What follows belongs to an exercise in optimizing a design on an open flow for small area, a short achievable clock period and few clock cycles per item; a production flow would make more cautious choices. Where RTL was checked, it was by simulation tests only, not by an equivalence proof against the original. The series may have gaps, and a smaller design here may also do less where the tests do not look. Function not checked in runs 2 and 10 to 12: the RTL went through the layout flow alone. Power and IR drop assume default switching activity.

$ cat design/flow/design.v
module mod_cu (
	input clk,
	input reset,
	input less_than, 
	output reg write_temp, 
	output reg write_result
);
reg [1:0] curr_state, next_state;
localparam 	START 	= 2'b00,
				SUB		= 2'b01,
				END 		= 2'b10;
always @ (posedge clk) begin
	if(reset)
		curr_state <= START;
	else
		curr_state <= next_state;
end
always @ (*) begin
	if(!reset) begin
		case (curr_state)
			START:  next_state = SUB;
			SUB: begin
					if (less_than)
						next_state = END;
					else
						next_state = SUB;
			end
			END:	begin
						next_state = END;
					end
			default: next_state = START;
		endcase
	end
	else begin
		next_state = START;  
	end
end
always @ (*) begin
	case (curr_state)
		START: 	begin
						write_temp = 1'b1;
						write_result = 1'b0;
					end
		SUB:	   begin
						write_temp = 1'b0;
						write_result = 1'b1;
					end
		END: 		begin
						write_temp = 1'b0;
						write_result = 1'b1;
					end
		default: begin
						write_temp = 1'b0;
						write_result = 1'b0;
					end
	endcase
end
endmodule
module mod_dp (
	input clk, 
	input [31:0] A, 
	input [31:0] B, 
	input write_temp, 
	input write_result, 
	output reg less_than, 
	output reg [31:0] R
); 
	reg [31:0] temp;
	always @(posedge clk) begin
		if (write_temp) begin
			temp <= A;
			less_than <= 1'b0;
		end
		if (write_result) begin
			if (temp >= B) begin
				 less_than <= 1'b0;
				 temp <= temp - B;
			end
			else begin
				less_than <= 1'b1;
				R <= temp; 
			end
		end
    end
endmodule
module mod(
	input [31:0] A,
	input [31:0] B,
	input clk,
	input reset,
	output [31:0] Result,
	output done
);
	wire isLessThan, writeTemp, writeResult;
	mod_cu io(.reset(reset), .clk(clk), .less_than(isLessThan), .write_temp(writeTemp), .write_result(writeResult));
	mod_dp i1(.clk(clk), .A(A), .B(B), .write_temp(writeTemp), .write_result(writeResult), .less_than(isLessThan), .R(Result));
	assign done = isLessThan & ~writeTemp;
endmodule
$ cat design/flow/run.sh
#!/bin/bash
# synth_recipe.tcl (not shown) runs the flow's synth.tcl, then flattens the netlist and writes it again
# the make line also repeats each setting of config.mk as NAME=value (left out here)
make -C /OpenROAD-flow-scripts/flow DESIGN_CONFIG=/design/flow/config.mk WORK_HOME=/design/flow/orfs CLKGATE_MAP_FILE= SYNTH_SCRIPT=/design/flow/synth_recipe.tcl finish
$ cat design/flow/config.mk
export PLATFORM = sky130hd
export DESIGN_NAME = mod
export DESIGN_NICKNAME = mod
export VERILOG_FILES = /design/flow/design.v
export SDC_FILE = /design/flow/constraint.sdc
export NUM_CORES = 4
export LEC_CHECK = 0
export CAP_MARGIN = 20
export CORE_MARGIN = 2
export CORE_UTILIZATION = 40
export SLEW_MARGIN = 20
$ cat design/flow/constraint.sdc
create_clock -name core_clock -period 4.5 [get_ports {clk}]
set_input_delay 0.9000 -clock core_clock [delete_from_list [all_inputs] [get_ports {clk}]]
set_output_delay 0.9000 -clock core_clock [all_outputs]
set_load 0.01 [all_outputs]
run_1/final_routing.png
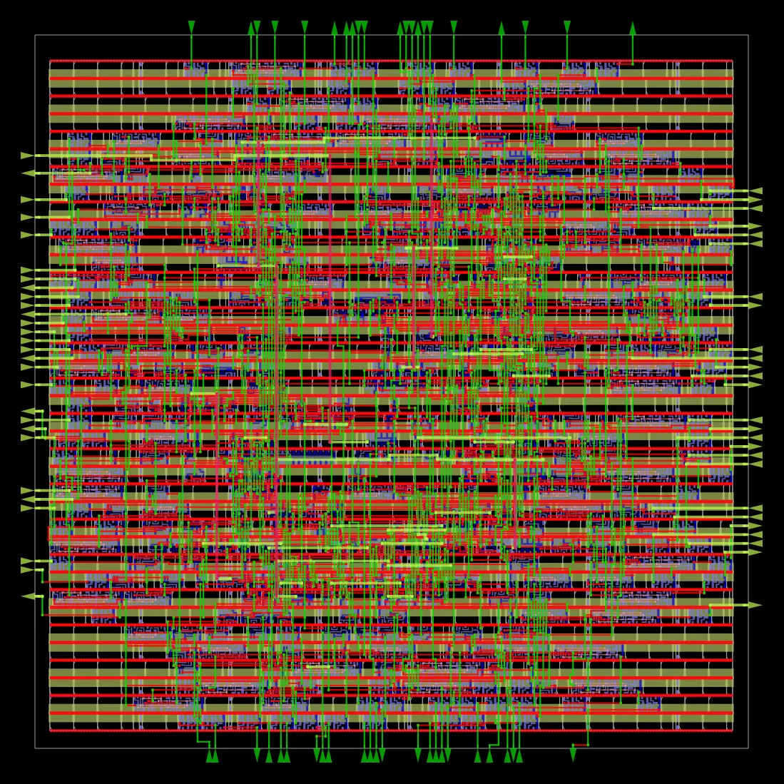
met3 routed WL: 663 um
met1 wire length: 5.27 mm
wire per inst: 15.7 um
routed wire length: 11.3 mm

run_1/met3.png
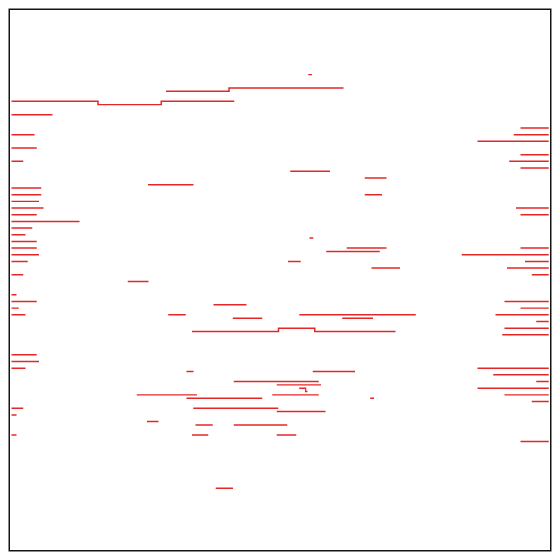
main direction: horizontal
wire length on this layer: 664 um
longest straight run: 23.5 um

==> notes.md, run 1 <==
CP required=roughly 4800 ps; final setup TNS=0 ps; Setup Skew=between 10 and 15 ps; global-route wire length before repair=~18 mm; Iteration-0 DRC Markers=151; asr flop ratio synth=0; hold slack=465 ps; Layout Nets=roughly 670; Port Buf Inserts=between 90 and 100; Final Max Tran Viols=0; post-synthesis adder-cell area fraction=0.102; mux cell area share after synthesis=0.119; critical path type=in -> reg; fmax=roughly 270 MHz; synth top area cells=edfxtp_1 22%, dfxtp_1 15%, mux2i_1 11%, ha_1 9.7%, a21oi_1 4.4%; worst vdd ir=0.000331 V; Simple-Gate Fraction of Synth Area=0.122; dpl cell area=around 5600 um2; top cell type's share of synthesized area=0.220; PostCTS Resize Cnt=0; CTS tree=built; Cells after DPL=between 700 and 800; post-DR vias/cell=roughly 5.3; Syn. warnings=2; status=complete, no violations
Testbench counts for the RTL of run 1, summed over its fixed seeds: cycles 164,005, items 720.
run_1/met1.png
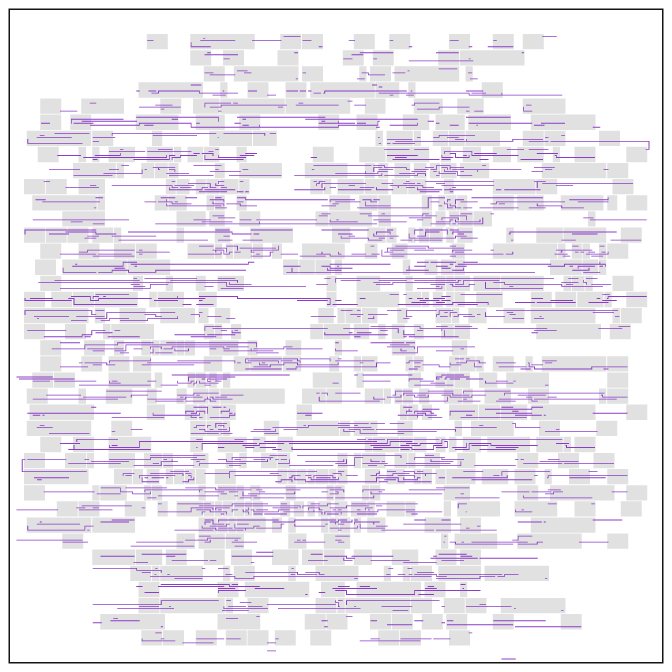
wire length on this layer: 5270 um
longest straight run: 41.9 um
nets with wire on the layer: 602
Vias: 3817
met1 usage: 0.270

run_1/met2.png
The bar under the picture is 20 um long.
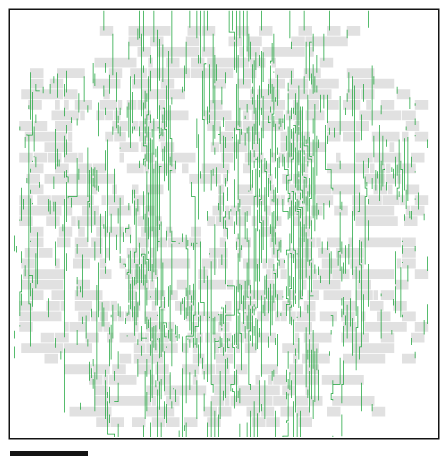
main direction: vertical
nets with wire on the layer: 572

run 1: layout make-up:
type,count,area share
multi-input cells,345,0.444
flip-flops and latches,67,0.288
repair buffers,106,0.179
well taps,140,0.0302
inverters,43,0.0278
clock buffers,12,0.0233
clock inverters,4,0.00733
run 1: state kept, by name, summed over array words and instances, names as in the netlist:
signal and flops:
i1.R 32, i1.temp 32, i1.less_than 1, io.curr_state 2
run 1: kinds of logic (layout without fill, tap and decap cells):
group,Yosys count,in the layout
AOI/OAI and AO/OA,121,121
adders and majority gates,36,36
xor gates and xnor gates,25,25
muxes,53,53
and+or+nand+nor,110,110
buffers and inverters,65,165
DFF,67,67
run 1: report_power, final:
group | total [mW] | internal (mW) | switching [mW]
sequential | 1.16 | 0.999 | 0.162
clock | 0.485 | 0.252 | 0.233
combinational | 2.51 | 1.14 | 1.37
total | 4.16 | 2.39 | 1.77
run 1: metal layers:
metal	up-vias	part of all wire	GRT usage
li1	1908	-	-
met1	1776	0.47	0.270
met2	117	0.45	0.312
met3	16	0.059	0.0382
met4	0	0.018	0.0633
met5	-	0	0
run 1: critical path, stage by stage:
cell	delay, ps
clkdlybuf4s50_1	450
inv_1	40
ha_1	290
a21o_1	190
a211oi_2	310
o21ai_1	130
a31o_2	300
a211oi_2	660
or2_1	270
buf_4	260
mux2i_1	210
run 1: final timing paths:
check	start	endpoint	slack, ps	cells past startpoint
max	B[28]	i1.temp[19]	770	11
min	i1.temp[19]	i1.R[19]	470	0
max reg2reg	i1.temp[0]	i1.temp[30]	1440	10
min reg2reg	i1.temp[19]	i1.R[19]	470	0
run 1: cell usage in the layout, fill, tap and decap left out, drive strengths merged, types with 12 or more instances in the layout:
cell and instances:
clkdlybuf4s50 98, mux2i 48, inv 43, a21oi 42, ha 35, dfxtp 34, edfxtp 33, nor2 28
nand2 27, o21ai 27, xnor2 19, clkbuf 12
==> run 2: changes to the inputs <==
==> design/flow/design.v (replaced) <==
module mod_cu (
	input clk,
	input reset,
	input fit1,
	input fit2,
	input last,
	output reg busy,
	output reg p1
);
always @(posedge clk) begin
	if (reset) begin
		busy <= 1'b1;
		p1 <= 1'b1;
	end else if (busy) begin
		if (!(p1 & fit1)) begin
			p1 <= 1'b0;
			if (last)
				busy <= 1'b0;
		end
	end
end
endmodule
module mod_dp (
	input clk,
	input reset,
	input [31:0] A,
	input [31:0] B,
	input busy,
	input p1,
	output fit1,
	output fit2,
	output last,
	output [31:0] R
);
	reg [31:0] r, d;
	reg [4:0] cnt;
	wire [31:0] s;
	genvar i;
	generate
		for (i = 0; i < 32; i = i + 1) begin : g_s
			assign s[i] = |r[31:i];
		end
	endgenerate
	assign fit1 = ~d[31] & ~|(d[30:0] & ~s[31:1]);
	assign fit2 = ~|d[31:30] & ~|(d[29:0] & ~s[31:2]);
	assign last = (cnt == 5'd0);
	wire [32:0] diff = {1'b0, r} - {1'b0, d};
	wire ge = ~diff[32];
	always @(posedge clk) begin
		if (reset) begin
			r <= A;
			d <= B;
			cnt <= 5'd0;
		end else if (busy) begin
			if (p1 & fit2) begin
				d <= {d[29:0], 2'b00};
				cnt <= cnt + 5'd2;
			end else if (p1 & fit1) begin
				d <= {d[30:0], 1'b0};
				cnt <= cnt + 5'd1;
			end else begin
				if (ge)
					r <= diff[31:0];
				if (!last) begin
					d <= {1'b0, d[31:1]};
					cnt <= cnt - 5'd1;
				end
			end
		end
	end
	assign R = r;
endmodule
module mod(
	input [31:0] A,
	input [31:0] B,
	input clk,
	input reset,
	output [31:0] Result,
	output done
);
	wire busy, p1, fit1, fit2, ge, last;
	mod_cu io(.clk(clk), .reset(reset), .fit1(fit1), .fit2(fit2), .last(last),
	          .busy(busy), .p1(p1));
	mod_dp i1(.clk(clk), .reset(reset), .A(A), .B(B), .busy(busy), .p1(p1),
	          .fit1(fit1), .fit2(fit2), .last(last), .R(Result));
	assign done = ~busy;
endmodule
run_2/final_routing.png
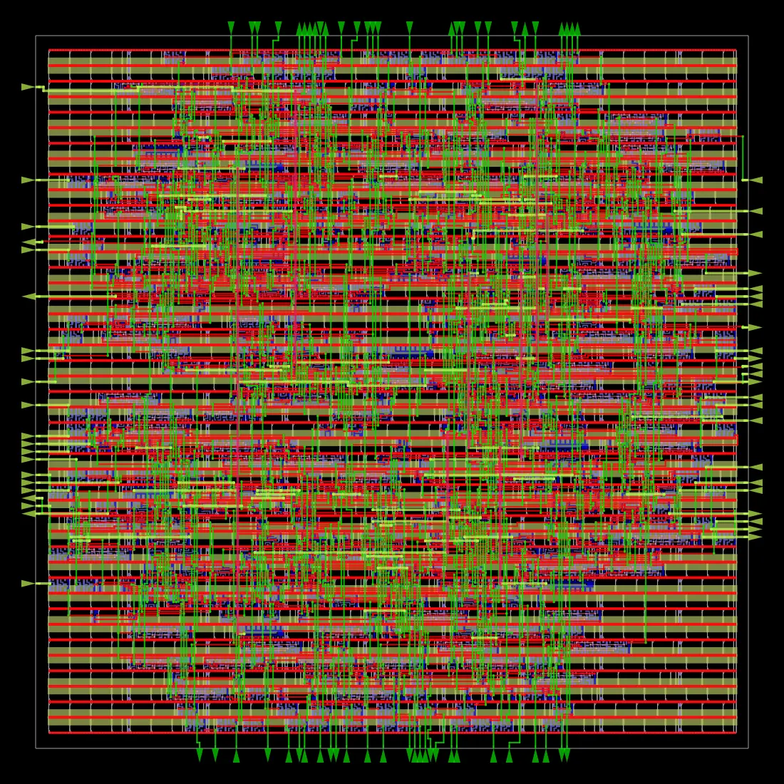
overall routing resource usage: 0.215
Vias: 5471

==> notes.md, run 2 <==
element type at the critical path end=flip-flop; Layout Nets=885 (+31%); Clock Tree Buf Depth=2; TritonCTS Buffers=9; GR peak layer=met2; worst vdd ir=0.000354 V (+7.1%); wire per inst=17.0 um (+8.5%); Top Layer Used=met4; post-DR vias/cell=5.64 (+5.9%); Min-Delay Path Class=reg -> reg; CTS tree=built; Final ANT Viol Nets=0; CP required=4490 ps (-290 ps); top cell type's share of synthesized area=0.328 (+0.108); met1 wire length=7.84 mm (+49%); met1 usage=0.300 (+0.0298); Port Buf Inserts=98 (unchanged); Critical-path top delay cell=edfxtp_1; Post-synth top flop=edfxtp_1; grt met3 use=0.0445 (+0.00629); status=complete, no violations; PostCTS Resize Cnt=0 (unchanged); most common cell after layout, fill and taps aside=clkdlybuf4s50_1; synth top area cells=edfxtp_1 33%, ha_1 7.7%, a21oi_1 6.8%, o21ai_0 6.4%, nand2_1 5.4%; largest net degree at the start of global routing=92; most frequent cells in the layout=97 x clkdlybuf4s50_1, 84 x nand2_1, 80 x a21oi_1, 75 x o21ai_0, 64 x edfxtp_1; critical path type=reg -> reg; Crit path largest cell delay=450 ps (-210 ps); global-route wire length before repair=27.1 mm (+47%); Setup Skew=9.55 ps (-1.20 ps); met2 routed WL=7.49 mm (+46%); met3 routed WL=897 um (+35%); Final Max Tran Viols=0 (unchanged); critical path cell sequence=ha_1 > fa_1 > nor2b_1 > o31a_1 > o31a_1 > o21ai_1 > a21oi_1 > o22ai_1 > o21ai_1 > nand3_1 > a31oi_4 > buf_4; Setup-failing EPs final=0; WP buf/inv=1 (-2); fmax=265 MHz (-1.3%); Worst Path Arrival=~3800 ps; dpl ws=roughly 760 ps; CTS Hold Bufs=0; Pwr per Cell Area=roughly 960 nW/um2; final setup TNS=0 ps (unchanged); Iteration-0 DRC Markers=461 (+210%); asr flop ratio synth=0 (unchanged); Crit path max-delay family=compound AO/OA/AOI/OAI gates; largest registers=i1.d x32, i1.r x32, i1.cnt x5; Syn. warnings=2 (unchanged)
run_2/met2.png
The bar under the picture is 20 um long.
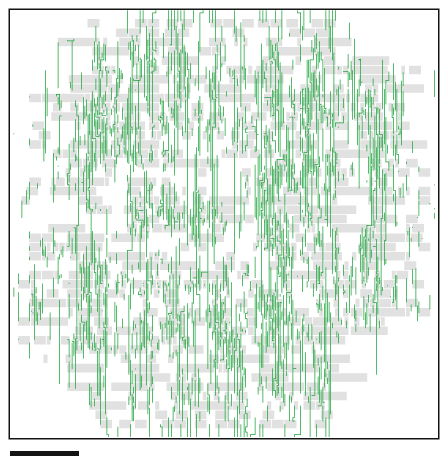
share of all routed wire: 45%
wire length on this layer: 7490 um
routed wire length: 16.5 mm
met2 GRT Util: 0.333

[run 2: changes by cell type in the layout (fill, tap and decap cells not counted), moves of 22 or more]
cell | before | now
nand2_1 | 27 | 84
o21ai_0 | 23 | 75
a21oi_1 | 40 | 80
edfxtp_1 | 33 | 64
dfxtp_1 | 34 | 7
nor2_1 | 28 | 50
[run 2: cell families after synthesis]
| family | after synthesis | share of synthesized area |
|---|---|---|
| fa+ha+maj | 38 | 0.0838 |
| buf+inv | 75 | 0.0543 |
| flops | 71 | 0.352 |
| xor+xnor | 23 | 0.0344 |
| compound gates | 247 | 0.253 |
| mux | 32 | 0.0552 |
| simple gates | 208 | 0.167 |
[run 2: path summary, 6_finish.rpt]
path                            startpoint        to  slack, ps  depth (start not counted)
worst max-delay path               i1.d[0]  i1.r[12]        720                         12
worst min-delay path                 io.p1     io.p1        480                          2
worst max register to register     i1.d[0]  i1.r[12]        720                         12
worst min register to register       io.p1     io.p1        480                          2
[run 2: worst register-to-register path, stage by stage (launching register included)]
cell and delay, ps:
edfxtp_1 450, ha_1 240, fa_1 400, nor2b_1 160, o31a_1 200, o31a_1 220, o21ai_1 160, a21oi_1 310
o22ai_1 170, o21ai_1 300, nand3_1 180, a31oi_4 170, buf_4 440
[run 2: area by class of cell]
class                      count  area (um2)  area share
timing repair buffer         105        1030       0.142
clock buffer                  12         236      0.0326
clock inverter                 4        15.0     0.00207
sequential                    71        2060       0.285
tap                          184         230      0.0318
inverter                      46         173      0.0238
multi-input combinational    548        3500       0.483
[run 2: per-stage QoR]
stage / std cells / power (mW) / utilization / hold WS, ps / instance area [um2]
floorplan: 694 / 4.94 / - / 443 / 5860
global placement: 954 / 6.19 / 0.485 / 456 / 6990
detailed placement: 954 / 6.26 / 0.485 / 461 / 6990
CTS: 970 / 6.95 / 0.502 / 470 / 7240
global route: 970 / 7.58 / 0.502 / 504 / 7240
finish: 970 / 6.96 / 0.502 / 475 / 7240
[run 2: report_power, final]
| part | internal, mW | switching, mW |
|---|---|---|
| combinational | 2.01 | 2.63 |
| sequential | 1.30 | 0.368 |
| clock | 0.366 | 0.288 |
| total | 3.67 | 3.29 |
run_2/met3.png
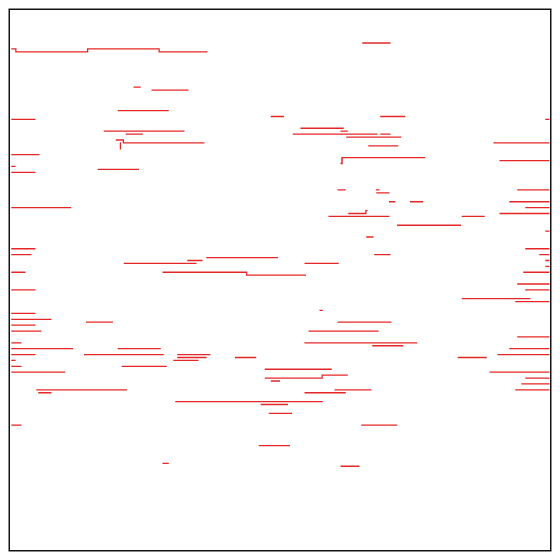

==> run 3: changes to the inputs <==
==> design/flow/design.v (replaced) <==
module mod_cu (
	input clk,
	input reset,
	input fit1,
	input fit3,
	input last,
	output reg busy,
	output reg p1
);
always @(posedge clk) begin
	if (reset) begin
		busy <= 1'b1;
		p1 <= 1'b1;
	end else if (busy) begin
		if (!(p1 & fit1)) begin
			p1 <= 1'b0;
			if (last)
				busy <= 1'b0;
		end
	end
end
endmodule
module mod_dp (
	input clk,
	input reset,
	input [31:0] A,
	input [31:0] B,
	input busy,
	input p1,
	output fit1,
	output fit3,
	output last,
	output [31:0] R
);
	reg [31:0] r, d;
	reg [4:0] cnt;
	wire [31:0] s;
	genvar i;
	generate
		for (i = 0; i < 32; i = i + 1) begin : g_s
			assign s[i] = |r[31:i];
		end
	endgenerate
	assign fit1 = ~d[31] & ~|(d[30:0] & ~s[31:1]);
	assign fit3 = ~|d[31:29] & ~|(d[28:0] & ~s[31:3]);
	assign last = (cnt == 5'd0);
	wire [32:0] diff = {1'b0, r} - {1'b0, d};
	wire ge = ~diff[32];
	wire sh3 = p1 & fit3;
	wire sh1 = p1 & fit1;
	always @(posedge clk) begin
		if (reset) begin
			d <= B;
			cnt <= 5'd0;
		end else if (sh3) begin
			d <= {d[28:0], 3'b000};
			cnt <= cnt + 5'd3;
		end else if (sh1) begin
			d <= {d[30:0], 1'b0};
			cnt <= cnt + 5'd1;
		end else begin
			d <= {1'b0, d[31:1]};
			cnt <= cnt - 5'd1;
		end
	end
	always @(posedge clk) begin
		if (reset)
			r <= A;
		else if (busy & ~sh1 & ge)
			r <= diff[31:0];
	end
	assign R = r;
endmodule
module mod(
	input [31:0] A,
	input [31:0] B,
	input clk,
	input reset,
	output [31:0] Result,
	output done
);
	wire busy, p1, fit1, fit3, ge, last;
	mod_cu io(.clk(clk), .reset(reset), .fit1(fit1), .fit3(fit3), .last(last),
	          .busy(busy), .p1(p1));
	mod_dp i1(.clk(clk), .reset(reset), .A(A), .B(B), .busy(busy), .p1(p1),
	          .fit1(fit1), .fit3(fit3), .last(last), .R(Result));
	assign done = ~busy;
endmodule
--- a/design/flow/config.mk
+++ b/design/flow/config.mk
@@ -9,3 +9,4 @@
 export CORE_MARGIN = 2
 export CORE_UTILIZATION = 40
+export CTS_BUF_LIST = sky130_fd_sc_hd__clkbuf_8
 export SLEW_MARGIN = 20
run_3/met3.png
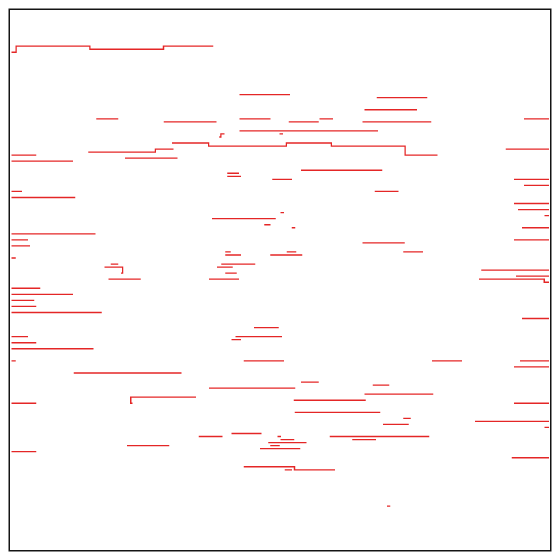
longest straight run: 30.8 um
nets with wire on the layer: 85

run_3/final_routing.png
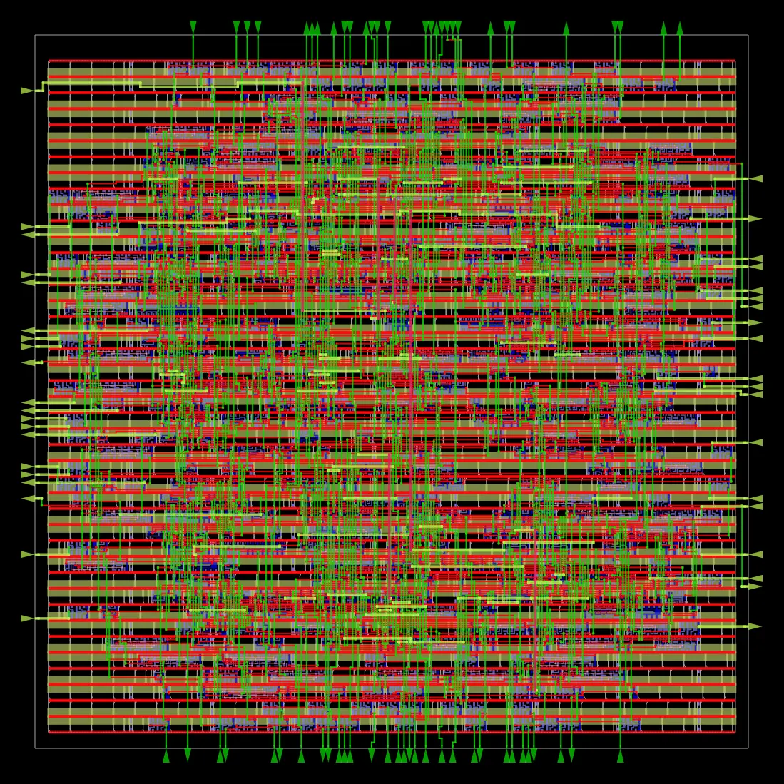
Top Layer Used: met4
Vias: 5188

==> notes.md, run 3 <==
overall routing resource usage=0.229 (+0.0140); setup slack, reg-to-reg=790 ps (+70 ps); final setup TNS=0 ps (unchanged); Setup Skew=16.2 ps (+6.68 ps); Simple-Gate Fraction of Synth Area=0.164 (-0.00348); final instance area=6850 um2 (-5.5%); Critical-path top delay cell=buf_4; dpl cell area=6630 um2 (-5.1%); most common cell after layout, fill and taps aside=clkdlybuf4s50_1; TritonCTS Buffers=9 (unchanged); synth top area cells=edfxtp_1 17%, dfxtp_1 14%, ha_1 7.7%, nand2_1 5.8%, o21ai_0 5.4%; Crit path largest cell delay=440 ps (about the same); critical path type=reg -> reg; element type at the critical path end=flip-flop; CP required=4520 ps (+30 ps); wire per inst=18.2 um (+6.6%); Setup-failing EPs final=0 (unchanged); mux cell area share after synthesis=0.00954 (-0.0456); Register-to-Register Path Depth=12 (unchanged); Min-Delay Path Class=reg -> reg; CTS Hold Bufs=0 (unchanged); Clock Tree Buf Depth=2 (unchanged); status=complete, no violations; crit path from=i1.r[0]; Tot Pwr=5.42 mW (-22%); largest registers=i1.d x32, i1.r x32, i1.cnt x5; fmax=270 MHz (+1.8%); Worst Path Arrival=3720 ps (-50 ps); post-synthesis compound-gate area fraction=0.325 (+0.0727); Reg-to-Reg End=i1.r[15]; CTS tree=built; asr flop ratio synth=0 (unchanged); Iteration-0 DRC Markers=457 (-0.87%)
Testbench counts for the RTL of run 3, summed over its fixed seeds: cycles 6,090, items 720.
==> run 3: final cells by class <==
type,instances,area (um2)
tap,176,220
multi-input combinational,486,3450
clock inverter,6,77.6
inverter,52,195
sequential,71,1740
fill,1289,6500
timing repair buffer,104,1020
clock buffer,10,138
==> run 3: worst min path at each step <==
stage / end / slack [ps] / cells after the start
after floorplan: io.p1 / 440 / 1
after global placement: i1.cnt[0] / 460 / 1
after detailed placement: i1.cnt[0] / 470 / 1
after CTS: i1.cnt[0] / 490 / 1
after global routing: i1.cnt[0] / 500 / 1
final: i1.cnt[0] / 490 / 1
==> run 3: critical path, delay by kind of cell, from the launching register on <==
kind / cells / cell delay (ps)
simple gates: 1 / 230
flops: 1 / 350
buf+inv: 2 / 490
fa+ha+maj: 2 / 650
compound gates: 7 / 1620
==> run 3: logic make-up (layout without fill, tap and decap cells) <==
logic type / Yosys count / in the layout
compound gates: 232 / 232
xor+xnor: 26 / 26
fa+ha+maj: 36 / 36
buf+inv: 80 / 172
flops: 71 / 71
mux: 5 / 5
simple gates: 187 / 187
==> run 3: layer usage <==
layer	GRT usage	up-vias	share of wire
met5	0	-	0
met4	0.0546	0	0.011
met3	0.0540	14	0.055
met2	0.376	164	0.47
met1	0.303	2456	0.46
li1	-	2554	-
==> run 3: report_power, final <==
| group | internal (mW) | leakage, nW | total, mW | switching [mW] |
|---|---|---|---|---|
| sequential | 1.05 | 0.653 | 1.46 | 0.405 |
| combinational | 1.51 | 2.00 | 3.39 | 1.87 |
| clock | 0.322 | 0.119 | 0.578 | 0.256 |
| total | 2.89 | 2.77 | 5.42 | 2.54 |
==> run 3: per-stage QoR <==
step	hold slack [ps]	util	instances	setup slack, ps
2_1_floorplan	440	-	637	93.7
3_3_place_gp	465	0.497	889	844
3_5_place_dp	473	0.497	889	770
4_1_cts	493	0.513	905	758
5_1_grt	501	0.513	905	615
6_report	491	0.513	905	790
run_3/met2.png
The bar under the picture is 20 um long.
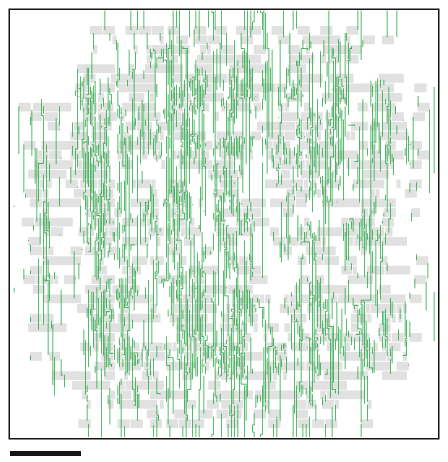

==> run 4: changes to the inputs <==
--- a/design/flow/config.mk
+++ b/design/flow/config.mk
@@ -9,4 +9,4 @@
 export CORE_MARGIN = 2
 export CORE_UTILIZATION = 40
-export CTS_BUF_LIST = sky130_fd_sc_hd__clkbuf_8
+export SETUP_SLACK_MARGIN = 1.0
 export SLEW_MARGIN = 20
run_4/met2.png
The bar under the picture is 20 um long.
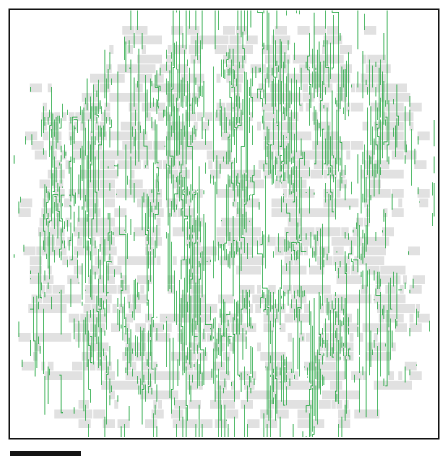
nets with wire on the layer: 698
longest straight run: 47.3 um

==> notes.md, run 4 <==
status=complete, no violations; Iteration-0 DRC Markers=355 (-22%); Worst Path Arrival=3390 ps (-330 ps); # fillers=1310 (+1.6%); overall routing resource usage=0.233 (+0.00465); met2 routed WL=7.68 mm (-0.85%); CP required=4540 ps (+20 ps); Setup Skew=10.3 ps (-5.96 ps); wire per inst=18.3 um (+0.98%); Critical-path top delay cell=fa_2; met1 wire length=7.71 mm (+1.6%); Crit path largest cell delay=350 ps (-90 ps); Worst-path clk slew=roughly 60 ps; Min-Delay Path Class=reg -> reg; Top Layer Used=met4; CTS tree=built; most common cell after layout, fill and taps aside=clkdlybuf4s50_1; synth top area cells=edfxtp_1 17%, dfxtp_1 14%, ha_1 7.7%, nand2_1 5.8%, o21ai_0 5.4%; critical path type=reg -> reg; final setup TNS=0 ps (unchanged); Setup-failing EPs final=0 (unchanged); CTS Hold Bufs=0 (unchanged); met3 routed WL=962 um (+6.2%); asr flop ratio synth=0 (unchanged); Tot Pwr=5.58 mW (+2.8%); global-route wire length before repair=26.5 mm; Clock Tree Buf Depth=2 (unchanged); element type at the critical path end=flip-flop; Layout area overhead=26.6%; fmax=299 MHz (+11%); TritonCTS Buffers=9 (unchanged); largest registers=i1.d x32, i1.r x32, i1.cnt x5
run_4/met1.png
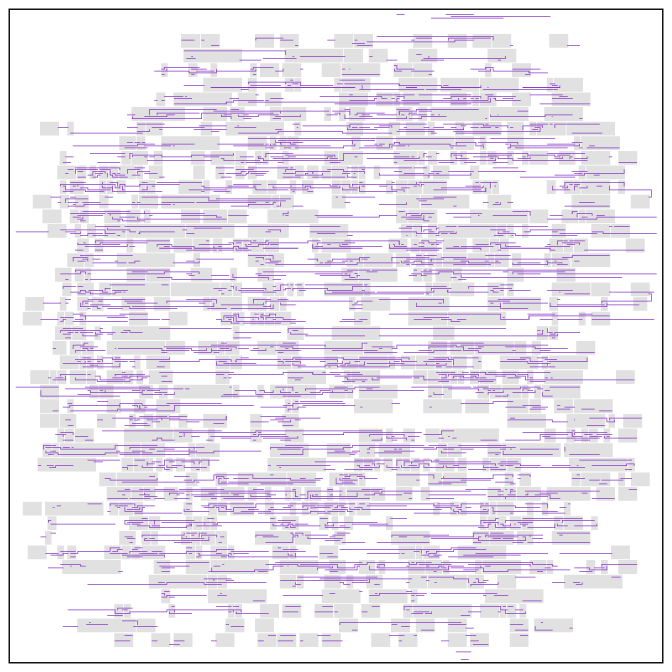
main direction: horizontal
share of all routed wire: 46%
wire length on this layer: 7710 um
nets with wire on the layer: 750
longest straight run: 45.1 um
routed wire length: 16.6 mm
Vias: 5162
met1 usage: 0.315

-- run 4: cell counts after synthesis --
No cell type changed its count.
-- run 4: power breakdown --
part,leakage [nW],internal (mW),switching (mW),total [mW]
registers,0.653,1.05,0.406,1.46
clock network,0.137,0.372,0.294,0.666
logic,2.02,1.56,1.90,3.45
total,2.81,2.98,2.60,5.58
-- run 4: per-stage QoR --
stage | hold WS (ps) | setup slack [ps] | cell area [um2] | utilization | std cells
5_1_grt | 525 | 973 | 6970 | 0.522 | 907
2_1_floorplan | 440 | 797 | 5530 | - | 637
6_report | 485 | 1150 | 6970 | 0.522 | 907
3_5_place_dp | 470 | 1070 | 6650 | 0.498 | 890
4_1_cts | 486 | 1060 | 6920 | 0.518 | 906
3_3_place_gp | 470 | 1120 | 6650 | 0.498 | 890
-- run 4: cells by family (layout without fill, tap and decap cells) --
| kind of cell | Yosys count | after routing | synth area share |
|---|---|---|---|
| and+or+nand+nor | 187 | 187 | 0.164 |
| AOI/OAI and AO/OA | 232 | 232 | 0.325 |
| buffers and inverters | 80 | 174 | 0.0595 |
| xor gates and xnor gates | 26 | 26 | 0.0413 |
| adders and majority gates | 36 | 36 | 0.0845 |
| DFF | 71 | 71 | 0.316 |
| muxes | 5 | 5 | 0.00954 |
-- run 4: routing by layer --
| metal | GRT usage | vias to the layer above |
|---|---|---|
| met1 | 0.315 | 2460 |
| met4 | 0.0769 | 0 |
| met3 | 0.0493 | 20 |
| met2 | 0.370 | 132 |
| li1 | - | 2550 |
| met5 | 0 | - |
-- run 4: path summary, 6_finish.rpt --
kind | startpoint | endpoint | cells past startpoint
setup reg to reg | i1.r[0] | i1.r[14] | 12
hold reg to reg | io.p1 | io.p1 | 1
setup / recovery | i1.r[0] | i1.r[14] | 12
hold / removal | io.p1 | io.p1 | 1
-- run 4: layout make-up --
type | instances | area (um2) | area share
well taps | 176 | 220 | 0.0316
multi-input cells | 486 | 3500 | 0.501
flip-flops and latches | 71 | 1740 | 0.250
repair buffers | 106 | 1050 | 0.151
clock buffers | 10 | 229 | 0.0328
inverters | 52 | 195 | 0.0280
clock inverters | 6 | 36.3 | 0.00520
-- run 4: critical path, delay by kind of cell, from the launching register on --
family	cells	cell delay [ps]
AO/OA/AOI/OAI	7	1630
adder cells (fa/ha/maj)	2	540
flip-flops	1	340
buffers and inverters	2	310
AND/OR/NAND/NOR	1	230
==> run 5: changes to the inputs <==
--- a/design/flow/config.mk
+++ b/design/flow/config.mk
@@ -9,4 +9,4 @@
 export CORE_MARGIN = 2
 export CORE_UTILIZATION = 40
-export SETUP_SLACK_MARGIN = 1.0
+export SETUP_SLACK_MARGIN = 1.6
 export SLEW_MARGIN = 20
==> notes.md, run 5 <==
status=complete, no violations; Vias=5484 (+6.2%); Hold Path Sink=io.p1; GR peak layer=met2; fmax=301 MHz (+0.85%); dpl cell area=6700 um2 (+0.66%); synth top area cells=edfxtp_1 17%, dfxtp_1 14%, ha_1 7.7%, nand2_1 5.8%, o21ai_0 5.4%; final instance area=7790 um2 (+12%); Reg-to-Reg Start=i1.r[0]; Iteration-0 DRC Markers=421 (+19%); Reg-to-Reg End=i1.r[31]; Setup-failing EPs final=0 (unchanged); Setup Skew=9.50 ps (-0.785 ps); PnR worst setup slack=1180 ps (+28.4 ps); most common cell after layout, fill and taps aside=clkdlybuf4s50_1; met2 GRT Util=0.384 (+0.0133); met1 usage=0.315 (about the same); TritonCTS Buffers=9 (unchanged); cell depth of the worst hold path=1 (unchanged); final setup TNS=0 ps (unchanged); Critical-path top delay cell=edfxtp_1; element type at the critical path end=flip-flop; Clock Tree Buf Depth=2 (unchanged); overall routing resource usage=0.236 (+0.00329); grt met3 use=0.0451 (-0.00423); post-synth cell types=76; Tot Pwr=6.55 mW (+18%); critical path type=reg -> reg; largest registers=i1.d x32, i1.r x32, i1.cnt x5; Final Max Tran Viols=0; Crit path largest cell delay=340 ps (about the same); Register-to-Register Path Depth=13 (+1); dpl ws=889 ps (-183 ps); routed wire length=17.7 mm (+6.1%); global-route wire length before repair=27.2 mm (+2.7%); fin cells=953 (+5.1%); CTS Hold Bufs=0 (unchanged); Worst Path Arrival=3380 ps (about the same); worst rel slew slack=0.423; Worst-path clk slew=60 ps (about the same); hold path start=io.p1; Cells after DPL=888 (-0.22%); crit-path max FO=8; wire per inst=18.5 um (+0.99%); CP required=4560 ps (+20 ps); asr flop ratio synth=0 (unchanged); Min-Delay Path Class=reg -> reg; Layout area overhead=41.4%
## run 5: cell counts after synthesis
Identical to the previous run, type by type.
## run 5: timing repair
item                       in CTS  in global routing
pin swaps                      21                 31
setup buffers                  32                 13
gates cloned                    2                  2
resized for setup              37                 51
setup endpoints to repair      74                 68
## run 5: cells by family (layout without fill, tap and decap cells)
| family | Yosys count | after routing | synth area share |
|---|---|---|---|
| flip-flops | 71 | 71 | 0.316 |
| AND/OR/NAND/NOR | 187 | 187 | 0.164 |
| buffers and inverters | 80 | 220 | 0.0595 |
| XOR/XNOR | 26 | 26 | 0.0413 |
| adder cells (fa/ha/maj) | 36 | 36 | 0.0845 |
| multiplexers | 5 | 5 | 0.00954 |
| AO/OA/AOI/OAI | 232 | 232 | 0.325 |
## run 5: final cells by class
type	instances	area, um2
sequential	71	1750
multi-input combinational	486	3800
clock buffer	12	268
tap	176	220
timing repair buffer	152	1530
inverter	52	198
fill	1191	5560
clock inverter	4	25.0
## run 5: how the worst max path moves through the flow
stage | from | to | slack, ps | cells after the start
floorplan | i1.r[0] | i1.r[0] | 800 | 11
global placement | i1.r[0] | i1.r[11] | 960 | 12
detailed placement | i1.r[0] | i1.r[12] | 890 | 12
CTS | i1.r[0] | i1.r[8] | 1150 | 13
global route | i1.r[23] | i1.cnt[4] | 1070 | 14
finish | i1.r[0] | i1.r[31] | 1180 | 13
## run 5: per-stage QoR
step | util | hold slack, ps
global route | 0.584 | 540
global placement | 0.502 | 478
floorplan | - | 440
detailed placement | 0.502 | 488
finish | 0.584 | 503
CTS | 0.558 | 502
## run 5: metal layers
layer,part of all wire,wire [um]
met5,0,0
met4,0.020,345
met3,0.053,944
met2,0.47,8350
met1,0.45,8010
## run 5: power breakdown
part	internal [mW]	switching, mW	leakage, nW
combinational	2.12	2.28	2.34
sequential	1.05	0.394	0.653
clock	0.422	0.291	0.145
## run 5: worst max-delay path: cells and delay by family (launching register included)
family                     cells  cell delay [ps]
and+or+nand+nor                1              230
buffers and inverters          3              390
DFF                            1              340
adders and majority gates      2              520
AOI/OAI and AO/OA              7             1530
run_5/met3.png
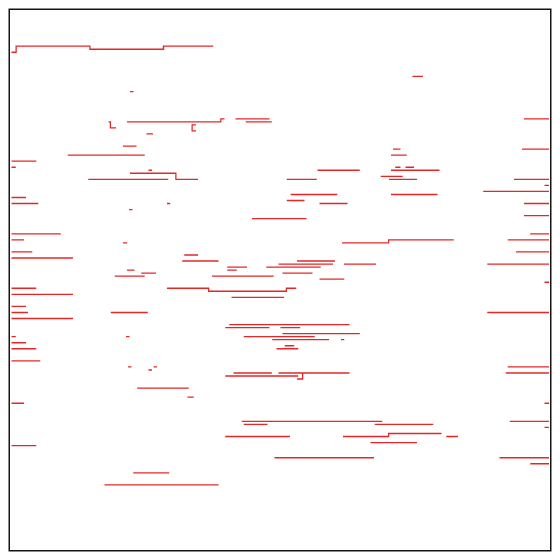
share of all routed wire: 5.4%
nets with wire on the layer: 92

run_5/met2.png
The bar under the picture is 20 um long.
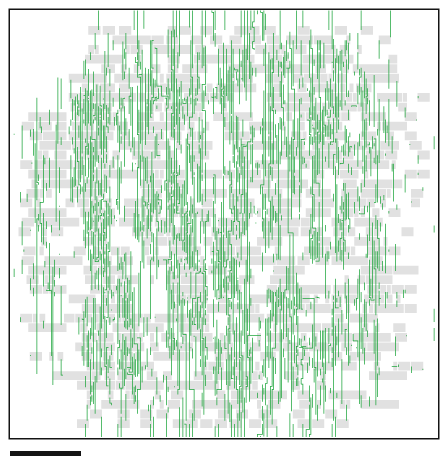
nets with wire on the layer: 736
longest straight run: 46.7 um

==> run 6: changes to the inputs <==
--- a/design/flow/config.mk
+++ b/design/flow/config.mk
@@ -9,4 +9,3 @@
 export CORE_MARGIN = 2
 export CORE_UTILIZATION = 40
-export SETUP_SLACK_MARGIN = 1.6
 export SLEW_MARGIN = 20
run_6/met1.png
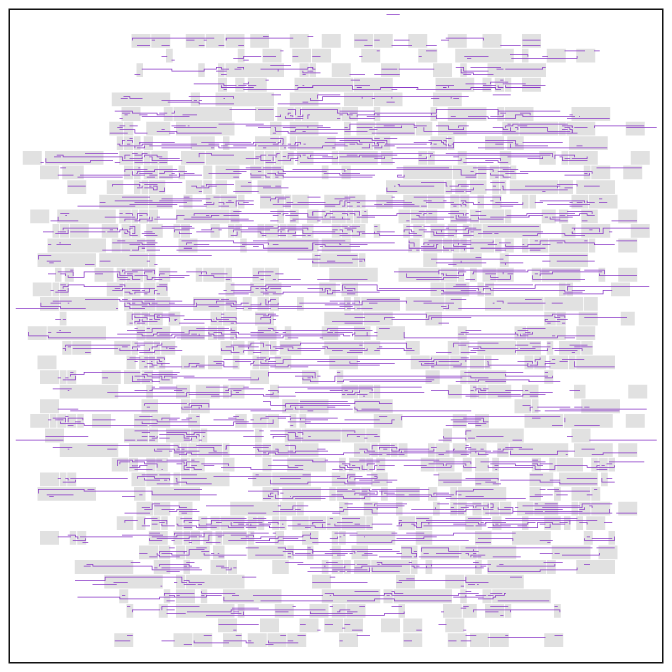
longest straight run: 33.1 um
wire length on this layer: 7650 um
Vias: 5195
met1 usage: 0.304

==> notes.md, run 6 <==
largest registers=i1.d x32, i1.r x32, i1.cnt x5; Setup-failing EPs final=0 (unchanged); Critical-path top delay cell=buf_4; Final Max Tran Viols=0 (unchanged); TritonCTS Buffers=9 (unchanged); CP required=4490 ps (-70 ps); fmax=270 MHz (-10%); critical path type=reg -> reg; Post-CTS Setup Bufs=0 (-100%); Setup Skew=9.41 ps (-0.0877 ps); Crit path max-delay family=compound AO/OA/AOI/OAI gates; Crit path largest cell delay=440 ps (+100 ps); Min-Delay Path Class=reg -> reg; Worst Path Arrival=3700 ps (+320 ps); Register-to-Register Path Depth=12 (-1); fin cells=905 (-5.0%); Hold Path Sink=i1.cnt[0]; largest net degree at the start of global routing=68; hold slack=485 ps (-17.7 ps); synth top area cells=edfxtp_1 17%, dfxtp_1 14%, ha_1 7.7%, nand2_1 5.8%, o21ai_0 5.4%; post-synth cell types=76 (unchanged); WP buf/inv=2 (-1); global-route wire length before repair=26.3 mm (-3.5%); overall routing resource usage=0.228 (-0.00803); Iteration-0 DRC Markers=478 (+14%); Cells after DPL=889 (+0.11%); Layout area overhead=26.0%; wire per inst=18.2 um (-1.8%); leak pwr=2.80 nW; Worst-path clk slew=60 ps (about the same); CTS Hold Bufs=0 (unchanged); element type at the critical path end=flip-flop; cell depth of the worst hold path=1 (unchanged); PostCTS Resize Cnt=0 (-100%); status=complete, no violations; final setup TNS=0 ps (unchanged); Tot Pwr=5.58 mW (-15%); asr flop ratio synth=0 (unchanged); Reg-to-Reg Start=i1.r[0]; most common cell after layout, fill and taps aside=clkdlybuf4s50_1; hold path start=i1.cnt[0]; crit-path max FO=32 (+24)
run_6/met2.png
The bar under the picture is 20 um long.
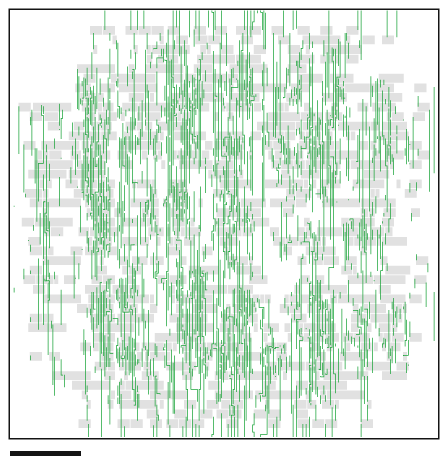
wire length on this layer: 7700 um
share of all routed wire: 47%
routed wire length: 16.5 mm
met2 GRT Util: 0.375

==> run 6: stage by stage <==
stage	instance area (um2)	util	worst slack, ps
floorplan	5510	-	93.7
global placement	6630	0.497	844
detailed placement	6630	0.497	770
CTS	6940	0.520	753
global route	6940	0.520	626
finish	6940	0.520	793
==> run 6: worst max path at each step <==
stage,start,end,depth (start not counted)
floorplan,i1.r[0],i1.r[0],11
finish,i1.r[0],i1.r[12],12
global placement,i1.r[0],i1.r[12],12
global route,i1.r[0],i1.r[22],12
CTS,i1.r[0],i1.r[8],12
detailed placement,i1.r[0],i1.r[14],12
==> run 6: worst register-to-register path: cells and delay by family, from the launching register on <==
kind,cells,cell delay (ps)
flip-flops,1,340
adder cells (fa/ha/maj),2,640
AO/OA/AOI/OAI,7,1630
buffers and inverters,2,490
AND/OR/NAND/NOR,1,230
==> run 6: where the power goes <==
group	internal (mW)	leakage (nW)	switching (mW)	total [mW]
Combinational	1.51	2.00	1.87	3.39
Clock	0.454	0.153	0.282	0.736
Sequential	1.05	0.653	0.407	1.46
==> run 6: layout make-up <==
| cell class | count | area [um2] |
|---|---|---|
| Fill cell | 1277 | 6410 |
| Multi-Input combinational cell | 486 | 3450 |
| Sequential cell | 71 | 1740 |
| Timing Repair Buffer | 104 | 1020 |
| Clock buffer | 14 | 297 |
| Tap cell | 176 | 220 |
| Inverter | 52 | 195 |
| Clock inverter | 2 | 10.0 |
==> run 6: kinds of logic (layout without fill, tap and decap cells) <==
logic type / count (synthesis) / after routing / synth area share
xor gates and xnor gates: 26 / 26 / 0.0413
DFF: 71 / 71 / 0.316
muxes: 5 / 5 / 0.00954
AOI/OAI and AO/OA: 232 / 232 / 0.325
and+or+nand+nor: 187 / 187 / 0.164
adders and majority gates: 36 / 36 / 0.0845
buffers and inverters: 80 / 172 / 0.0595
==> run 6: routing by layer <==
layer / GRT usage / vias to the layer above / part of all wire
li1: - / 2548 / -
met1: 0.304 / 2475 / 0.46
met2: 0.375 / 153 / 0.47
met3: 0.0573 / 19 / 0.053
met4: 0.0510 / 0 / 0.014
met5: 0 / - / 0
run_6/met3.png
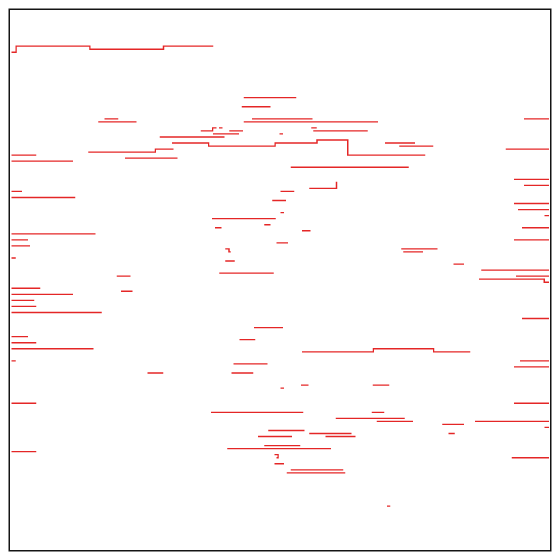

==> run 7: changes to the inputs <==
==> design/flow/flow/run.sh (new file) <==
#!/bin/bash
# The standard layout, with the smallest buffer on each port instead of the
# delay cell buffer_ports picks by default.
set -euo pipefail
export BUFFER_PORTS_ARGS="-buffer_cell sky130_fd_sc_hd__buf_1"
bash standard.sh finish > standard.log 2>&1
==> design/flow/standard.sh (new file) <==
#!/bin/bash
# synth_recipe.tcl (not shown) runs the flow's synth.tcl, then flattens the netlist and writes it again
# the make line also repeats each setting of config.mk as NAME=value (left out here)
make -C /OpenROAD-flow-scripts/flow DESIGN_CONFIG=/design/flow/config.mk WORK_HOME=/design/flow/orfs CLKGATE_MAP_FILE= SYNTH_SCRIPT=/design/flow/synth_recipe.tcl "${@:-finish}"
--- a/design/flow/config.mk
+++ b/design/flow/config.mk
@@ -8,4 +8,6 @@
 export CAP_MARGIN = 20
 export CORE_MARGIN = 2
-export CORE_UTILIZATION = 40
+export CORE_UTILIZATION = 60
+export CTS_BUF_LIST = sky130_fd_sc_hd__clkbuf_8
+export SETUP_SLACK_MARGIN = 1.0
 export SLEW_MARGIN = 20
removed: design/flow/run.sh
run_7/met3.png
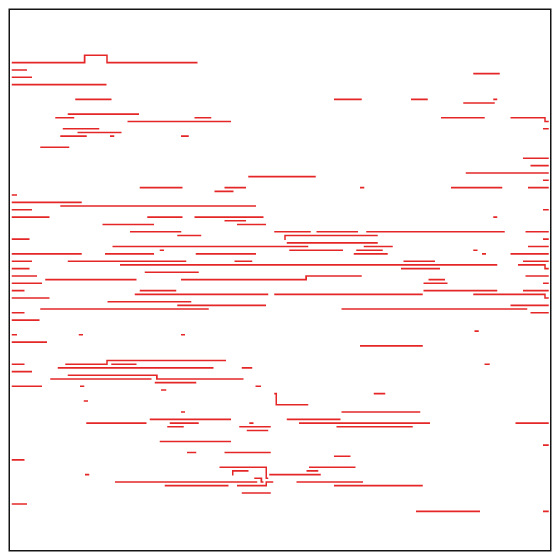
longest straight run: 69.5 um
share of all routed wire: 8.5%
wire length on this layer: 1370 um

==> notes.md, run 7 <==
final instance area=6370 um2 (-8.2%); CP required=4580 ps (+90 ps); Seq/Total Area, Yosys=0.316; Root Buffer Master=clkbuf_8; fin crit period=between 3000 and 4000 ps; Synth area leader=edfxtp_1; most common cell after layout, fill and taps aside=buf_1; Iteration-0 DRC Markers=320 (-33%); Clock Tree Buf Depth=2; Critical-path top delay cell=o311ai_4; TritonCTS Buffers=9 (unchanged); Final Max Tran Viols=0 (unchanged); wire per inst=19.1 um (+4.9%); top cell type's share of synthesized area=0.174; final setup TNS=0 ps (unchanged); Worst Path Arrival=3490 ps (-210 ps); startpoint types=flip-flop; Multi-input gate area=3560 um2 (+3.0%); fin cells=846 (-6.5%); share of cells above drive strength 1=0.114; global-route wire length before repair=25.3 mm (-3.7%); Cells after DPL=822 (-7.5%); largest registers=i1.d x32, i1.r x32, i1.cnt x5; synth top area cells=edfxtp_1 17%, dfxtp_1 14%, ha_1 7.7%, nand2_1 5.8%, o21ai_0 5.4%; Final ANT Viol Nets=0; Min-Delay Path Class=reg -> reg; critical path type=reg -> reg; hold slack=507 ps (+21.9 ps); Core Area=between 8000 and 9000 um2; Worst-path clk slew=90 ps (+30 ps); dpl cell area=5960 um2 (-10%); Setup-failing EPs final=0 (unchanged); Least-Margin Pin Slew=646 ps; # fillers=715 (-44%); status=complete, no violations; fmax=293 MHz (+8.5%); leak pwr=2.58 nW (-8.1%); asr flop ratio synth=0 (unchanged); Die ar.=~10000 um2; largest net degree at the start of global routing=67 (-1.5%); Clock Sinks=71; Reg area=1740 um2 (+0.14%); Crit path largest cell delay=370 ps (-70 ps); overall routing resource usage=0.316 (+0.0878); element type at the critical path end=flip-flop; final core utilization=0.723 (+0.203); Layout area overhead=15.6%; Cell Area, Synth=between 5000 and 6000 um2; post-synth cell types=76 (unchanged); crit-path max FO=8 (-75%); Setup Skew=17.5 ps (+8.08 ps); DRT Pass-1 Iters=5
run_7/met1.png
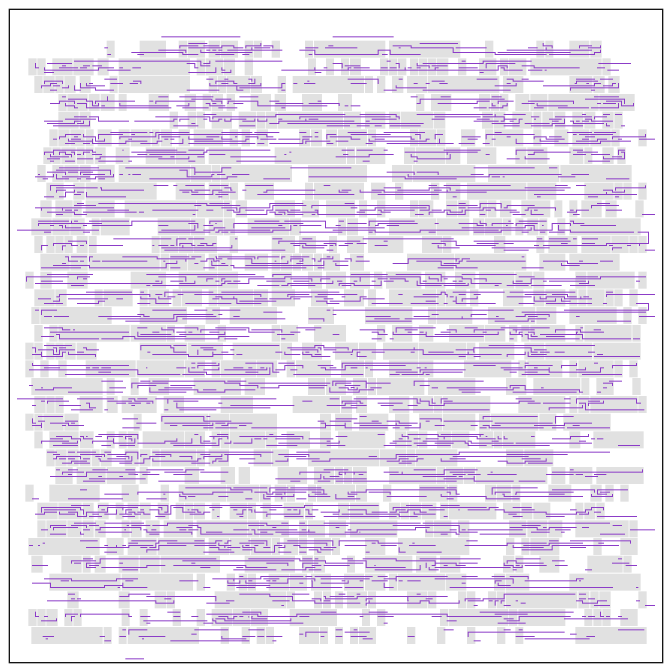
longest straight run: 33.1 um
nets with wire on the layer: 761
main direction: horizontal
share of all routed wire: 43%
Vias: 5407
routed wire length: 16.1 mm
met1 usage: 0.438

==> run 7: cell types whose count changed in the layout (fill, tap and decap cells not counted), moves of 4 or more <==
cell	before	now
buf_1	0	97
clkbuf_16	11	3
clkbuf_8	1	9
clkdlybuf4s50_1	97	0
clkinv_4	0	4
==> run 7: final cells by class <==
| type | instances | area share |
|---|---|---|
| multi-input cells | 486 | 0.558 |
| flip-flops and latches | 71 | 0.274 |
| repair buffers | 113 | 0.0888 |
| inverters | 52 | 0.0306 |
| well taps | 108 | 0.0212 |
| clock buffers | 9 | 0.0194 |
| clock inverters | 7 | 0.00786 |
==> run 7: final timing paths <==
kind           start        to  slack (ps)  depth (start not counted)
min reg2reg  io.busy   io.busy         510                          2
max reg2reg  i1.r[0]  i1.r[28]        1080                         13
max          i1.r[0]  i1.r[28]        1080                         13
min          io.busy   io.busy         510                          2
==> run 7: through the flow <==
| stage | power, mW | setup WS (ps) |
|---|---|---|
| 2_1_floorplan | 3.77 | 797 |
| 3_3_place_gp | 4.49 | 1110 |
| 3_5_place_dp | 4.59 | 1040 |
| 4_1_cts | 5.07 | 989 |
| 5_1_grt | 5.81 | 978 |
| 6_report | 5.40 | 1080 |
==> run 7: cell families after synthesis <==
group | share of synthesized area
multiplexers | 0.00954
buffers and inverters | 0.0595
AND/OR/NAND/NOR | 0.164
adder cells (fa/ha/maj) | 0.0845
flip-flops | 0.316
XOR/XNOR | 0.0413
AO/OA/AOI/OAI | 0.325
==> run 7: repair_timing <==
| item | CTS | global route |
|---|---|---|
| endpoints found under the setup margin | 18 | 35 |
| cloned | 0 | 3 |
| resized for setup | 0 | 23 |
| buffers inserted | 0 | 5 |
| hold buffers | 0 | 0 |
| pin swaps | 0 | 7 |
==> run 7: worst max-delay path, delay by kind of cell, from the launching register on <==
kind                     cells  cell delay, ps
buffers and inverters        3             400
AO/OA/AOI/OAI                7            1600
flip-flops                   1             350
adder cells (fa/ha/maj)      2             520
AND/OR/NAND/NOR              1             250
==> run 7: per-layer routing <==
layer | global-route usage | up-vias | wire [um]
met2 | 0.503 | 261 | 7460
li1 | - | 2568 | -
met5 | 0 | - | 0
met4 | 0.119 | 0 | 318
met3 | 0.0481 | 33 | 1370
met1 | 0.438 | 2545 | 6990
==> run 7: power by group <==
group | switching, mW | internal, mW | total, mW
Combinational | 1.99 | 1.47 | 3.47
Sequential | 0.408 | 1.05 | 1.46
Clock | 0.268 | 0.201 | 0.469
run_7/met2.png
The bar under the picture is 20 um long.
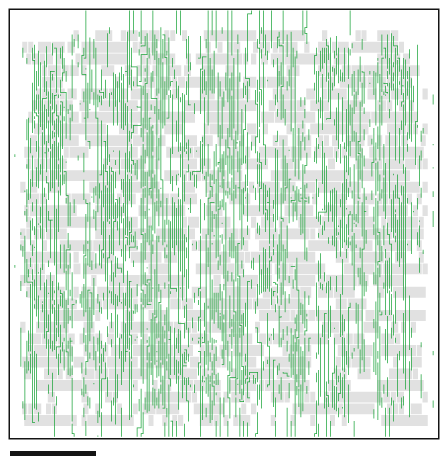

==> run 8: changes to the inputs <==
--- a/design/flow/config.mk
+++ b/design/flow/config.mk
@@ -8,5 +8,5 @@
 export CAP_MARGIN = 20
 export CORE_MARGIN = 2
-export CORE_UTILIZATION = 60
+export CORE_UTILIZATION = 40
 export CTS_BUF_LIST = sky130_fd_sc_hd__clkbuf_8
 export SETUP_SLACK_MARGIN = 1.0
run_8/met2.png
The bar under the picture is 20 um long.
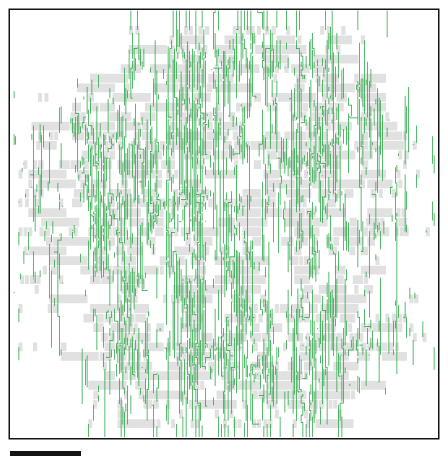
longest straight run: 58.5 um
share of all routed wire: 46%
wire length on this layer: 7790 um

==> notes.md, run 8 <==
Clock Sinks=71 (unchanged); Seq/Total Area, Yosys=0.316 (unchanged); startpoint types=flip-flop; overall routing resource usage=0.228 (-0.0887); fin crit period=3420 ps (+2.75 ps); Crit path largest cell delay=490 ps (+120 ps); crit-path max FO=4 (-4); Setup-failing EPs final=0 (unchanged); CP required=4790 ps (+210 ps); Psw=2.66 mW (-0.41%); Root Buffer Master=clkbuf_8; Setup Skew=13.9 ps (-3.58 ps); top cell type's share of synthesized area=0.174 (unchanged); global-route wire length before repair=26.3 mm (+4.0%); TritonCTS Buffers=9 (unchanged); Clk pwr share=0.102 (+0.015); asr flop ratio synth=0 (unchanged); synth top area cells=edfxtp_1 17%, dfxtp_1 14%, ha_1 7.7%, nand2_1 5.8%, o21ai_0 5.4%; final setup TNS=0 ps (unchanged); most frequent cells in the layout=97 x buf_1, 85 x nand2_1, 58 x o21ai_0, 51 x inv_1, 39 x dfxtp_1; DP HPWL=about 12 mm; share of cells above drive strength 1=0.116 (+0.00224); Sw Ratio=0.493 (-0.00236); critical path type=reg -> reg; Syn Inst Count=about 640; Critical-path top delay cell=fa_1; Min-Delay Path Class=reg -> reg; element type at the critical path end=flip-flop; post-synthesis adder-cell area fraction=0.0845 (unchanged); Simple-Gate Fraction of Synth Area=0.164 (unchanged); most common cell after layout, fill and taps aside=buf_1; post-synthesis xor/xnor area fraction=0.0413 (unchanged); DRT Pass-1 Iters=5 (unchanged); Cell Area, Synth=5510 um2 (unchanged); largest net degree at the start of global routing=109 (+63%); wire per inst=18.3 um (-4.2%); Die ar.=14700 um2 (+48%); Synth area leader=edfxtp_1; Clock Tree Buf Depth=2 (unchanged); fmax=292 MHz (about the same); post-synth cell types=76 (unchanged); status=complete, no violations; Least-Margin Pin Slew=1040 ps (+394 ps); Final Max Tran Viols=0 (unchanged); Final ANT Viol Nets=0 (unchanged); Worst-path clk slew=90 ps (about the same); Gate power share=0.628 (-0.015); sequential group share of total power=0.271 (about the same); Layout area overhead=16.5%
run_8/met4.png
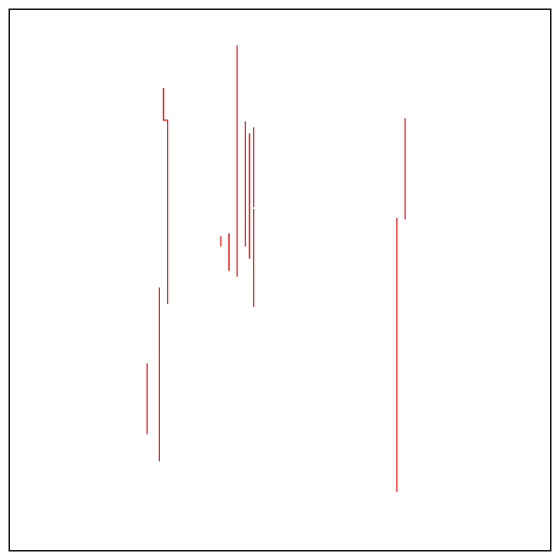
wire length on this layer: 344 um
main direction: vertical
Vias: 5309
routed wire length: 16.8 mm

==> run 8: cell families after synthesis <==
group	Yosys count
adder cells (fa/ha/maj)	36
AO/OA/AOI/OAI	232
buffers and inverters	80
flip-flops	71
AND/OR/NAND/NOR	187
multiplexers	5
XOR/XNOR	26
==> run 8: repair_timing <==
action / in CTS / in global routing
cloned: 0 / 2
buffers inserted: 0 / 11
setup endpoints to repair: 33 / 36
gates resized for setup: 2 / 16
pin swaps: 0 / 5
==> run 8: power groups by stage <==
stage / logic, mW / registers (mW) / clock network [mW]
2_1_floorplan: 2.38 / 1.39 / 0
3_3_place_gp: 3.10 / 1.45 / 0
3_5_place_dp: 3.14 / 1.45 / 0
4_1_cts: 3.18 / 1.45 / 0.554
5_1_grt: 3.75 / 1.50 / 0.576
6_report: 3.39 / 1.46 / 0.548
==> run 8: critical path, delay by kind of cell (launching register included) <==
family	cells	cell delay, ps
simple gates	3	780
buf+inv	1	80
mux	2	480
compound gates	5	1010
fa+ha+maj	1	490
flops	1	470
==> run 8: layer usage <==
metal | vias to the layer above | share of wire | GRT usage
li1 | 2579 | - | -
met1 | 2522 | 0.46 | 0.307
met2 | 180 | 0.46 | 0.366
met3 | 28 | 0.054 | 0.0362
met4 | 0 | 0.021 | 0.0876
met5 | - | 0 | 0
==> run 8: area by class of cell <==
class,instances,area (um2)
Fill cell,1332,6930
Multi-Input combinational cell,486,3520
Sequential cell,71,1740
Timing Repair Buffer,116,541
Tap cell,176,220
Inverter,52,195
Clock buffer,9,124
Clock inverter,7,73.8
==> run 8: stage by stage <==
step	setup WS [ps]	instances	hold slack [ps]	total power, mW	instance area (um2)
2_1_floorplan	797	637	440	3.77	5530
3_3_place_gp	956	888	456	4.55	6030
3_5_place_dp	960	888	481	4.60	6030
4_1_cts	1010	904	502	5.18	6240
5_1_grt	936	917	539	5.82	6420
6_report	1080	917	501	5.40	6420
==> run 8: final timing paths <==
path,from,end,slack (ps),cells past startpoint
worst min register to register,i1.cnt[0],i1.cnt[0],500,1
worst min-delay path,i1.cnt[0],i1.cnt[0],500,1
worst max register to register,i1.r[18],i1.cnt[4],1080,12
worst max-delay path,i1.r[18],i1.cnt[4],1080,12
run_8/met3.png
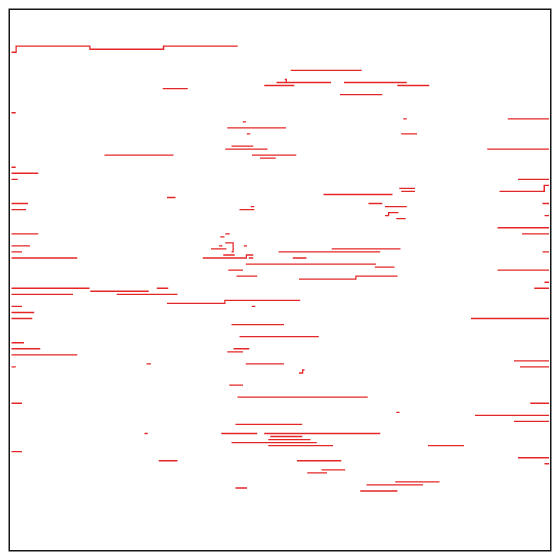

==> run 9: changes to the inputs <==
--- a/design/flow/config.mk
+++ b/design/flow/config.mk
@@ -10,4 +10,5 @@
 export CORE_UTILIZATION = 40
 export CTS_BUF_LIST = sky130_fd_sc_hd__clkbuf_8
-export SETUP_SLACK_MARGIN = 1.0
+export SETUP_SLACK_MARGIN = 1.2
 export SLEW_MARGIN = 20
+export TNS_END_PERCENT = 0
run_9/met3.png
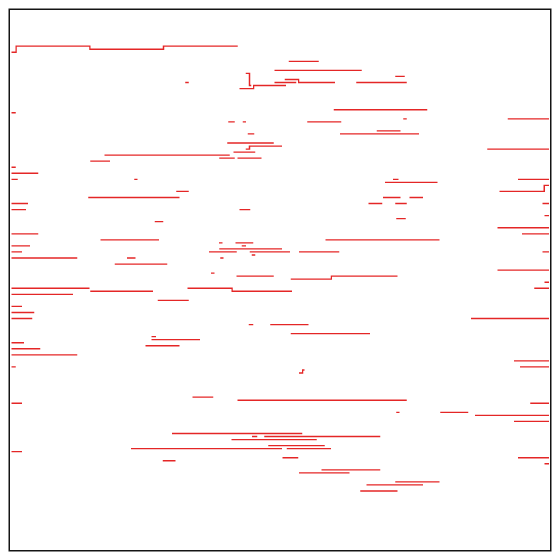
main direction: horizontal
nets with wire on the layer: 98
wire length on this layer: 1000 um
share of all routed wire: 5.9%
Vias: 5373
routed wire length: 17.1 mm
grt met3 use: 0.0385

==> notes.md, run 9 <==
share of cells above drive strength 1=0.135 (+0.0190); fmax=303 MHz (+3.6%); Levels on crit path=12 (unchanged); Root Buffer Master=clkbuf_8; wire per inst=18.5 um (+1.1%); most common cell after layout, fill and taps aside=buf_1; crit-path max FO=3 (-1); Crit path largest cell delay=470 ps (-20 ps); TritonCTS Buffers=9 (unchanged); status=complete, no violations; overall routing resource usage=0.233 (+0.00579); Critical-path top delay cell=edfxtp_1; Clock Tree Buf Depth=2 (unchanged); Synth area leader=edfxtp_1; asr flop ratio synth=0 (unchanged); final setup TNS=0 ps (unchanged); Worst-path clk slew=90 ps (about the same); Crit path max-delay family=compound AO/OA/AOI/OAI gates; Final Max Tran Viols=0 (unchanged); hold slack=502 ps (+1.43 ps); dpl cell area=6030 um2 (unchanged); critical path type=reg -> reg; cell depth of the worst hold path=1 (unchanged); final instance area=6540 um2 (+2.0%); most frequent cells in the layout=97 x buf_1, 85 x nand2_1, 57 x o21ai_0, 51 x inv_1, 36 x dfxtp_1; element type at the critical path end=flip-flop; Layout area overhead=18.8%; Seq/Total Area, Yosys=0.316 (unchanged); DRT Pass-1 Iters=5 (unchanged)
run_9/met1.png
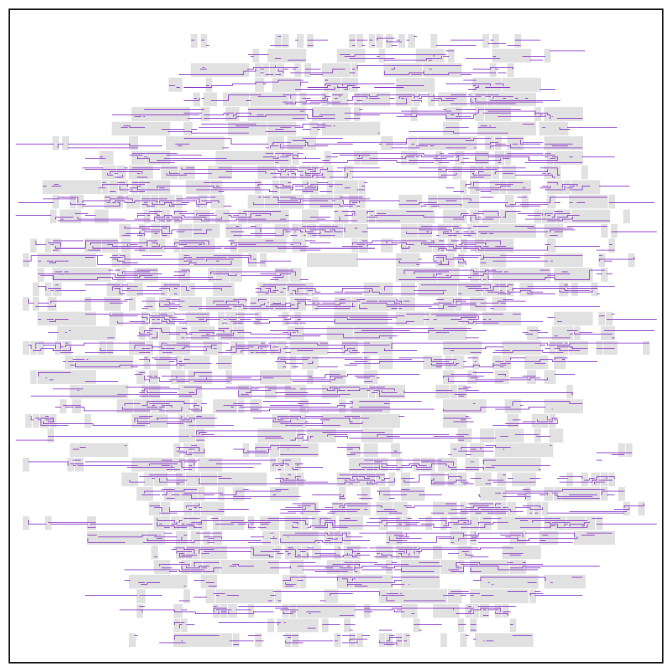
wire length on this layer: 7830 um
longest straight run: 31.3 um
main direction: horizontal
share of all routed wire: 46%
nets with wire on the layer: 772

run 9: final timing paths:
| check | start | endpoint | slack [ps] |
|---|---|---|---|
| worst max-delay path | i1.r[19] | i1.cnt[4] | 1200 |
| worst min-delay path | io.p1 | io.p1 | 500 |
| worst max register to register | i1.r[19] | i1.cnt[4] | 1200 |
| worst min register to register | io.p1 | io.p1 | 500 |
run 9: per-layer routing:
layer  vias to the layer above  wire [um]  track usage
met2                       184       7850        0.373
met1                      2565       7830        0.314
met5                         -          0            0
met3                        30       1000       0.0385
met4                         0        383       0.0948
li1                       2594          -            -
run 9: cell families (layout without fill, tap and decap cells):
kind of cell    Yosys count  in the layout  synth area share
fa+ha+maj                36             36            0.0845
flops                    71             71             0.316
simple gates            187            187             0.164
mux                       5              5           0.00954
compound gates          232            232             0.325
xor+xnor                 26             26            0.0413
buf+inv                  80            191            0.0595
run 9: what timing repair did:
item,in CTS,in global routing
cloned,1,2
setup buffers,9,8
pin swaps,1,8
resized for setup,13,15
hold endpoints to repair,0,0
setup endpoints to repair,36,49
run 9: worst register-to-register path: cells and delay by family (launching register included):
family                   cells  cell delay (ps)
AO/OA/AOI/OAI                5              990
flip-flops                   1              470
buffers and inverters        1               80
adder cells (fa/ha/maj)      1              420
multiplexers                 2              480
AND/OR/NAND/NOR              3              750
run 9: layout make-up:
type | count | area share
clock buffer | 9 | 0.0189
timing repair buffer | 123 | 0.0964
clock inverter | 7 | 0.0113
inverter | 52 | 0.0298
sequential | 71 | 0.267
tap | 176 | 0.0337
multi-input combinational | 486 | 0.543
run 9: where the power goes:
part / total, mW / switching [mW] / internal (mW)
combinational: 3.55 / 2.02 / 1.52
clock: 0.543 / 0.286 / 0.257
sequential: 1.45 / 0.400 / 1.05
run 9: per-stage QoR:
stage          worst slack, ps  instances
3_3_place_gp               956        888
2_1_floorplan              797        637
4_1_cts                   1180        914
6_report                  1200        924
3_5_place_dp               960        888
5_1_grt                   1060        924
==> run 10: changes to the inputs <==
--- a/design/flow/design.v
+++ b/design/flow/design.v
@@ -45,6 +45,30 @@
 	assign fit3 = ~|d[31:29] & ~|(d[28:0] & ~s[31:3]);
 	assign last = (cnt == 5'd0);
-	wire [32:0] diff = {1'b0, r} - {1'b0, d};
-	wire ge = ~diff[32];
+	wire [31:0] diff = r - d;
+	wire [31:0] g0 = r & ~d;
+	wire [31:0] e0 = ~(r ^ d);
+	wire [15:0] g1, e1;
+	wire [7:0] g2, e2;
+	wire [3:0] g3, e3;
+	wire [1:0] g4, e4;
+	generate
+		for (i = 0; i < 16; i = i + 1) begin : g_c1
+			assign g1[i] = g0[2*i+1] | (e0[2*i+1] & g0[2*i]);
+			assign e1[i] = e0[2*i+1] & e0[2*i];
+		end
+		for (i = 0; i < 8; i = i + 1) begin : g_c2
+			assign g2[i] = g1[2*i+1] | (e1[2*i+1] & g1[2*i]);
+			assign e2[i] = e1[2*i+1] & e1[2*i];
+		end
+		for (i = 0; i < 4; i = i + 1) begin : g_c3
+			assign g3[i] = g2[2*i+1] | (e2[2*i+1] & g2[2*i]);
+			assign e3[i] = e2[2*i+1] & e2[2*i];
+		end
+		for (i = 0; i < 2; i = i + 1) begin : g_c4
+			assign g4[i] = g3[2*i+1] | (e3[2*i+1] & g3[2*i]);
+			assign e4[i] = e3[2*i+1] & e3[2*i];
+		end
+	endgenerate
+	wire ge = g4[1] | (e4[1] & (g4[0] | e4[0]));
 	wire sh3 = p1 & fit3;
 	wire sh1 = p1 & fit1;
@@ -68,5 +92,5 @@
 			r <= A;
 		else if (busy & ~sh1 & ge)
-			r <= diff[31:0];
+			r <= diff;
 	end
 	assign R = r;
--- a/design/flow/config.mk
+++ b/design/flow/config.mk
@@ -10,5 +10,4 @@
 export CORE_UTILIZATION = 40
 export CTS_BUF_LIST = sky130_fd_sc_hd__clkbuf_8
-export SETUP_SLACK_MARGIN = 1.2
+export SETUP_SLACK_MARGIN = 1.0
 export SLEW_MARGIN = 20
-export TNS_END_PERCENT = 0
run_10/met1.png
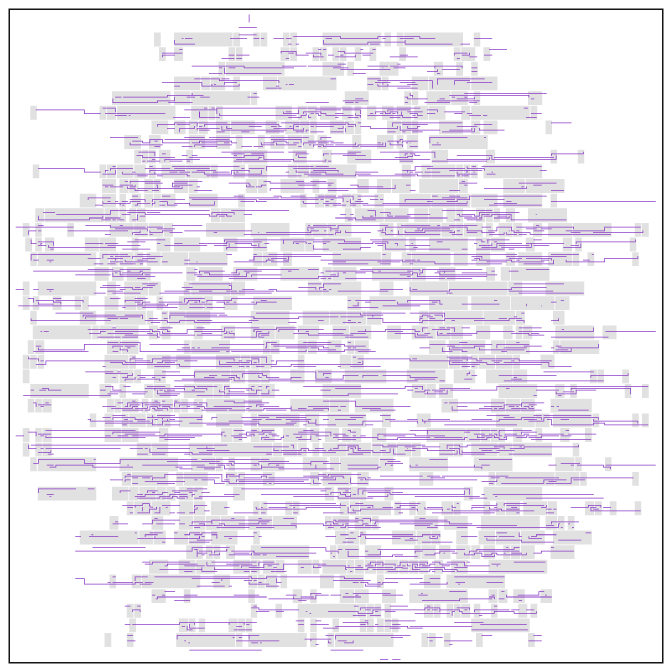
wire length on this layer: 8010 um
main direction: horizontal
nets with wire on the layer: 783
met1 usage: 0.334
Vias: 5464

==> notes.md, run 10 <==
PnR worst setup slack=1110 ps (-87.5 ps); final instance area=6680 um2 (+2.0%); Crit path largest cell delay=440 ps (-30 ps); element type at the critical path end=flip-flop; TritonCTS Buffers=9 (unchanged); Worst-path clk slew=80 ps (about the same); most frequent cells in the layout=97 x buf_1, 64 x o21ai_0, 53 x nand2_1, 47 x inv_1; Cells after DPL=895 (+0.79%); critical path type=reg -> reg; internal power=3.09 mW (+9.3%); status=complete, no violations; Clk pwr share=0.112 (+0.014); wire per inst=18.5 um (about the same); cell depth of the worst hold path=1 (unchanged); Synth area leader=edfxtp_1; Layout area overhead=21.7%; dpl ws=735 ps (-225 ps); Clock Tree Buf Depth=2 (unchanged); setup slack, reg-to-reg=1110 ps (-90 ps); met3 routed WL=970 um (-3.1%); Psw=2.89 mW (+6.7%); Sw Ratio=0.483 (-0.00612); Levels on crit path=12 (unchanged); Crit path max-delay family=simple AND/OR/NAND/NOR gates; fmax=295 MHz (-2.6%); Root Buffer Master=clkbuf_8; final setup TNS=0 ps (unchanged); asr flop ratio synth=0 (unchanged); Critical-path top delay cell=edfxtp_1; sequential group share of total power=0.246 (-0.016); dpl cell area=5990 um2 (-0.66%)
run_10/final_routing.png
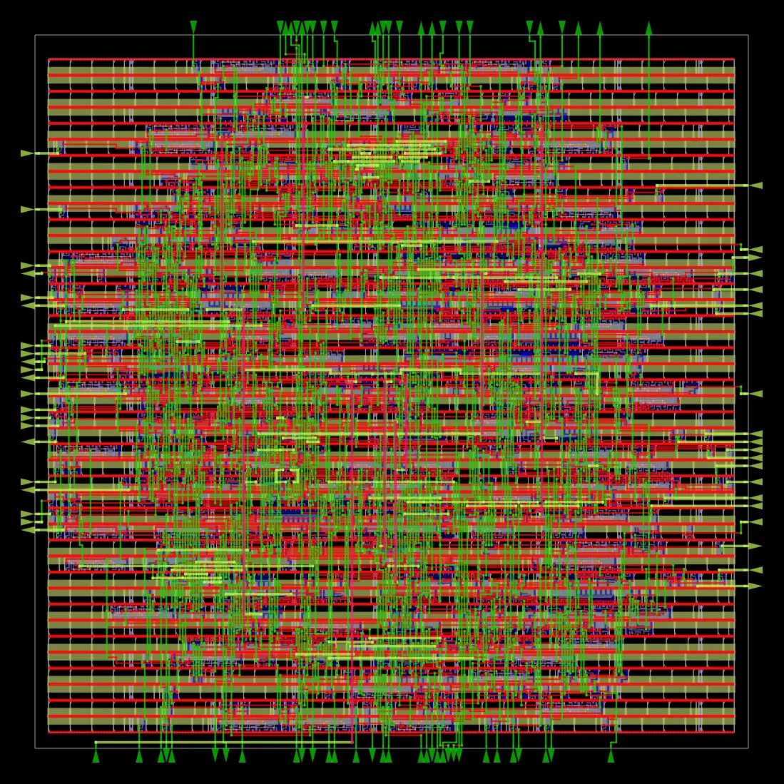
overall routing resource usage: 0.237
met1 wire length: 8.01 mm
routed wire length: 17.4 mm

run 10: per-layer routing:
layer	GRT usage	vias up
met4	0.0807	0
met2	0.375	183
met5	0	-
met3	0.0268	23
li1	-	2659
met1	0.334	2599
run 10: final timing paths:
check            from   endpoint
min reg2reg     io.p1      io.p1
min             io.p1      io.p1
max reg2reg  i1.r[29]  i1.cnt[4]
max          i1.r[29]  i1.cnt[4]
run 10: cells by family (layout without fill, tap and decap cells):
group,after synthesis,in the layout,share of synthesized area
AO/OA/AOI/OAI,257,259,0.318
XOR/XNOR,28,28,0.0447
adder cells (fa/ha/maj),37,37,0.0872
buffers and inverters,79,195,0.0609
flip-flops,71,71,0.318
multiplexers,5,5,0.00981
AND/OR/NAND/NOR,169,170,0.162
run 10: timing repair:
item	in CTS	in global routing
resized for setup	15	18
gates cloned	3	1
setup endpoints to repair	35	41
buffers inserted	16	10
pin swaps	7	15
run 10: layout make-up:
class / instances / area [um2]
fillers: 1283 / 6620
multi-input cells: 499 / 3590
flip-flops and latches: 71 / 1740
repair buffers: 131 / 687
well taps: 176 / 220
inverters: 48 / 180
clock buffers: 10 / 138
clock inverters: 6 / 116
run 10: per-stage QoR:
stage / utilization / hold slack, ps
4_1_cts: 0.489 / 458
3_5_place_dp: 0.451 / 439
2_1_floorplan: - / 426
6_report: 0.502 / 459
3_3_place_gp: 0.451 / 440
5_1_grt: 0.502 / 478
run 10: power groups by stage:
stage	combinational (mW)	sequential, mW	clock, mW
after floorplan	2.49	1.43	0
after global placement	3.27	1.48	0
after detailed placement	3.32	1.49	0
after CTS	3.65	1.46	0.676
after global routing	4.23	1.51	0.692
final	3.84	1.47	0.668
run_10/met3.png
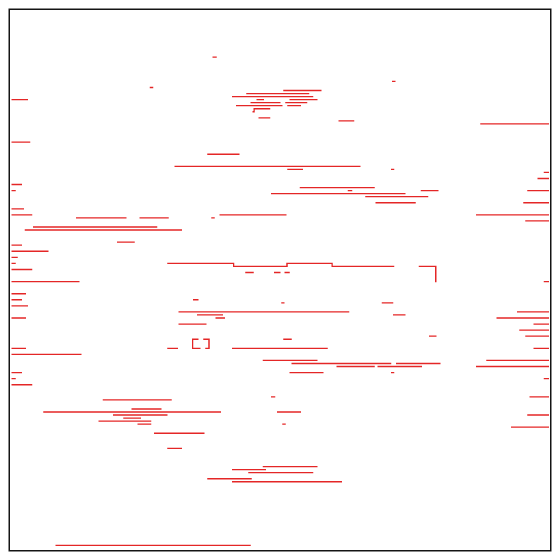

==> run 11: changes to the inputs <==
--- a/design/flow/config.mk
+++ b/design/flow/config.mk
@@ -10,4 +10,4 @@
 export CORE_UTILIZATION = 40
 export CTS_BUF_LIST = sky130_fd_sc_hd__clkbuf_8
-export SETUP_SLACK_MARGIN = 1.0
+export SETUP_SLACK_MARGIN = 2.0
 export SLEW_MARGIN = 20
run_11/met3.png
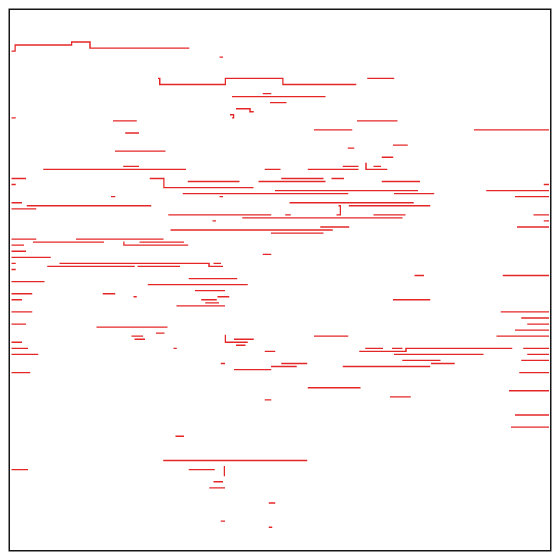
share of all routed wire: 6.4%
wire length on this layer: 1210 um
routed wire length: 19.0 mm
Vias: 5766
grt met3 use: 0.0451

run_11/final_routing.png
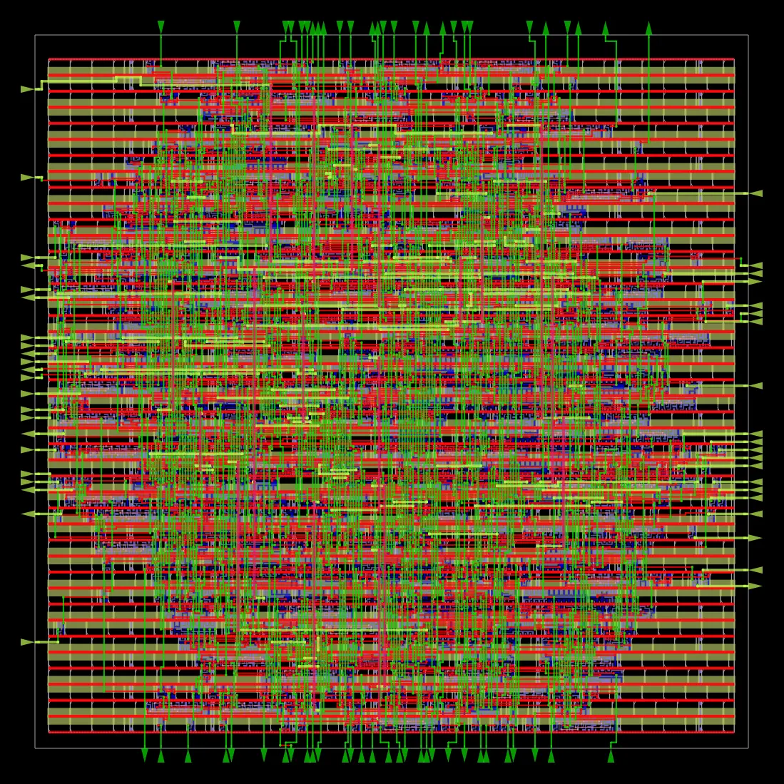
met1 wire length: 8.35 mm
met3 routed WL: 1.21 mm
met2 routed WL: 8.94 mm
overall routing resource usage: 0.247

==> notes.md, run 11 <==
status=complete, no violations; final core utilization=0.586 (+0.0843); critical path type=reg -> reg; Psw=3.43 mW (+19%); final instance area=7800 um2 (+17%); Critical-path top delay cell=or4_4; Sw Ratio=0.469 (-0.0145); Simple-Gate Fraction of Synth Area=0.162 (unchanged); Worst-path clk slew=80 ps (about the same); post-synthesis xor/xnor area fraction=0.0447 (unchanged); Clk pwr share=0.082 (-0.030); Root Buffer Master=clkbuf_8; element type at the critical path end=flip-flop; dpl cell area=6170 um2 (+2.9%); most frequent cells in the layout=97 x buf_1, 67 x buf_4, 52 x nand2_1, 46 x inv_1, 42 x o21ai_1; Synth area leader=edfxtp_1; Layout area overhead=42.2%; Crit path max-delay family=simple AND/OR/NAND/NOR gates; crit-path max FO=3; largest family of logic cells by synthesized area=compound AO/OA/AOI/OAI gates; Worst Path Arrival=approximately 3600 ps; final setup TNS=0 ps (unchanged); post-synthesis adder-cell area fraction=0.0872 (unchanged); wire per inst=19.0 um (+2.9%); Cells after DPL=893 (-0.22%); asr flop ratio synth=0 (unchanged); mux cell area share after synthesis=0.00981 (unchanged); dpl ws=773 ps (+37.9 ps); internal power=3.89 mW (+26%); Crit path largest cell delay=550 ps (+110 ps); hold slack=483 ps (+24.4 ps); post-synthesis compound-gate area fraction=0.318 (unchanged); PnR worst setup slack=1190 ps (+78.7 ps); fmax=302 MHz (+2.4%)
-- run 11: cell types whose count changed in the layout (fill, tap and decap cells not counted), sizes merged --
cell | before | now
buf | 129 | 188
bufinv | 3 | 2
clkbuf | 12 | 13
inv | 49 | 50
-- run 11: routing by layer --
layer | vias up | share of wire | GRT usage
met3 | 40 | 0.064 | 0.0451
met4 | 0 | 0.027 | 0.0945
met1 | 2745 | 0.44 | 0.334
met5 | - | 0 | 0
met2 | 210 | 0.47 | 0.390
li1 | 2771 | - | -
-- run 11: power by group through the flow --
| stage | clock network [mW] | registers (mW) | logic, mW |
|---|---|---|---|
| after floorplan | 0 | 1.45 | 2.76 |
| after global placement | 0 | 1.50 | 3.50 |
| after detailed placement | 0 | 1.51 | 3.55 |
| after CTS | 0.607 | 1.48 | 4.29 |
| after global routing | 0.639 | 1.53 | 5.62 |
| final | 0.603 | 1.49 | 5.23 |
-- run 11: worst paths after layout --
kind / slack (ps) / startpoint / endpoint / cells after the start
min reg2reg: 480 / io.p1 / io.p1 / 1
max reg2reg: 1190 / i1.r[6] / i1.cnt[4] / 13
max: 1190 / i1.r[6] / i1.cnt[4] / 13
min: 480 / io.p1 / io.p1 / 1
-- run 11: kinds of logic (layout without fill, tap and decap cells) --
logic type,count (synthesis),in the layout
AOI/OAI and AO/OA,257,259
muxes,5,5
and+or+nand+nor,169,170
xor gates and xnor gates,28,28
buffers and inverters,79,255
DFF,71,71
adders and majority gates,37,37
-- run 11: cell type report --
type | instances | area, um2
fill | 1177 | 5500
multi-input combinational | 499 | 4140
sequential | 71 | 1760
timing repair buffer | 191 | 1280
tap | 176 | 220
inverter | 48 | 180
clock buffer | 10 | 138
clock inverter | 6 | 83.8
-- run 11: timing repair --
action                                  CTS  global route
endpoints found under the hold margin     0             0
setup buffers                            40            43
pin swaps                                27            42
endpoints found under the setup margin   88            89
gates resized for setup                  65            90
gates cloned                              7             2
run_11/met1.png
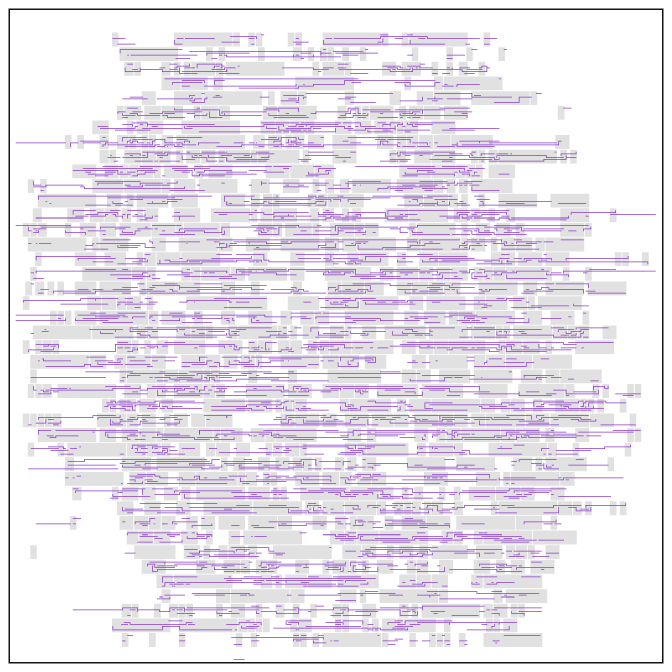

==> run 12: changes to the inputs <==
--- a/design/flow/config.mk
+++ b/design/flow/config.mk
@@ -10,4 +10,4 @@
 export CORE_UTILIZATION = 40
 export CTS_BUF_LIST = sky130_fd_sc_hd__clkbuf_8
-export SETUP_SLACK_MARGIN = 2.0
+export SETUP_SLACK_MARGIN = 1.5
 export SLEW_MARGIN = 20
run_12/met1.png
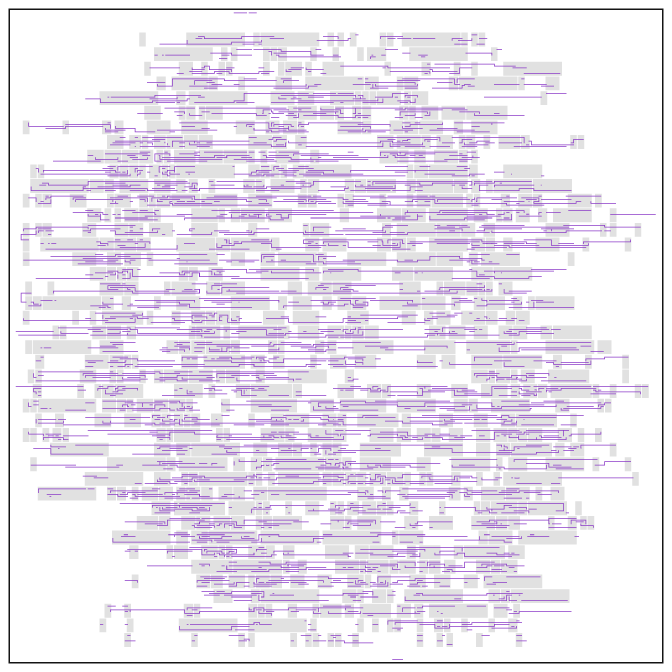
nets with wire on the layer: 796
share of all routed wire: 46%
main direction: horizontal

==> notes.md, run 12 <==
Pwr per Cell Area=between 900 and 1000 nW/um2; gpl congestion=0.965; Setup Skew=~12 ps; Die Y=between 100 and 150 um; max_cap viols=0; Cells after DPL=893 (unchanged); hold slack=473 ps (-10.7 ps); Layout area overhead=26.7%; fmax=306 MHz (+1.2%); Crit path max-delay family=simple AND/OR/NAND/NOR gates; Core Area=around 13000 um2; Syn. warnings=2; Skew-Pair Late Insertion Delay=380 ps; RSZ-0062 raised after global routing=yes; Levels on crit path=13 (unchanged); status=complete, no violations; Root Buffer Master=clkbuf_8; Critical-path top delay cell=edfxtp_1; cell depth of the worst hold path=1 (unchanged); startpoint types=flip-flop; asr flop ratio synth=0 (unchanged); most frequent cells in the layout=97 x buf_1, 60 x o21ai_0, 53 x nand2_1, 49 x inv_1, 38 x buf_4; Crit path largest cell delay=490 ps (-60 ps); IO Count=99; Synth area leader=edfxtp_1; final setup TNS=0 ps (unchanged); Worst-path clk slew=80 ps (about the same); CTS tree=built; crit-path max FO=4 (+1); largest registers=i1.d x32, i1.r x32, i1.cnt x5; synth top area cells=edfxtp_1 18%, dfxtp_1 14%, ha_1 8.0%, o21ai_0 6.1%, a22oi_1 5.1%; wire per inst=18.9 um (-0.64%); post-synth cell types=between 50 and 60; Post-synth top flop=dfxtp_1; Setup-failing EPs final=0; most common cell after layout, fill and taps aside=buf_1; dpl ws=712 ps (-60.7 ps); DP HPWL=12.2 mm; critical path type=reg -> reg; overall routing resource usage=0.241 (-0.00548); Worst Path Arrival=3520 ps (-60 ps); element type at the critical path end=flip-flop; PnR worst setup slack=1230 ps (+38.8 ps); leak pwr=2.72 nW; Die ar.=~15000 um2; Register-to-Register Path Depth=13 (unchanged); Syn Nets=749
run_12/met4.png
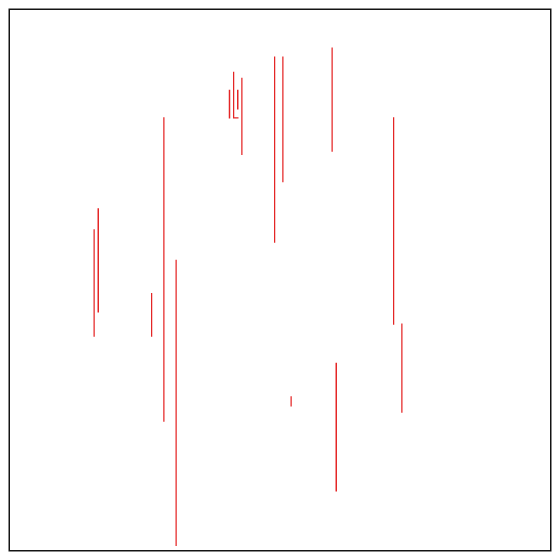
longest straight run: 68.0 um
nets with wire on the layer: 14
Vias: 5615
routed wire length: 18.0 mm

==> run 12: worst register-to-register path, cell delays in order, from the launching register on <==
cell	delay, ps
edfxtp_1	490
or4_4	480
nor3_4	240
a31oi_1	110
o221ai_1	260
a21oi_2	110
and4_4	200
nor3_4	150
inv_2	60
fa_2	370
o21ai_2	140
nand2b_1	60
mux2i_1	150
mux2_1	340
==> run 12: timing repair <==
item | 4_1_cts | 5_1_grt
setup endpoints to repair | 74 | 74
cloned | 3 | 3
gates resized for setup | 38 | 43
pin swaps | 15 | 21
setup buffers | 28 | 10
==> run 12: cell families (layout without fill, tap and decap cells) <==
group           after synthesis  in the layout  share of synthesized area
compound gates              257            259                      0.318
xor+xnor                     28             28                     0.0447
fa+ha+maj                    37             37                     0.0872
buf+inv                      79            207                     0.0609
flops                        71             71                      0.318
mux                           5              5                    0.00981
simple gates                169            170                      0.162
==> run 12: power breakdown <==
part | switching, mW | internal, mW
clock network | 0.264 | 0.265
registers | 0.415 | 1.07
logic | 2.41 | 1.88
total | 3.08 | 3.22
==> run 12: metal layers <==
metal,up-vias,track usage,share of wire
met5,-,0,0
li1,2673,-,-
met1,2684,0.342,0.46
met3,37,0.0348,0.063
met2,221,0.371,0.46
met4,0,0.0908,0.023
==> run 12: final cells by class <==
cell class / count / area (um2)
fillers: 1267 / 6350
repair buffers: 143 / 752
inverters: 48 / 180
flip-flops and latches: 71 / 1760
clock inverters: 6 / 52.6
clock buffers: 10 / 138
multi-input cells: 499 / 3840
well taps: 176 / 220
==> run 12: metrics by stage <==
step | cell area, um2 | utilization | total power, mW
global placement | 6020 | 0.453 | 4.78
floorplan | 5570 | - | 3.98
finish | 6950 | 0.522 | 6.30
global route | 6950 | 0.522 | 6.75
detailed placement | 6020 | 0.453 | 4.85
CTS | 6640 | 0.499 | 5.85
==> run 12: final timing paths <==
kind	startpoint	end	slack, ps
hold / removal	io.p1	io.p1	470
hold reg to reg	io.p1	io.p1	470
setup / recovery	i1.r[9]	i1.cnt[4]	1230
setup reg to reg	i1.r[9]	i1.cnt[4]	1230
==> run 13: changes to the inputs <==
--- a/design/flow/design.v
+++ b/design/flow/design.v
@@ -73,4 +73,9 @@
 	wire sh3 = p1 & fit3;
 	wire sh1 = p1 & fit1;
+	wire [4:0] c = cnt;
+	wire [4:0] cnt_p1 = {c[4] ^ (&c[3:0]), c[3] ^ (&c[2:0]), c[2] ^ (&c[1:0]), c[1] ^ c[0], ~c[0]};
+	wire [4:0] cnt_m1 = {c[4] ^ ~|c[3:0], c[3] ^ ~|c[2:0], c[2] ^ ~|c[1:0], c[1] ^ ~c[0], ~c[0]};
+	wire k1 = c[1] | c[0];
+	wire [4:0] cnt_p3 = {c[4] ^ (c[3] & c[2] & k1), c[3] ^ (c[2] & k1), c[2] ^ k1, ~(c[1] ^ c[0]), ~c[0]};
 	always @(posedge clk) begin
 		if (reset) begin
@@ -79,11 +84,11 @@
 		end else if (sh3) begin
 			d <= {d[28:0], 3'b000};
-			cnt <= cnt + 5'd3;
+			cnt <= cnt_p3;
 		end else if (sh1) begin
 			d <= {d[30:0], 1'b0};
-			cnt <= cnt + 5'd1;
+			cnt <= cnt_p1;
 		end else begin
 			d <= {1'b0, d[31:1]};
-			cnt <= cnt - 5'd1;
+			cnt <= cnt_m1;
 		end
 	end
--- a/design/flow/config.mk
+++ b/design/flow/config.mk
@@ -10,4 +10,4 @@
 export CORE_UTILIZATION = 40
 export CTS_BUF_LIST = sky130_fd_sc_hd__clkbuf_8
-export SETUP_SLACK_MARGIN = 1.5
+export SETUP_SLACK_MARGIN = 1.0
 export SLEW_MARGIN = 20
==> notes.md, run 13 <==
status=complete, no violations; wire per inst=17.5 um (-7.4%); asr flop ratio synth=0 (unchanged); Layout area overhead=14.2%; overall routing resource usage=0.230 (-0.0112); Worst-path clk slew=80 ps (about the same); Setup-failing EPs final=0 (unchanged); setup slack, reg-to-reg=1130 ps (-100 ps); Pwr per Cell Area=844 nW/um2 (-7.0%); max_cap viols=0 (unchanged); Die Y=124 um (+2.0%); Post-synth top flop=dfxtp_1; final core utilization=0.468 (-0.0543); critical path type=reg -> reg; DP HPWL=13.0 mm (+6.8%); PnR worst setup slack=1130 ps (-104 ps); crit-path max FO=6 (+2); IO Count=99 (unchanged); Skew-Pair Late Insertion Delay=380 ps (about the same); final setup TNS=0 ps (unchanged); largest registers=i1.d x32, i1.r x32, i1.cnt x5; post-synth cell types=67 (+14%); Syn Nets=810 (+8.1%); most common cell after layout, fill and taps aside=buf_1; Multi-input gate area=3680 um2 (-4.3%); Syn. warnings=2 (unchanged); Setup Skew=9.79 ps (-2.48 ps); Register-to-Register Path Depth=10 (-3); RSZ-0062 raised after global routing=yes; synth top area cells=edfxtp_1 17%, dfxtp_1 14%, mux2i_1 9.1%, ha_1 7.7%, o21ai_0 6.4%; Synth area leader=edfxtp_1; fmax=296 MHz (-3.1%); Root Buffer Master=clkbuf_8; Die ar.=15300 um2 (+4.1%)
Testbench counts for the RTL of run 13, summed over its fixed seeds: cycles 6,090, items 720.
-- run 13: cell types whose count changed after synthesis, moves of 4 or more --
cell / before / now
a21oi_1: 35 / 48
a22oi_1: 37 / 1
a22oi_2: 20 / 0
clkbuf_1: 18 / 24
inv_1: 48 / 52
mux2i_1: 2 / 52
nand2_1: 54 / 91
nand2b_1: 12 / 5
nor2_1: 27 / 39
nor3_1: 20 / 13
o2111ai_1: 0 / 5
o21ai_0: 67 / 73
o21ai_1: 20 / 8
xor2_1: 15 / 10
-- run 13: area by class of cell --
cell class	instances	area share
flip-flops and latches	71	0.267
well taps	180	0.0345
repair buffers	105	0.0662
inverters	54	0.0311
clock inverters	6	0.0163
clock buffers	10	0.0211
multi-input cells	549	0.564
-- run 13: critical path: stages, from the launching register on --
cell      delay, ps
edfxtp_1        460
ha_1            410
a21oi_1         220
o221ai_1        180
a21oi_1         280
nor2b_1          80
a311o_1         370
o311ai_1        490
and2_0          350
xor2_1          190
o21ai_0          80
-- run 13: what timing repair did --
item / in CTS / in global routing
pin swaps: 0 / 0
resized for setup: 1 / 6
cloned: 0 / 0
setup endpoints to repair: 25 / 52
-- run 13: cell families after synthesis --
kind of cell | after synthesis | synth area share
compound gates | 220 | 0.241
xor+xnor | 25 | 0.0383
fa+ha+maj | 36 | 0.0802
buf+inv | 88 | 0.0611
flops | 71 | 0.305
mux | 54 | 0.0957
simple gates | 214 | 0.179
-- run 13: worst paths after layout --
kind,start,to
max,i1.r[11],i1.r[24]
min,i1.cnt[0],i1.cnt[0]
max reg2reg,i1.r[11],i1.r[24]
min reg2reg,i1.cnt[0],i1.cnt[0]
-- run 13: power by group --
group	switching [mW]	leakage (nW)	internal, mW
clock network	0.273	0.129	0.382
registers	0.333	0.651	1.04
logic	2.06	1.95	1.41
-- run 13: per-layer routing --
metal	part of all wire	vias up	track usage
met3	0.050	42	0.0337
met1	0.47	2616	0.307
li1	-	2756	-
met2	0.45	185	0.364
met4	0.036	0	0.112
met5	0	-	0
-- run 13: per-stage QoR --
step / hold WS, ps / instance area [um2]
2_1_floorplan: 402 / 5750
5_1_grt: 451 / 6520
6_report: 437 / 6520
3_5_place_dp: 425 / 6250
4_1_cts: 441 / 6500
3_3_place_gp: 412 / 6250
run_13/met3.png
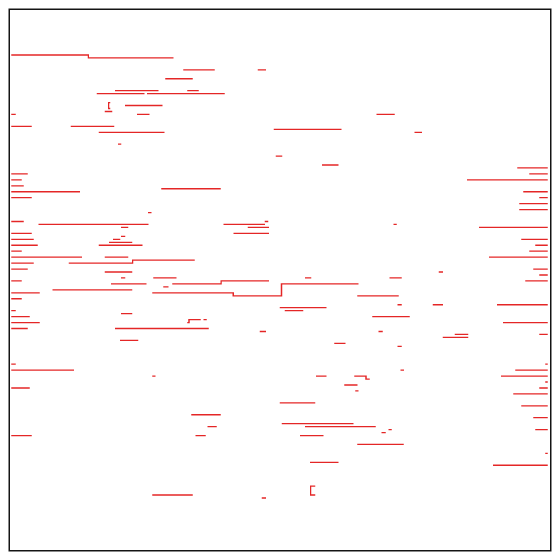
Vias: 5599
routed wire length: 17.0 mm
grt met3 use: 0.0337

run_13/met2.png
The bar under the picture is 20 um long.
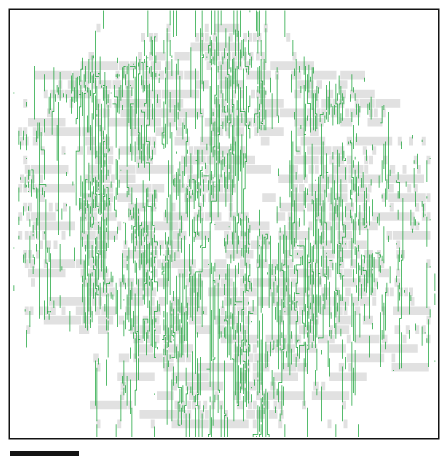
main direction: vertical
nets with wire on the layer: 747
wire length on this layer: 7630 um
longest straight run: 56.4 um
met2 GRT Util: 0.364

==> run 14: changes to the inputs <==
--- a/design/flow/config.mk
+++ b/design/flow/config.mk
@@ -10,4 +10,4 @@
 export CORE_UTILIZATION = 40
 export CTS_BUF_LIST = sky130_fd_sc_hd__clkbuf_8
-export SETUP_SLACK_MARGIN = 1.0
+export SETUP_SLACK_MARGIN = 1.4
 export SLEW_MARGIN = 20
run_14/met2.png
The bar under the picture is 20 um long.
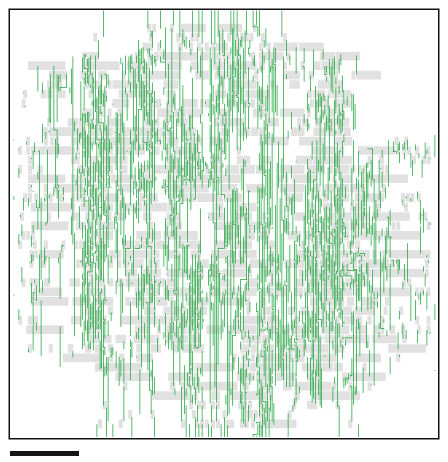
Vias: 5816
routed wire length: 18.6 mm

==> notes.md, run 14 <==
Syn. warnings=2 (unchanged); Clk pwr share=0.099 (-0.020); met2 routed WL=8.72 mm (+14%); Skew-Pair Late Insertion Delay=370 ps (about the same); Die ar.=15300 um2 (unchanged); sequential group share of total power=0.228 (-0.022); Sw Ratio=0.479 (-0.00525); Syn Nets=810 (unchanged); RSZ-0062 raised after global routing=yes; comb pwr=4.10 mW (+18%); Gate power share=0.673 (+0.042); Layout area overhead=24.0%; met3 routed WL=977 um (+14%); Pwr top=combinational logic; Psw=2.92 mW (+9.4%); IO Count=99 (unchanged); PnR worst setup slack=1420 ps (+292 ps); overall routing resource usage=0.233 (+0.00320); asr flop ratio synth=0 (unchanged); Post-synth top flop=dfxtp_1; Setup Skew=10.7 ps (+0.932 ps); Setup-failing EPs final=0 (unchanged); setup slack, reg-to-reg=1420 ps (+290 ps); Seq. pwr=1.39 mW (about the same); Top Layer Used=met4; Synth area leader=edfxtp_1; post-synth cell types=67 (unchanged); Die Y=124 um (unchanged); status=complete, no violations; most common cell after layout, fill and taps aside=buf_1; met1 wire length=8.32 mm (+4.9%)
run_14/met3.png
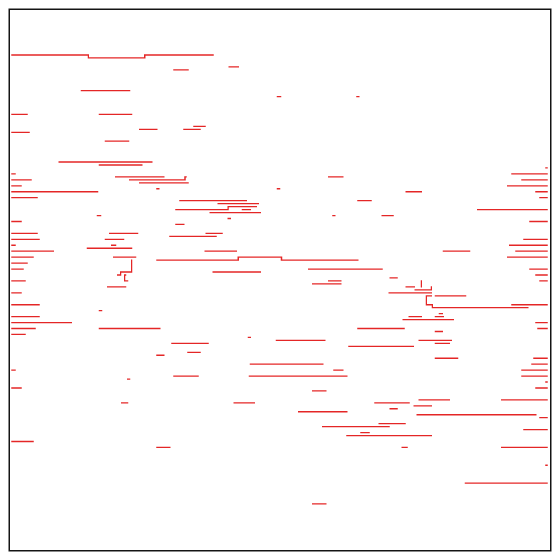
nets with wire on the layer: 121
share of all routed wire: 5.3%
main direction: horizontal
longest straight run: 27.1 um
grt met3 use: 0.0309

run 14: changes by cell type in the layout (fill, tap and decap cells not counted), moves of 4 or more:
| cell | delta |
|---|---|
| a21oi_1 | -5 |
| dfxtp_1 | -5 |
| dfxtp_2 | +4 |
| ha_1 | -8 |
| buf_4 | +30 |
| a21oi_2 | +4 |
| ha_4 | +5 |
run 14: worst max-delay path, stage by stage, from the launching register on:
cell	delay (ps)
edfxtp_1	520
nor4_2	90
a21oi_1	140
o221ai_1	160
a221oi_2	350
o22ai_2	140
or4b_4	600
or4_4	520
o211a_1	160
mux2_4	290
run 14: worst paths after layout:
path         depth (start not counted)  startpoint         to
min reg2reg                          1   i1.cnt[0]  i1.cnt[0]
max                                  9    i1.r[21]  i1.cnt[4]
max reg2reg                          9    i1.r[21]  i1.cnt[4]
min                                  1   i1.cnt[0]  i1.cnt[0]
run 14: metal layers:
metal  track usage  up-vias
li1              -     2823
met1         0.302     2742
met2         0.387      212
met3        0.0309       39
met4         0.104        0
met5             0        -
run 14: kinds of logic (layout without fill, tap and decap cells):
group / count (synthesis) / after routing / share of synthesized area
compound gates: 220 / 220 / 0.241
simple gates: 214 / 215 / 0.179
buf+inv: 88 / 211 / 0.0611
flops: 71 / 71 / 0.305
mux: 54 / 54 / 0.0957
fa+ha+maj: 36 / 36 / 0.0802
xor+xnor: 25 / 25 / 0.0383
run 14: final cells by class:
| type | count | area (um2) | area share |
|---|---|---|---|
| clock inverters | 5 | 72.6 | 0.0102 |
| multi-input cells | 550 | 3930 | 0.554 |
| inverters | 54 | 203 | 0.0286 |
| well taps | 180 | 225 | 0.0318 |
| flip-flops and latches | 71 | 1750 | 0.247 |
| clock buffers | 11 | 151 | 0.0214 |
| repair buffers | 141 | 758 | 0.107 |
run 14: what timing repair did:
action / 4_1_cts / 5_1_grt
buffers inserted: 4 / 29
setup endpoints to repair: 71 / 64
endpoints found under the hold margin: 0 / 0
gates cloned: 0 / 4
resized for setup: 17 / 48
pin swaps: 4 / 23
run 14: stage by stage:
stage               area (um2)   util  hold slack, ps  instances
floorplan                 5770      -             402        708
global placement          6270  0.450             415        959
detailed placement        6270  0.450             431        959
CTS                       6590  0.473             445        979
global route              7090  0.509             464       1012
finish                    7090  0.509             444       1012
==> run 15: changes to the inputs <==
--- a/design/flow/config.mk
+++ b/design/flow/config.mk
@@ -12,2 +12,3 @@
 export SETUP_SLACK_MARGIN = 1.4
 export SLEW_MARGIN = 20
+export TNS_END_PERCENT = 0
run_15/final_routing.png
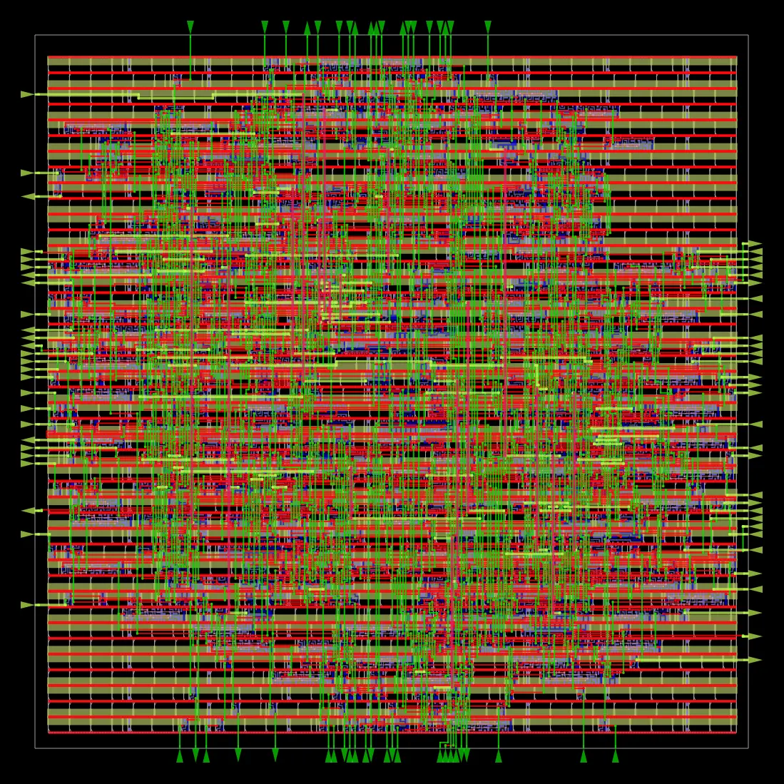
met1 wire length: 8.25 mm
wire per inst: 18.1 um
routed wire length: 18.3 mm
met3 routed WL: 914 um
Vias: 5775

==> notes.md, run 15 <==
Register-to-Register Path Depth=10 (+1); most common cell after layout, fill and taps aside=buf_1; initial antenna violation count=0; Skew-Pair Late Insertion Delay=370 ps (about the same); Clock Tree Buf Depth=2; WP buf/inv=3 (+3); setup slack, reg-to-reg=1400 ps (-20 ps); cell depth of the worst hold path=1 (unchanged); fin cells=1014 (+0.20%); Post-synth top flop=dfxtp_1; Syn Nets=810 (unchanged); Setup-failing EPs final=0 (unchanged); worst rel slew slack=0.591; Setup Skew=9.80 ps (-0.928 ps); Layout area overhead=24.1% (about the same); Syn. warnings=2 (unchanged); critical path cell sequence=or4_4 > nand2b_4 > or3_4 > o22ai_4 > or4b_4 > buf_4 > nand2_4 > o31ai_4 > buf_4 > clkbuf_16; Layout Nets=slightly above 900; Cells after DPL=959 (unchanged); status=complete, no violations; Most common cell on crit path=buf_4; hold path start=i1.cnt[0]; overall routing resource usage=0.233 (about the same); hold slack=442 ps (-2.18 ps); Die Y=124 um (unchanged); final core utilization=0.509 (about the same); final instance area=7090 um2 (about the same); Crit path max-delay family=simple AND/OR/NAND/NOR gates; post-synth cell types=67 (unchanged); RSZ-0062 raised after global routing=yes; Die ar.=15300 um2 (unchanged); Synth area leader=edfxtp_1; Reg-to-Reg End=i1.r[7]
run_15/met3.png
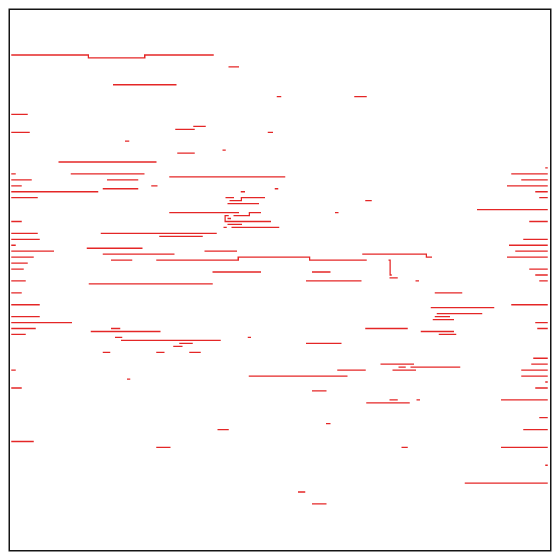
longest straight run: 28.1 um
nets with wire on the layer: 113
main direction: horizontal
share of all routed wire: 5.0%
wire length on this layer: 914 um

[run 15: metrics by stage]
step	setup slack, ps	total power [mW]
3_3_place_gp	891	4.75
2_1_floorplan	1140	3.90
6_report	1400	6.03
3_5_place_dp	807	4.80
4_1_cts	1350	5.52
5_1_grt	1310	6.48
[run 15: repair_timing]
| item | CTS | global route |
|---|---|---|
| pin swaps | 3 | 16 |
| gates cloned | 0 | 4 |
| setup endpoints to repair | 71 | 64 |
| gates resized for setup | 15 | 45 |
| buffers inserted | 4 | 31 |
[run 15: per-layer routing]
layer  GRT usage  vias up  part of all wire
met5           0        -                 0
met4       0.104        0             0.028
met3      0.0309       38             0.050
met2       0.387      188              0.47
met1       0.302     2725              0.45
li1            -     2824                 -
[run 15: logic make-up after synthesis]
| family | Yosys count | share of synthesized area |
|---|---|---|
| AO/OA/AOI/OAI | 220 | 0.241 |
| flip-flops | 71 | 0.305 |
| AND/OR/NAND/NOR | 214 | 0.179 |
| buffers and inverters | 88 | 0.0611 |
| adder cells (fa/ha/maj) | 36 | 0.0802 |
| XOR/XNOR | 25 | 0.0383 |
| multiplexers | 54 | 0.0957 |
[run 15: worst max-delay path by stage]
| stage | to | cells after the start | startpoint | slack, ps |
|---|---|---|---|---|
| CTS | i1.r[31] | 10 | i1.d[6] | 1350 |
| finish | i1.r[7] | 10 | i1.r[29] | 1400 |
| global route | i1.r[7] | 10 | i1.r[29] | 1310 |
| detailed placement | i1.cnt[4] | 10 | i1.r[18] | 810 |
| floorplan | i1.r[0] | 9 | i1.r[31] | 1140 |
| global placement | i1.cnt[4] | 10 | i1.r[18] | 890 |
[run 15: layout make-up]
type / instances / area [um2]
fillers: 1338 / 6840
multi-input cells: 550 / 3910
flip-flops and latches: 71 / 1750
repair buffers: 143 / 781
well taps: 180 / 225
inverters: 54 / 203
clock buffers: 11 / 151
clock inverters: 5 / 72.6
[run 15: power breakdown]
group	internal [mW]	leakage (nW)	switching, mW
clock network	0.338	0.122	0.267
logic	1.77	2.19	2.28
registers	1.04	0.652	0.335
==> run 16: changes to the inputs <==
--- a/design/flow/config.mk
+++ b/design/flow/config.mk
@@ -10,5 +10,4 @@
 export CORE_UTILIZATION = 40
 export CTS_BUF_LIST = sky130_fd_sc_hd__clkbuf_8
-export SETUP_SLACK_MARGIN = 1.4
+export SETUP_SLACK_MARGIN = 1.8
 export SLEW_MARGIN = 20
-export TNS_END_PERCENT = 0
run_16/met1.png
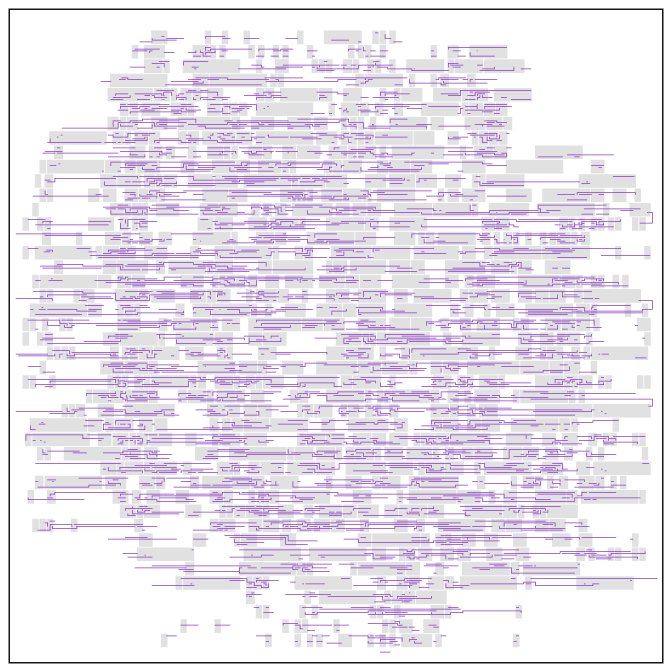
share of all routed wire: 44%
main direction: horizontal
wire length on this layer: 8620 um
nets with wire on the layer: 884
routed wire length: 19.4 mm
Vias: 6140
met1 usage: 0.332

==> notes.md, run 16 <==
Die ar.=15300 um2 (unchanged); Skew-Pair Late Insertion Delay=380 ps (about the same); FP Rows=43; fin crit share=0.682; most common cell after layout, fill and taps aside=buf_1; Synth area leader=edfxtp_1; hold slack=438 ps (-3.74 ps); Syn Nets=810 (unchanged); top cell type's share of synthesized area=0.168; worst vdd ir=approximately 0.00046 V; Clock Sinks=71; Cell Area, Synth=around 5700 um2; Reg area=1750 um2 (+0.50%); worst rel slew slack=0.348 (-0.243); initial antenna violation count=0 (unchanged); Die Y=124 um (unchanged); Worst-path clk slew=90 ps; Seq/Total Area, Yosys=0.305; post-synth cell types=67 (unchanged); count leader, synth=nand2_1; Setup-failing EPs final=0 (unchanged); Syn. warnings=2 (unchanged); RSZ-0062 raised after global routing=yes; Layout Nets=976 (+4.8%); post-DR vias/cell=between 5 and 6; overall routing resource usage=0.252 (+0.0184); Post-synth top flop=dfxtp_1; Worst Path Arrival=3160 ps; synth top area cells=edfxtp_1 17%, dfxtp_1 14%, mux2i_1 9.1%, ha_1 7.7%, o21ai_0 6.4%; Min-Delay Path Class=reg -> reg; critical path cell sequence=ha_2 > a2111o_1 > o21ai_4 > o211ai_1 > a221o_1 > a211o_1 > a31oi_2 > xor2_1 > o21ai_1; Layout area overhead=39.2%; Initial Util=0.410; Setup Skew=16.0 ps (+6.22 ps); global-route wire length before repair=roughly 30 mm; Core Area=between 10000 and 15000 um2; status=complete, no violations; final setup TNS=0 ps; Root Buffer Master=clkbuf_8; Die X-Extent=124 um; fmax=326 MHz; Multi-input gate area=4270 um2 (+9.1%); gpl congestion=around 0.91; Clock Tree Buf Depth=2 (unchanged); Synth top cells by count=91 x nand2_1, 73 x o21ai_0, 52 x inv_1, 52 x mux2i_1, 48 x a21oi_1; total grt overflow=0; synthesized flop and latch total=a little over 70; final core utilization=0.571 (+0.0620); # fillers=1250 (-6.6%); crit-path max FO=5; number of enable flip-flop cells after synthesis=32; DR DRC count=0
run_16/final_routing.png
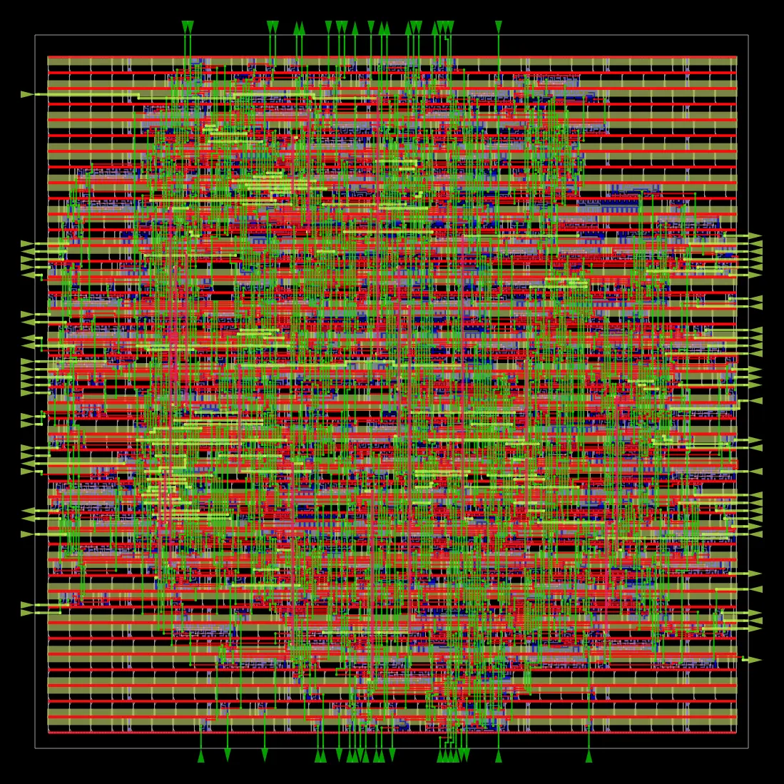
met1 wire length: 8.62 mm
met2 routed WL: 9.21 mm
met3 routed WL: 1.08 mm
wire per inst: 18.3 um

[run 16: cell counts after synthesis]
Identical to the previous run, type by type.
[run 16: area by class of cell]
type | count | share of cell area
Clock buffer | 10 | 0.0173
Multi-Input combinational cell | 551 | 0.536
Inverter | 54 | 0.0255
Clock inverter | 6 | 0.0134
Tap cell | 180 | 0.0283
Timing Repair Buffer | 187 | 0.159
Sequential cell | 71 | 0.221
[run 16: timing repair]
item | CTS | global route
gates cloned | 4 | 3
endpoints found under the hold margin | 0 | 0
setup endpoints to repair | 85 | 82
setup buffers | 48 | 30
gates resized for setup | 70 | 99
pin swaps | 35 | 53
[run 16: logic make-up after synthesis]
family / after synthesis / share of synthesized area
AO/OA/AOI/OAI: 220 / 0.241
AND/OR/NAND/NOR: 214 / 0.179
buffers and inverters: 88 / 0.0611
flip-flops: 71 / 0.305
multiplexers: 54 / 0.0957
adder cells (fa/ha/maj): 36 / 0.0802
XOR/XNOR: 25 / 0.0383
[run 16: through the flow]
step | cell area (um2) | worst slack (ps) | cells | total power [mW]
after floorplan | 5830 | 1140 | 708 | 3.97
after global placement | 6310 | 1080 | 958 | 4.79
after detailed placement | 6310 | 994 | 958 | 4.84
after CTS | 7330 | 1390 | 1026 | 6.28
after global routing | 7960 | 1330 | 1059 | 7.55
final | 7960 | 1430 | 1059 | 7.08
[run 16: path summary, 6_finish.rpt]
check	startpoint	endpoint	slack, ps	cells past startpoint
hold reg to reg	i1.cnt[0]	i1.cnt[0]	440	1
setup / recovery	i1.r[4]	i1.r[27]	1430	9
hold / removal	i1.cnt[0]	i1.cnt[0]	440	1
setup reg to reg	i1.r[4]	i1.r[27]	1430	9
[run 16: layer usage]
metal	vias to the layer above	track usage	part of all wire
li1	2916	-	-
met1	2941	0.332	0.44
met2	241	0.412	0.47
met3	42	0.0503	0.056
met4	0	0.0803	0.025
met5	-	0	0
[run 16: where the power goes]
part           switching, mW  leakage (nW)  total [mW]  internal, mW
Combinational           2.63          2.50        5.03          2.39
Clock                  0.278         0.129       0.660         0.382
Sequential             0.340         0.652        1.39          1.05
Total                   3.25          3.28        7.08          3.82
[run 16: worst max-delay path: cells and delay by family (launching register included)]
kind | cells | cell delay (ps)
AOI/OAI and AO/OA | 7 | 1840
xor gates and xnor gates | 1 | 180
adders and majority gates | 1 | 260
DFF | 1 | 500
==> run 17: changes to the inputs <==
--- a/design/flow/config.mk
+++ b/design/flow/config.mk
@@ -10,4 +10,5 @@
 export CORE_UTILIZATION = 40
 export CTS_BUF_LIST = sky130_fd_sc_hd__clkbuf_8
-export SETUP_SLACK_MARGIN = 1.8
+export SETUP_SLACK_MARGIN = 1.2
 export SLEW_MARGIN = 20
+export TNS_END_PERCENT = 0
run_17/met3.png
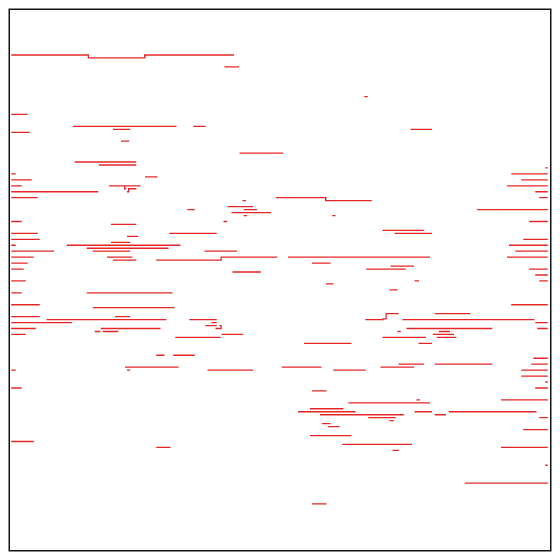
routed wire length: 17.4 mm
Vias: 5607
grt met3 use: 0.0291

run_17/final_routing.png
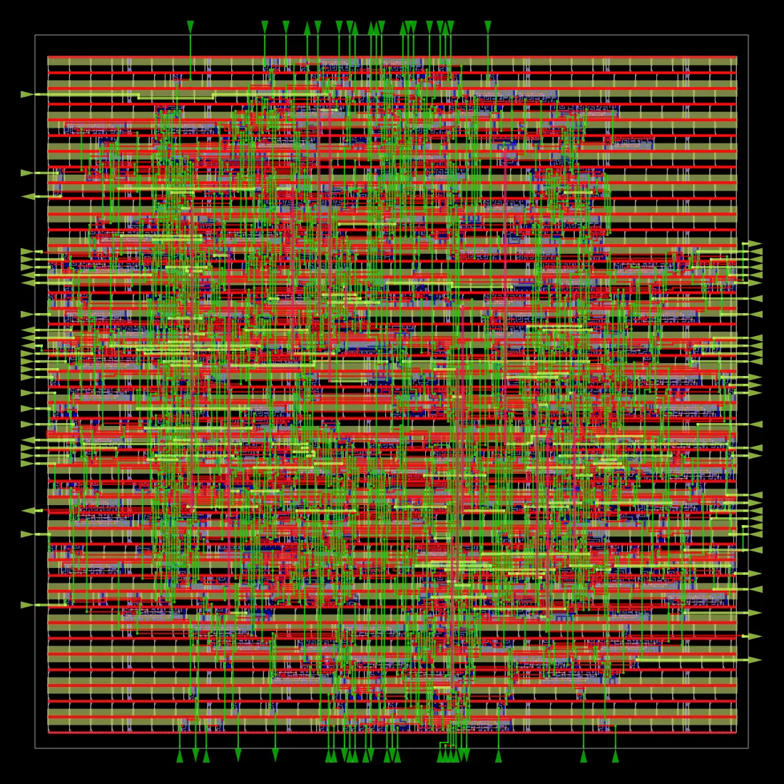
met2 routed WL: 8.11 mm
met1 wire length: 7.71 mm
wire per inst: 17.8 um

==> notes.md, run 17 <==
worst vdd ir=0.000309 V (-32%); Clock Tree Buf Depth=2 (unchanged); setup slack, reg-to-reg=1240 ps (-190 ps); CP endpoint=i1.cnt[4]; fin crit share=0.724 (+0.0427); RSZ-0062 raised after global routing=yes; Syn Nets=810 (unchanged); fmax=307 MHz (-5.9%); top cell type's share of synthesized area=0.168 (unchanged); Layout Nets=894 (-8.4%); synthesized flop and latch total=71 (unchanged); synth top area cells=edfxtp_1 17%, dfxtp_1 14%, mux2i_1 9.1%, ha_1 7.7%, o21ai_0 6.4%; post-DR vias/cell=5.74 (-1.0%); Register-to-Register Path Depth=9 (unchanged); critical path type=reg -> reg; Min-Delay Path Class=reg -> reg; number of enable flip-flop cells after synthesis=32 (unchanged); Root Buffer Master=clkbuf_8; Die X-Extent=124 um (unchanged); Initial Util=0.410 (unchanged); gpl congestion=0.957 (+4.9%); DR DRC count=0 (unchanged); final instance area=6560 um2 (-18%); Die ar.=15300 um2 (unchanged); worst rel slew slack=0.599 (+0.251); initial antenna violation count=0 (unchanged); Cell Area, Synth=5710 um2 (unchanged); Tot Pwr=5.52 mW (-22%); Reg-to-Reg End=i1.cnt[4]; Least-Margin Pin Slew=approximately 600 ps; final setup TNS=0 ps (unchanged); Die Y=124 um (unchanged); Layout area overhead=14.8%; Reg-to-Reg Start=i1.r[31]; Skew-Pair Late Insertion Delay=380 ps (about the same); Synth top cells by count=91 x nand2_1, 73 x o21ai_0, 52 x inv_1, 52 x mux2i_1, 48 x a21oi_1; crit path from=i1.r[31]; Post-synth top flop=dfxtp_1; status=complete, no violations; FP Rows=43 (unchanged); post-synth cell types=67 (unchanged); overall routing resource usage=0.233 (-0.0186); crit-path max FO=22 (+17); Setup Skew=9.73 ps (-6.29 ps); most common cell after layout, fill and taps aside=buf_1; Worst Path Arrival=3520 ps (+360 ps); Clock Sinks=71 (unchanged); hold slack=443 ps (+5.10 ps); Setup-failing EPs final=0 (unchanged); global-route wire length before repair=27.6 mm (-7.8%); Seq/Total Area, Yosys=0.305 (unchanged); dpl cell area=6270 um2 (-0.73%); Worst-path clk slew=80 ps (about the same); Synth area leader=edfxtp_1; Core Area=13900 um2 (unchanged)
-- run 17: cell counts after synthesis --
Identical to the previous run, type by type.
-- run 17: cells by family (layout without fill, tap and decap cells) --
family | count (synthesis) | after routing | share of synthesized area
compound gates | 220 | 220 | 0.241
xor+xnor | 25 | 25 | 0.0383
fa+ha+maj | 36 | 36 | 0.0802
buf+inv | 88 | 177 | 0.0611
flops | 71 | 71 | 0.305
mux | 54 | 54 | 0.0957
simple gates | 214 | 214 | 0.179
-- run 17: per-layer routing --
metal  GRT usage  routed length, um
met3      0.0291               1070
met1       0.304               7710
met4      0.0980                468
met5           0                  0
met2       0.388               8110
-- run 17: layout make-up --
cell class / count / area, um2
clock buffers: 11 / 151
clock inverters: 5 / 72.6
fillers: 1391 / 7370
inverters: 54 / 203
multi-input cells: 549 / 3720
flip-flops and latches: 71 / 1740
well taps: 180 / 225
repair buffers: 107 / 443
-- run 17: worst min-delay path by stage --
stage                    from         to  slack (ps)  depth (start not counted)
CTS                 i1.cnt[0]  i1.cnt[0]         440                          1
detailed placement  i1.cnt[0]  i1.cnt[0]         430                          1
finish              i1.cnt[0]  i1.cnt[0]         440                          1
global placement    i1.cnt[0]  i1.cnt[0]         410                          1
floorplan           i1.cnt[0]  i1.cnt[0]         400                          1
global route        i1.cnt[0]  i1.cnt[0]         460                          1
-- run 17: timing repair --
item | 4_1_cts | 5_1_grt
pin swaps | 0 | 2
hold endpoints to repair | 0 | 0
setup endpoints to repair | 17 | 67
buffers inserted | 0 | 2
resized for setup | 4 | 8
-- run 17: worst max-delay path: stages (launching register included) --
cell       delay (ps)
edfxtp_1          500
or4_4             600
nand2b_4          200
a2111oi_4         360
a2111oi_0         110
nor3b_2           180
buf_4             240
or4_1             490
o211a_1           160
mux2_4            290
-- run 17: stage by stage --
stage / util / cells / worst slack, ps
global placement: 0.450 / 959 / 891
finish: 0.471 / 977 / 1240
floorplan: - / 708 / 1140
global route: 0.471 / 977 / 1100
CTS: 0.466 / 975 / 1050
detailed placement: 0.450 / 959 / 807
-- run 17: power breakdown --
part	total, mW	internal (mW)	switching (mW)	leakage [nW]
Clock	0.608	0.338	0.270	0.122
Combinational	3.52	1.43	2.09	1.96
Sequential	1.39	1.04	0.346	0.651

[separate check: timing with driven ports]
The results above use ideal ports. As a check the final layouts listed here were re-extracted and re-timed, cells and wires unchanged.
Step 1 assumes that a clkbuf_16 drives the clock port and a buf_2 every other input.
Step 2 adds t to the input delays and takes it off the output delays; t is the mean of the earliest and latest rising clock arrival at the registers after step 1. Input paths then give back, and output paths get back, about the clock's delay inside the block.
Three values: ideal ports, drivers, drivers and shift; two values: the first two.
run	t, ns	setup WS [ns]	worst hold slack (ns)	clock arrival spread, ns	slew at the worst register clock pin (ns)
run 1	0.385	0.771 / 0.782 / 0.397	0.465 / 0.465 / 0.465	0.011 / 0.011	0.07 / 0.07
run 2	0.394	0.724 / 0.724 / 0.724	0.475 / 0.475 / 0.475	0.009 / 0.009	0.06 / 0.06
run 3	0.407	0.790 / 0.790 / 0.790	0.491 / 0.491 / 0.491	0.016 / 0.017	0.09 / 0.09
run 4	0.390	1.152 / 1.152 / 1.152	0.485 / 0.485 / 0.485	0.011 / 0.010	0.07 / 0.07
run 5	0.385	1.180 / 1.180 / 1.180	0.503 / 0.503 / 0.503	0.009 / 0.010	0.06 / 0.06
run 6	0.385	0.793 / 0.793 / 0.793	0.485 / 0.485 / 0.485	0.009 / 0.009	0.06 / 0.06
run 7	0.391	1.083 / 1.083 / 1.083	0.507 / 0.507 / 0.507	0.017 / 0.018	0.09 / 0.09
run 8	0.423	1.081 / 1.081 / 1.081	0.501 / 0.501 / 0.501	0.014 / 0.014	0.09 / 0.09
run 9	0.418	1.199 / 1.199 / 1.199	0.502 / 0.502 / 0.502	0.013 / 0.013	0.09 / 0.09
run 10	0.406	1.111 / 1.111 / 1.111	0.459 / 0.459 / 0.459	0.015 / 0.016	0.09 / 0.09
run 11	0.409	1.190 / 1.190 / 1.190	0.483 / 0.483 / 0.483	0.009 / 0.009	0.09 / 0.09
run 12	0.405	1.229 / 1.229 / 1.229	0.473 / 0.473 / 0.473	0.013 / 0.013	0.09 / 0.09
run 13	0.412	1.125 / 1.125 / 1.125	0.437 / 0.437 / 0.437	0.010 / 0.010	0.08 / 0.08
run 14	0.403	1.418 / 1.418 / 1.418	0.444 / 0.444 / 0.444	0.011 / 0.011	0.09 / 0.09
run 15	0.403	1.402 / 1.402 / 1.402	0.442 / 0.442 / 0.442	0.010 / 0.010	0.08 / 0.08
run 16	0.411	1.433 / 1.433 / 1.416	0.438 / 0.438 / 0.438	0.016 / 0.017	0.09 / 0.09
run 17	0.405	1.241 / 1.241 / 1.241	0.443 / 0.443 / 0.443	0.009 / 0.009	0.09 / 0.09
After both steps every run listed still meets setup and hold. The setup slack of run 1, which loses most, moves by +0.011 ns with the drivers and by -0.374 ns with both steps.
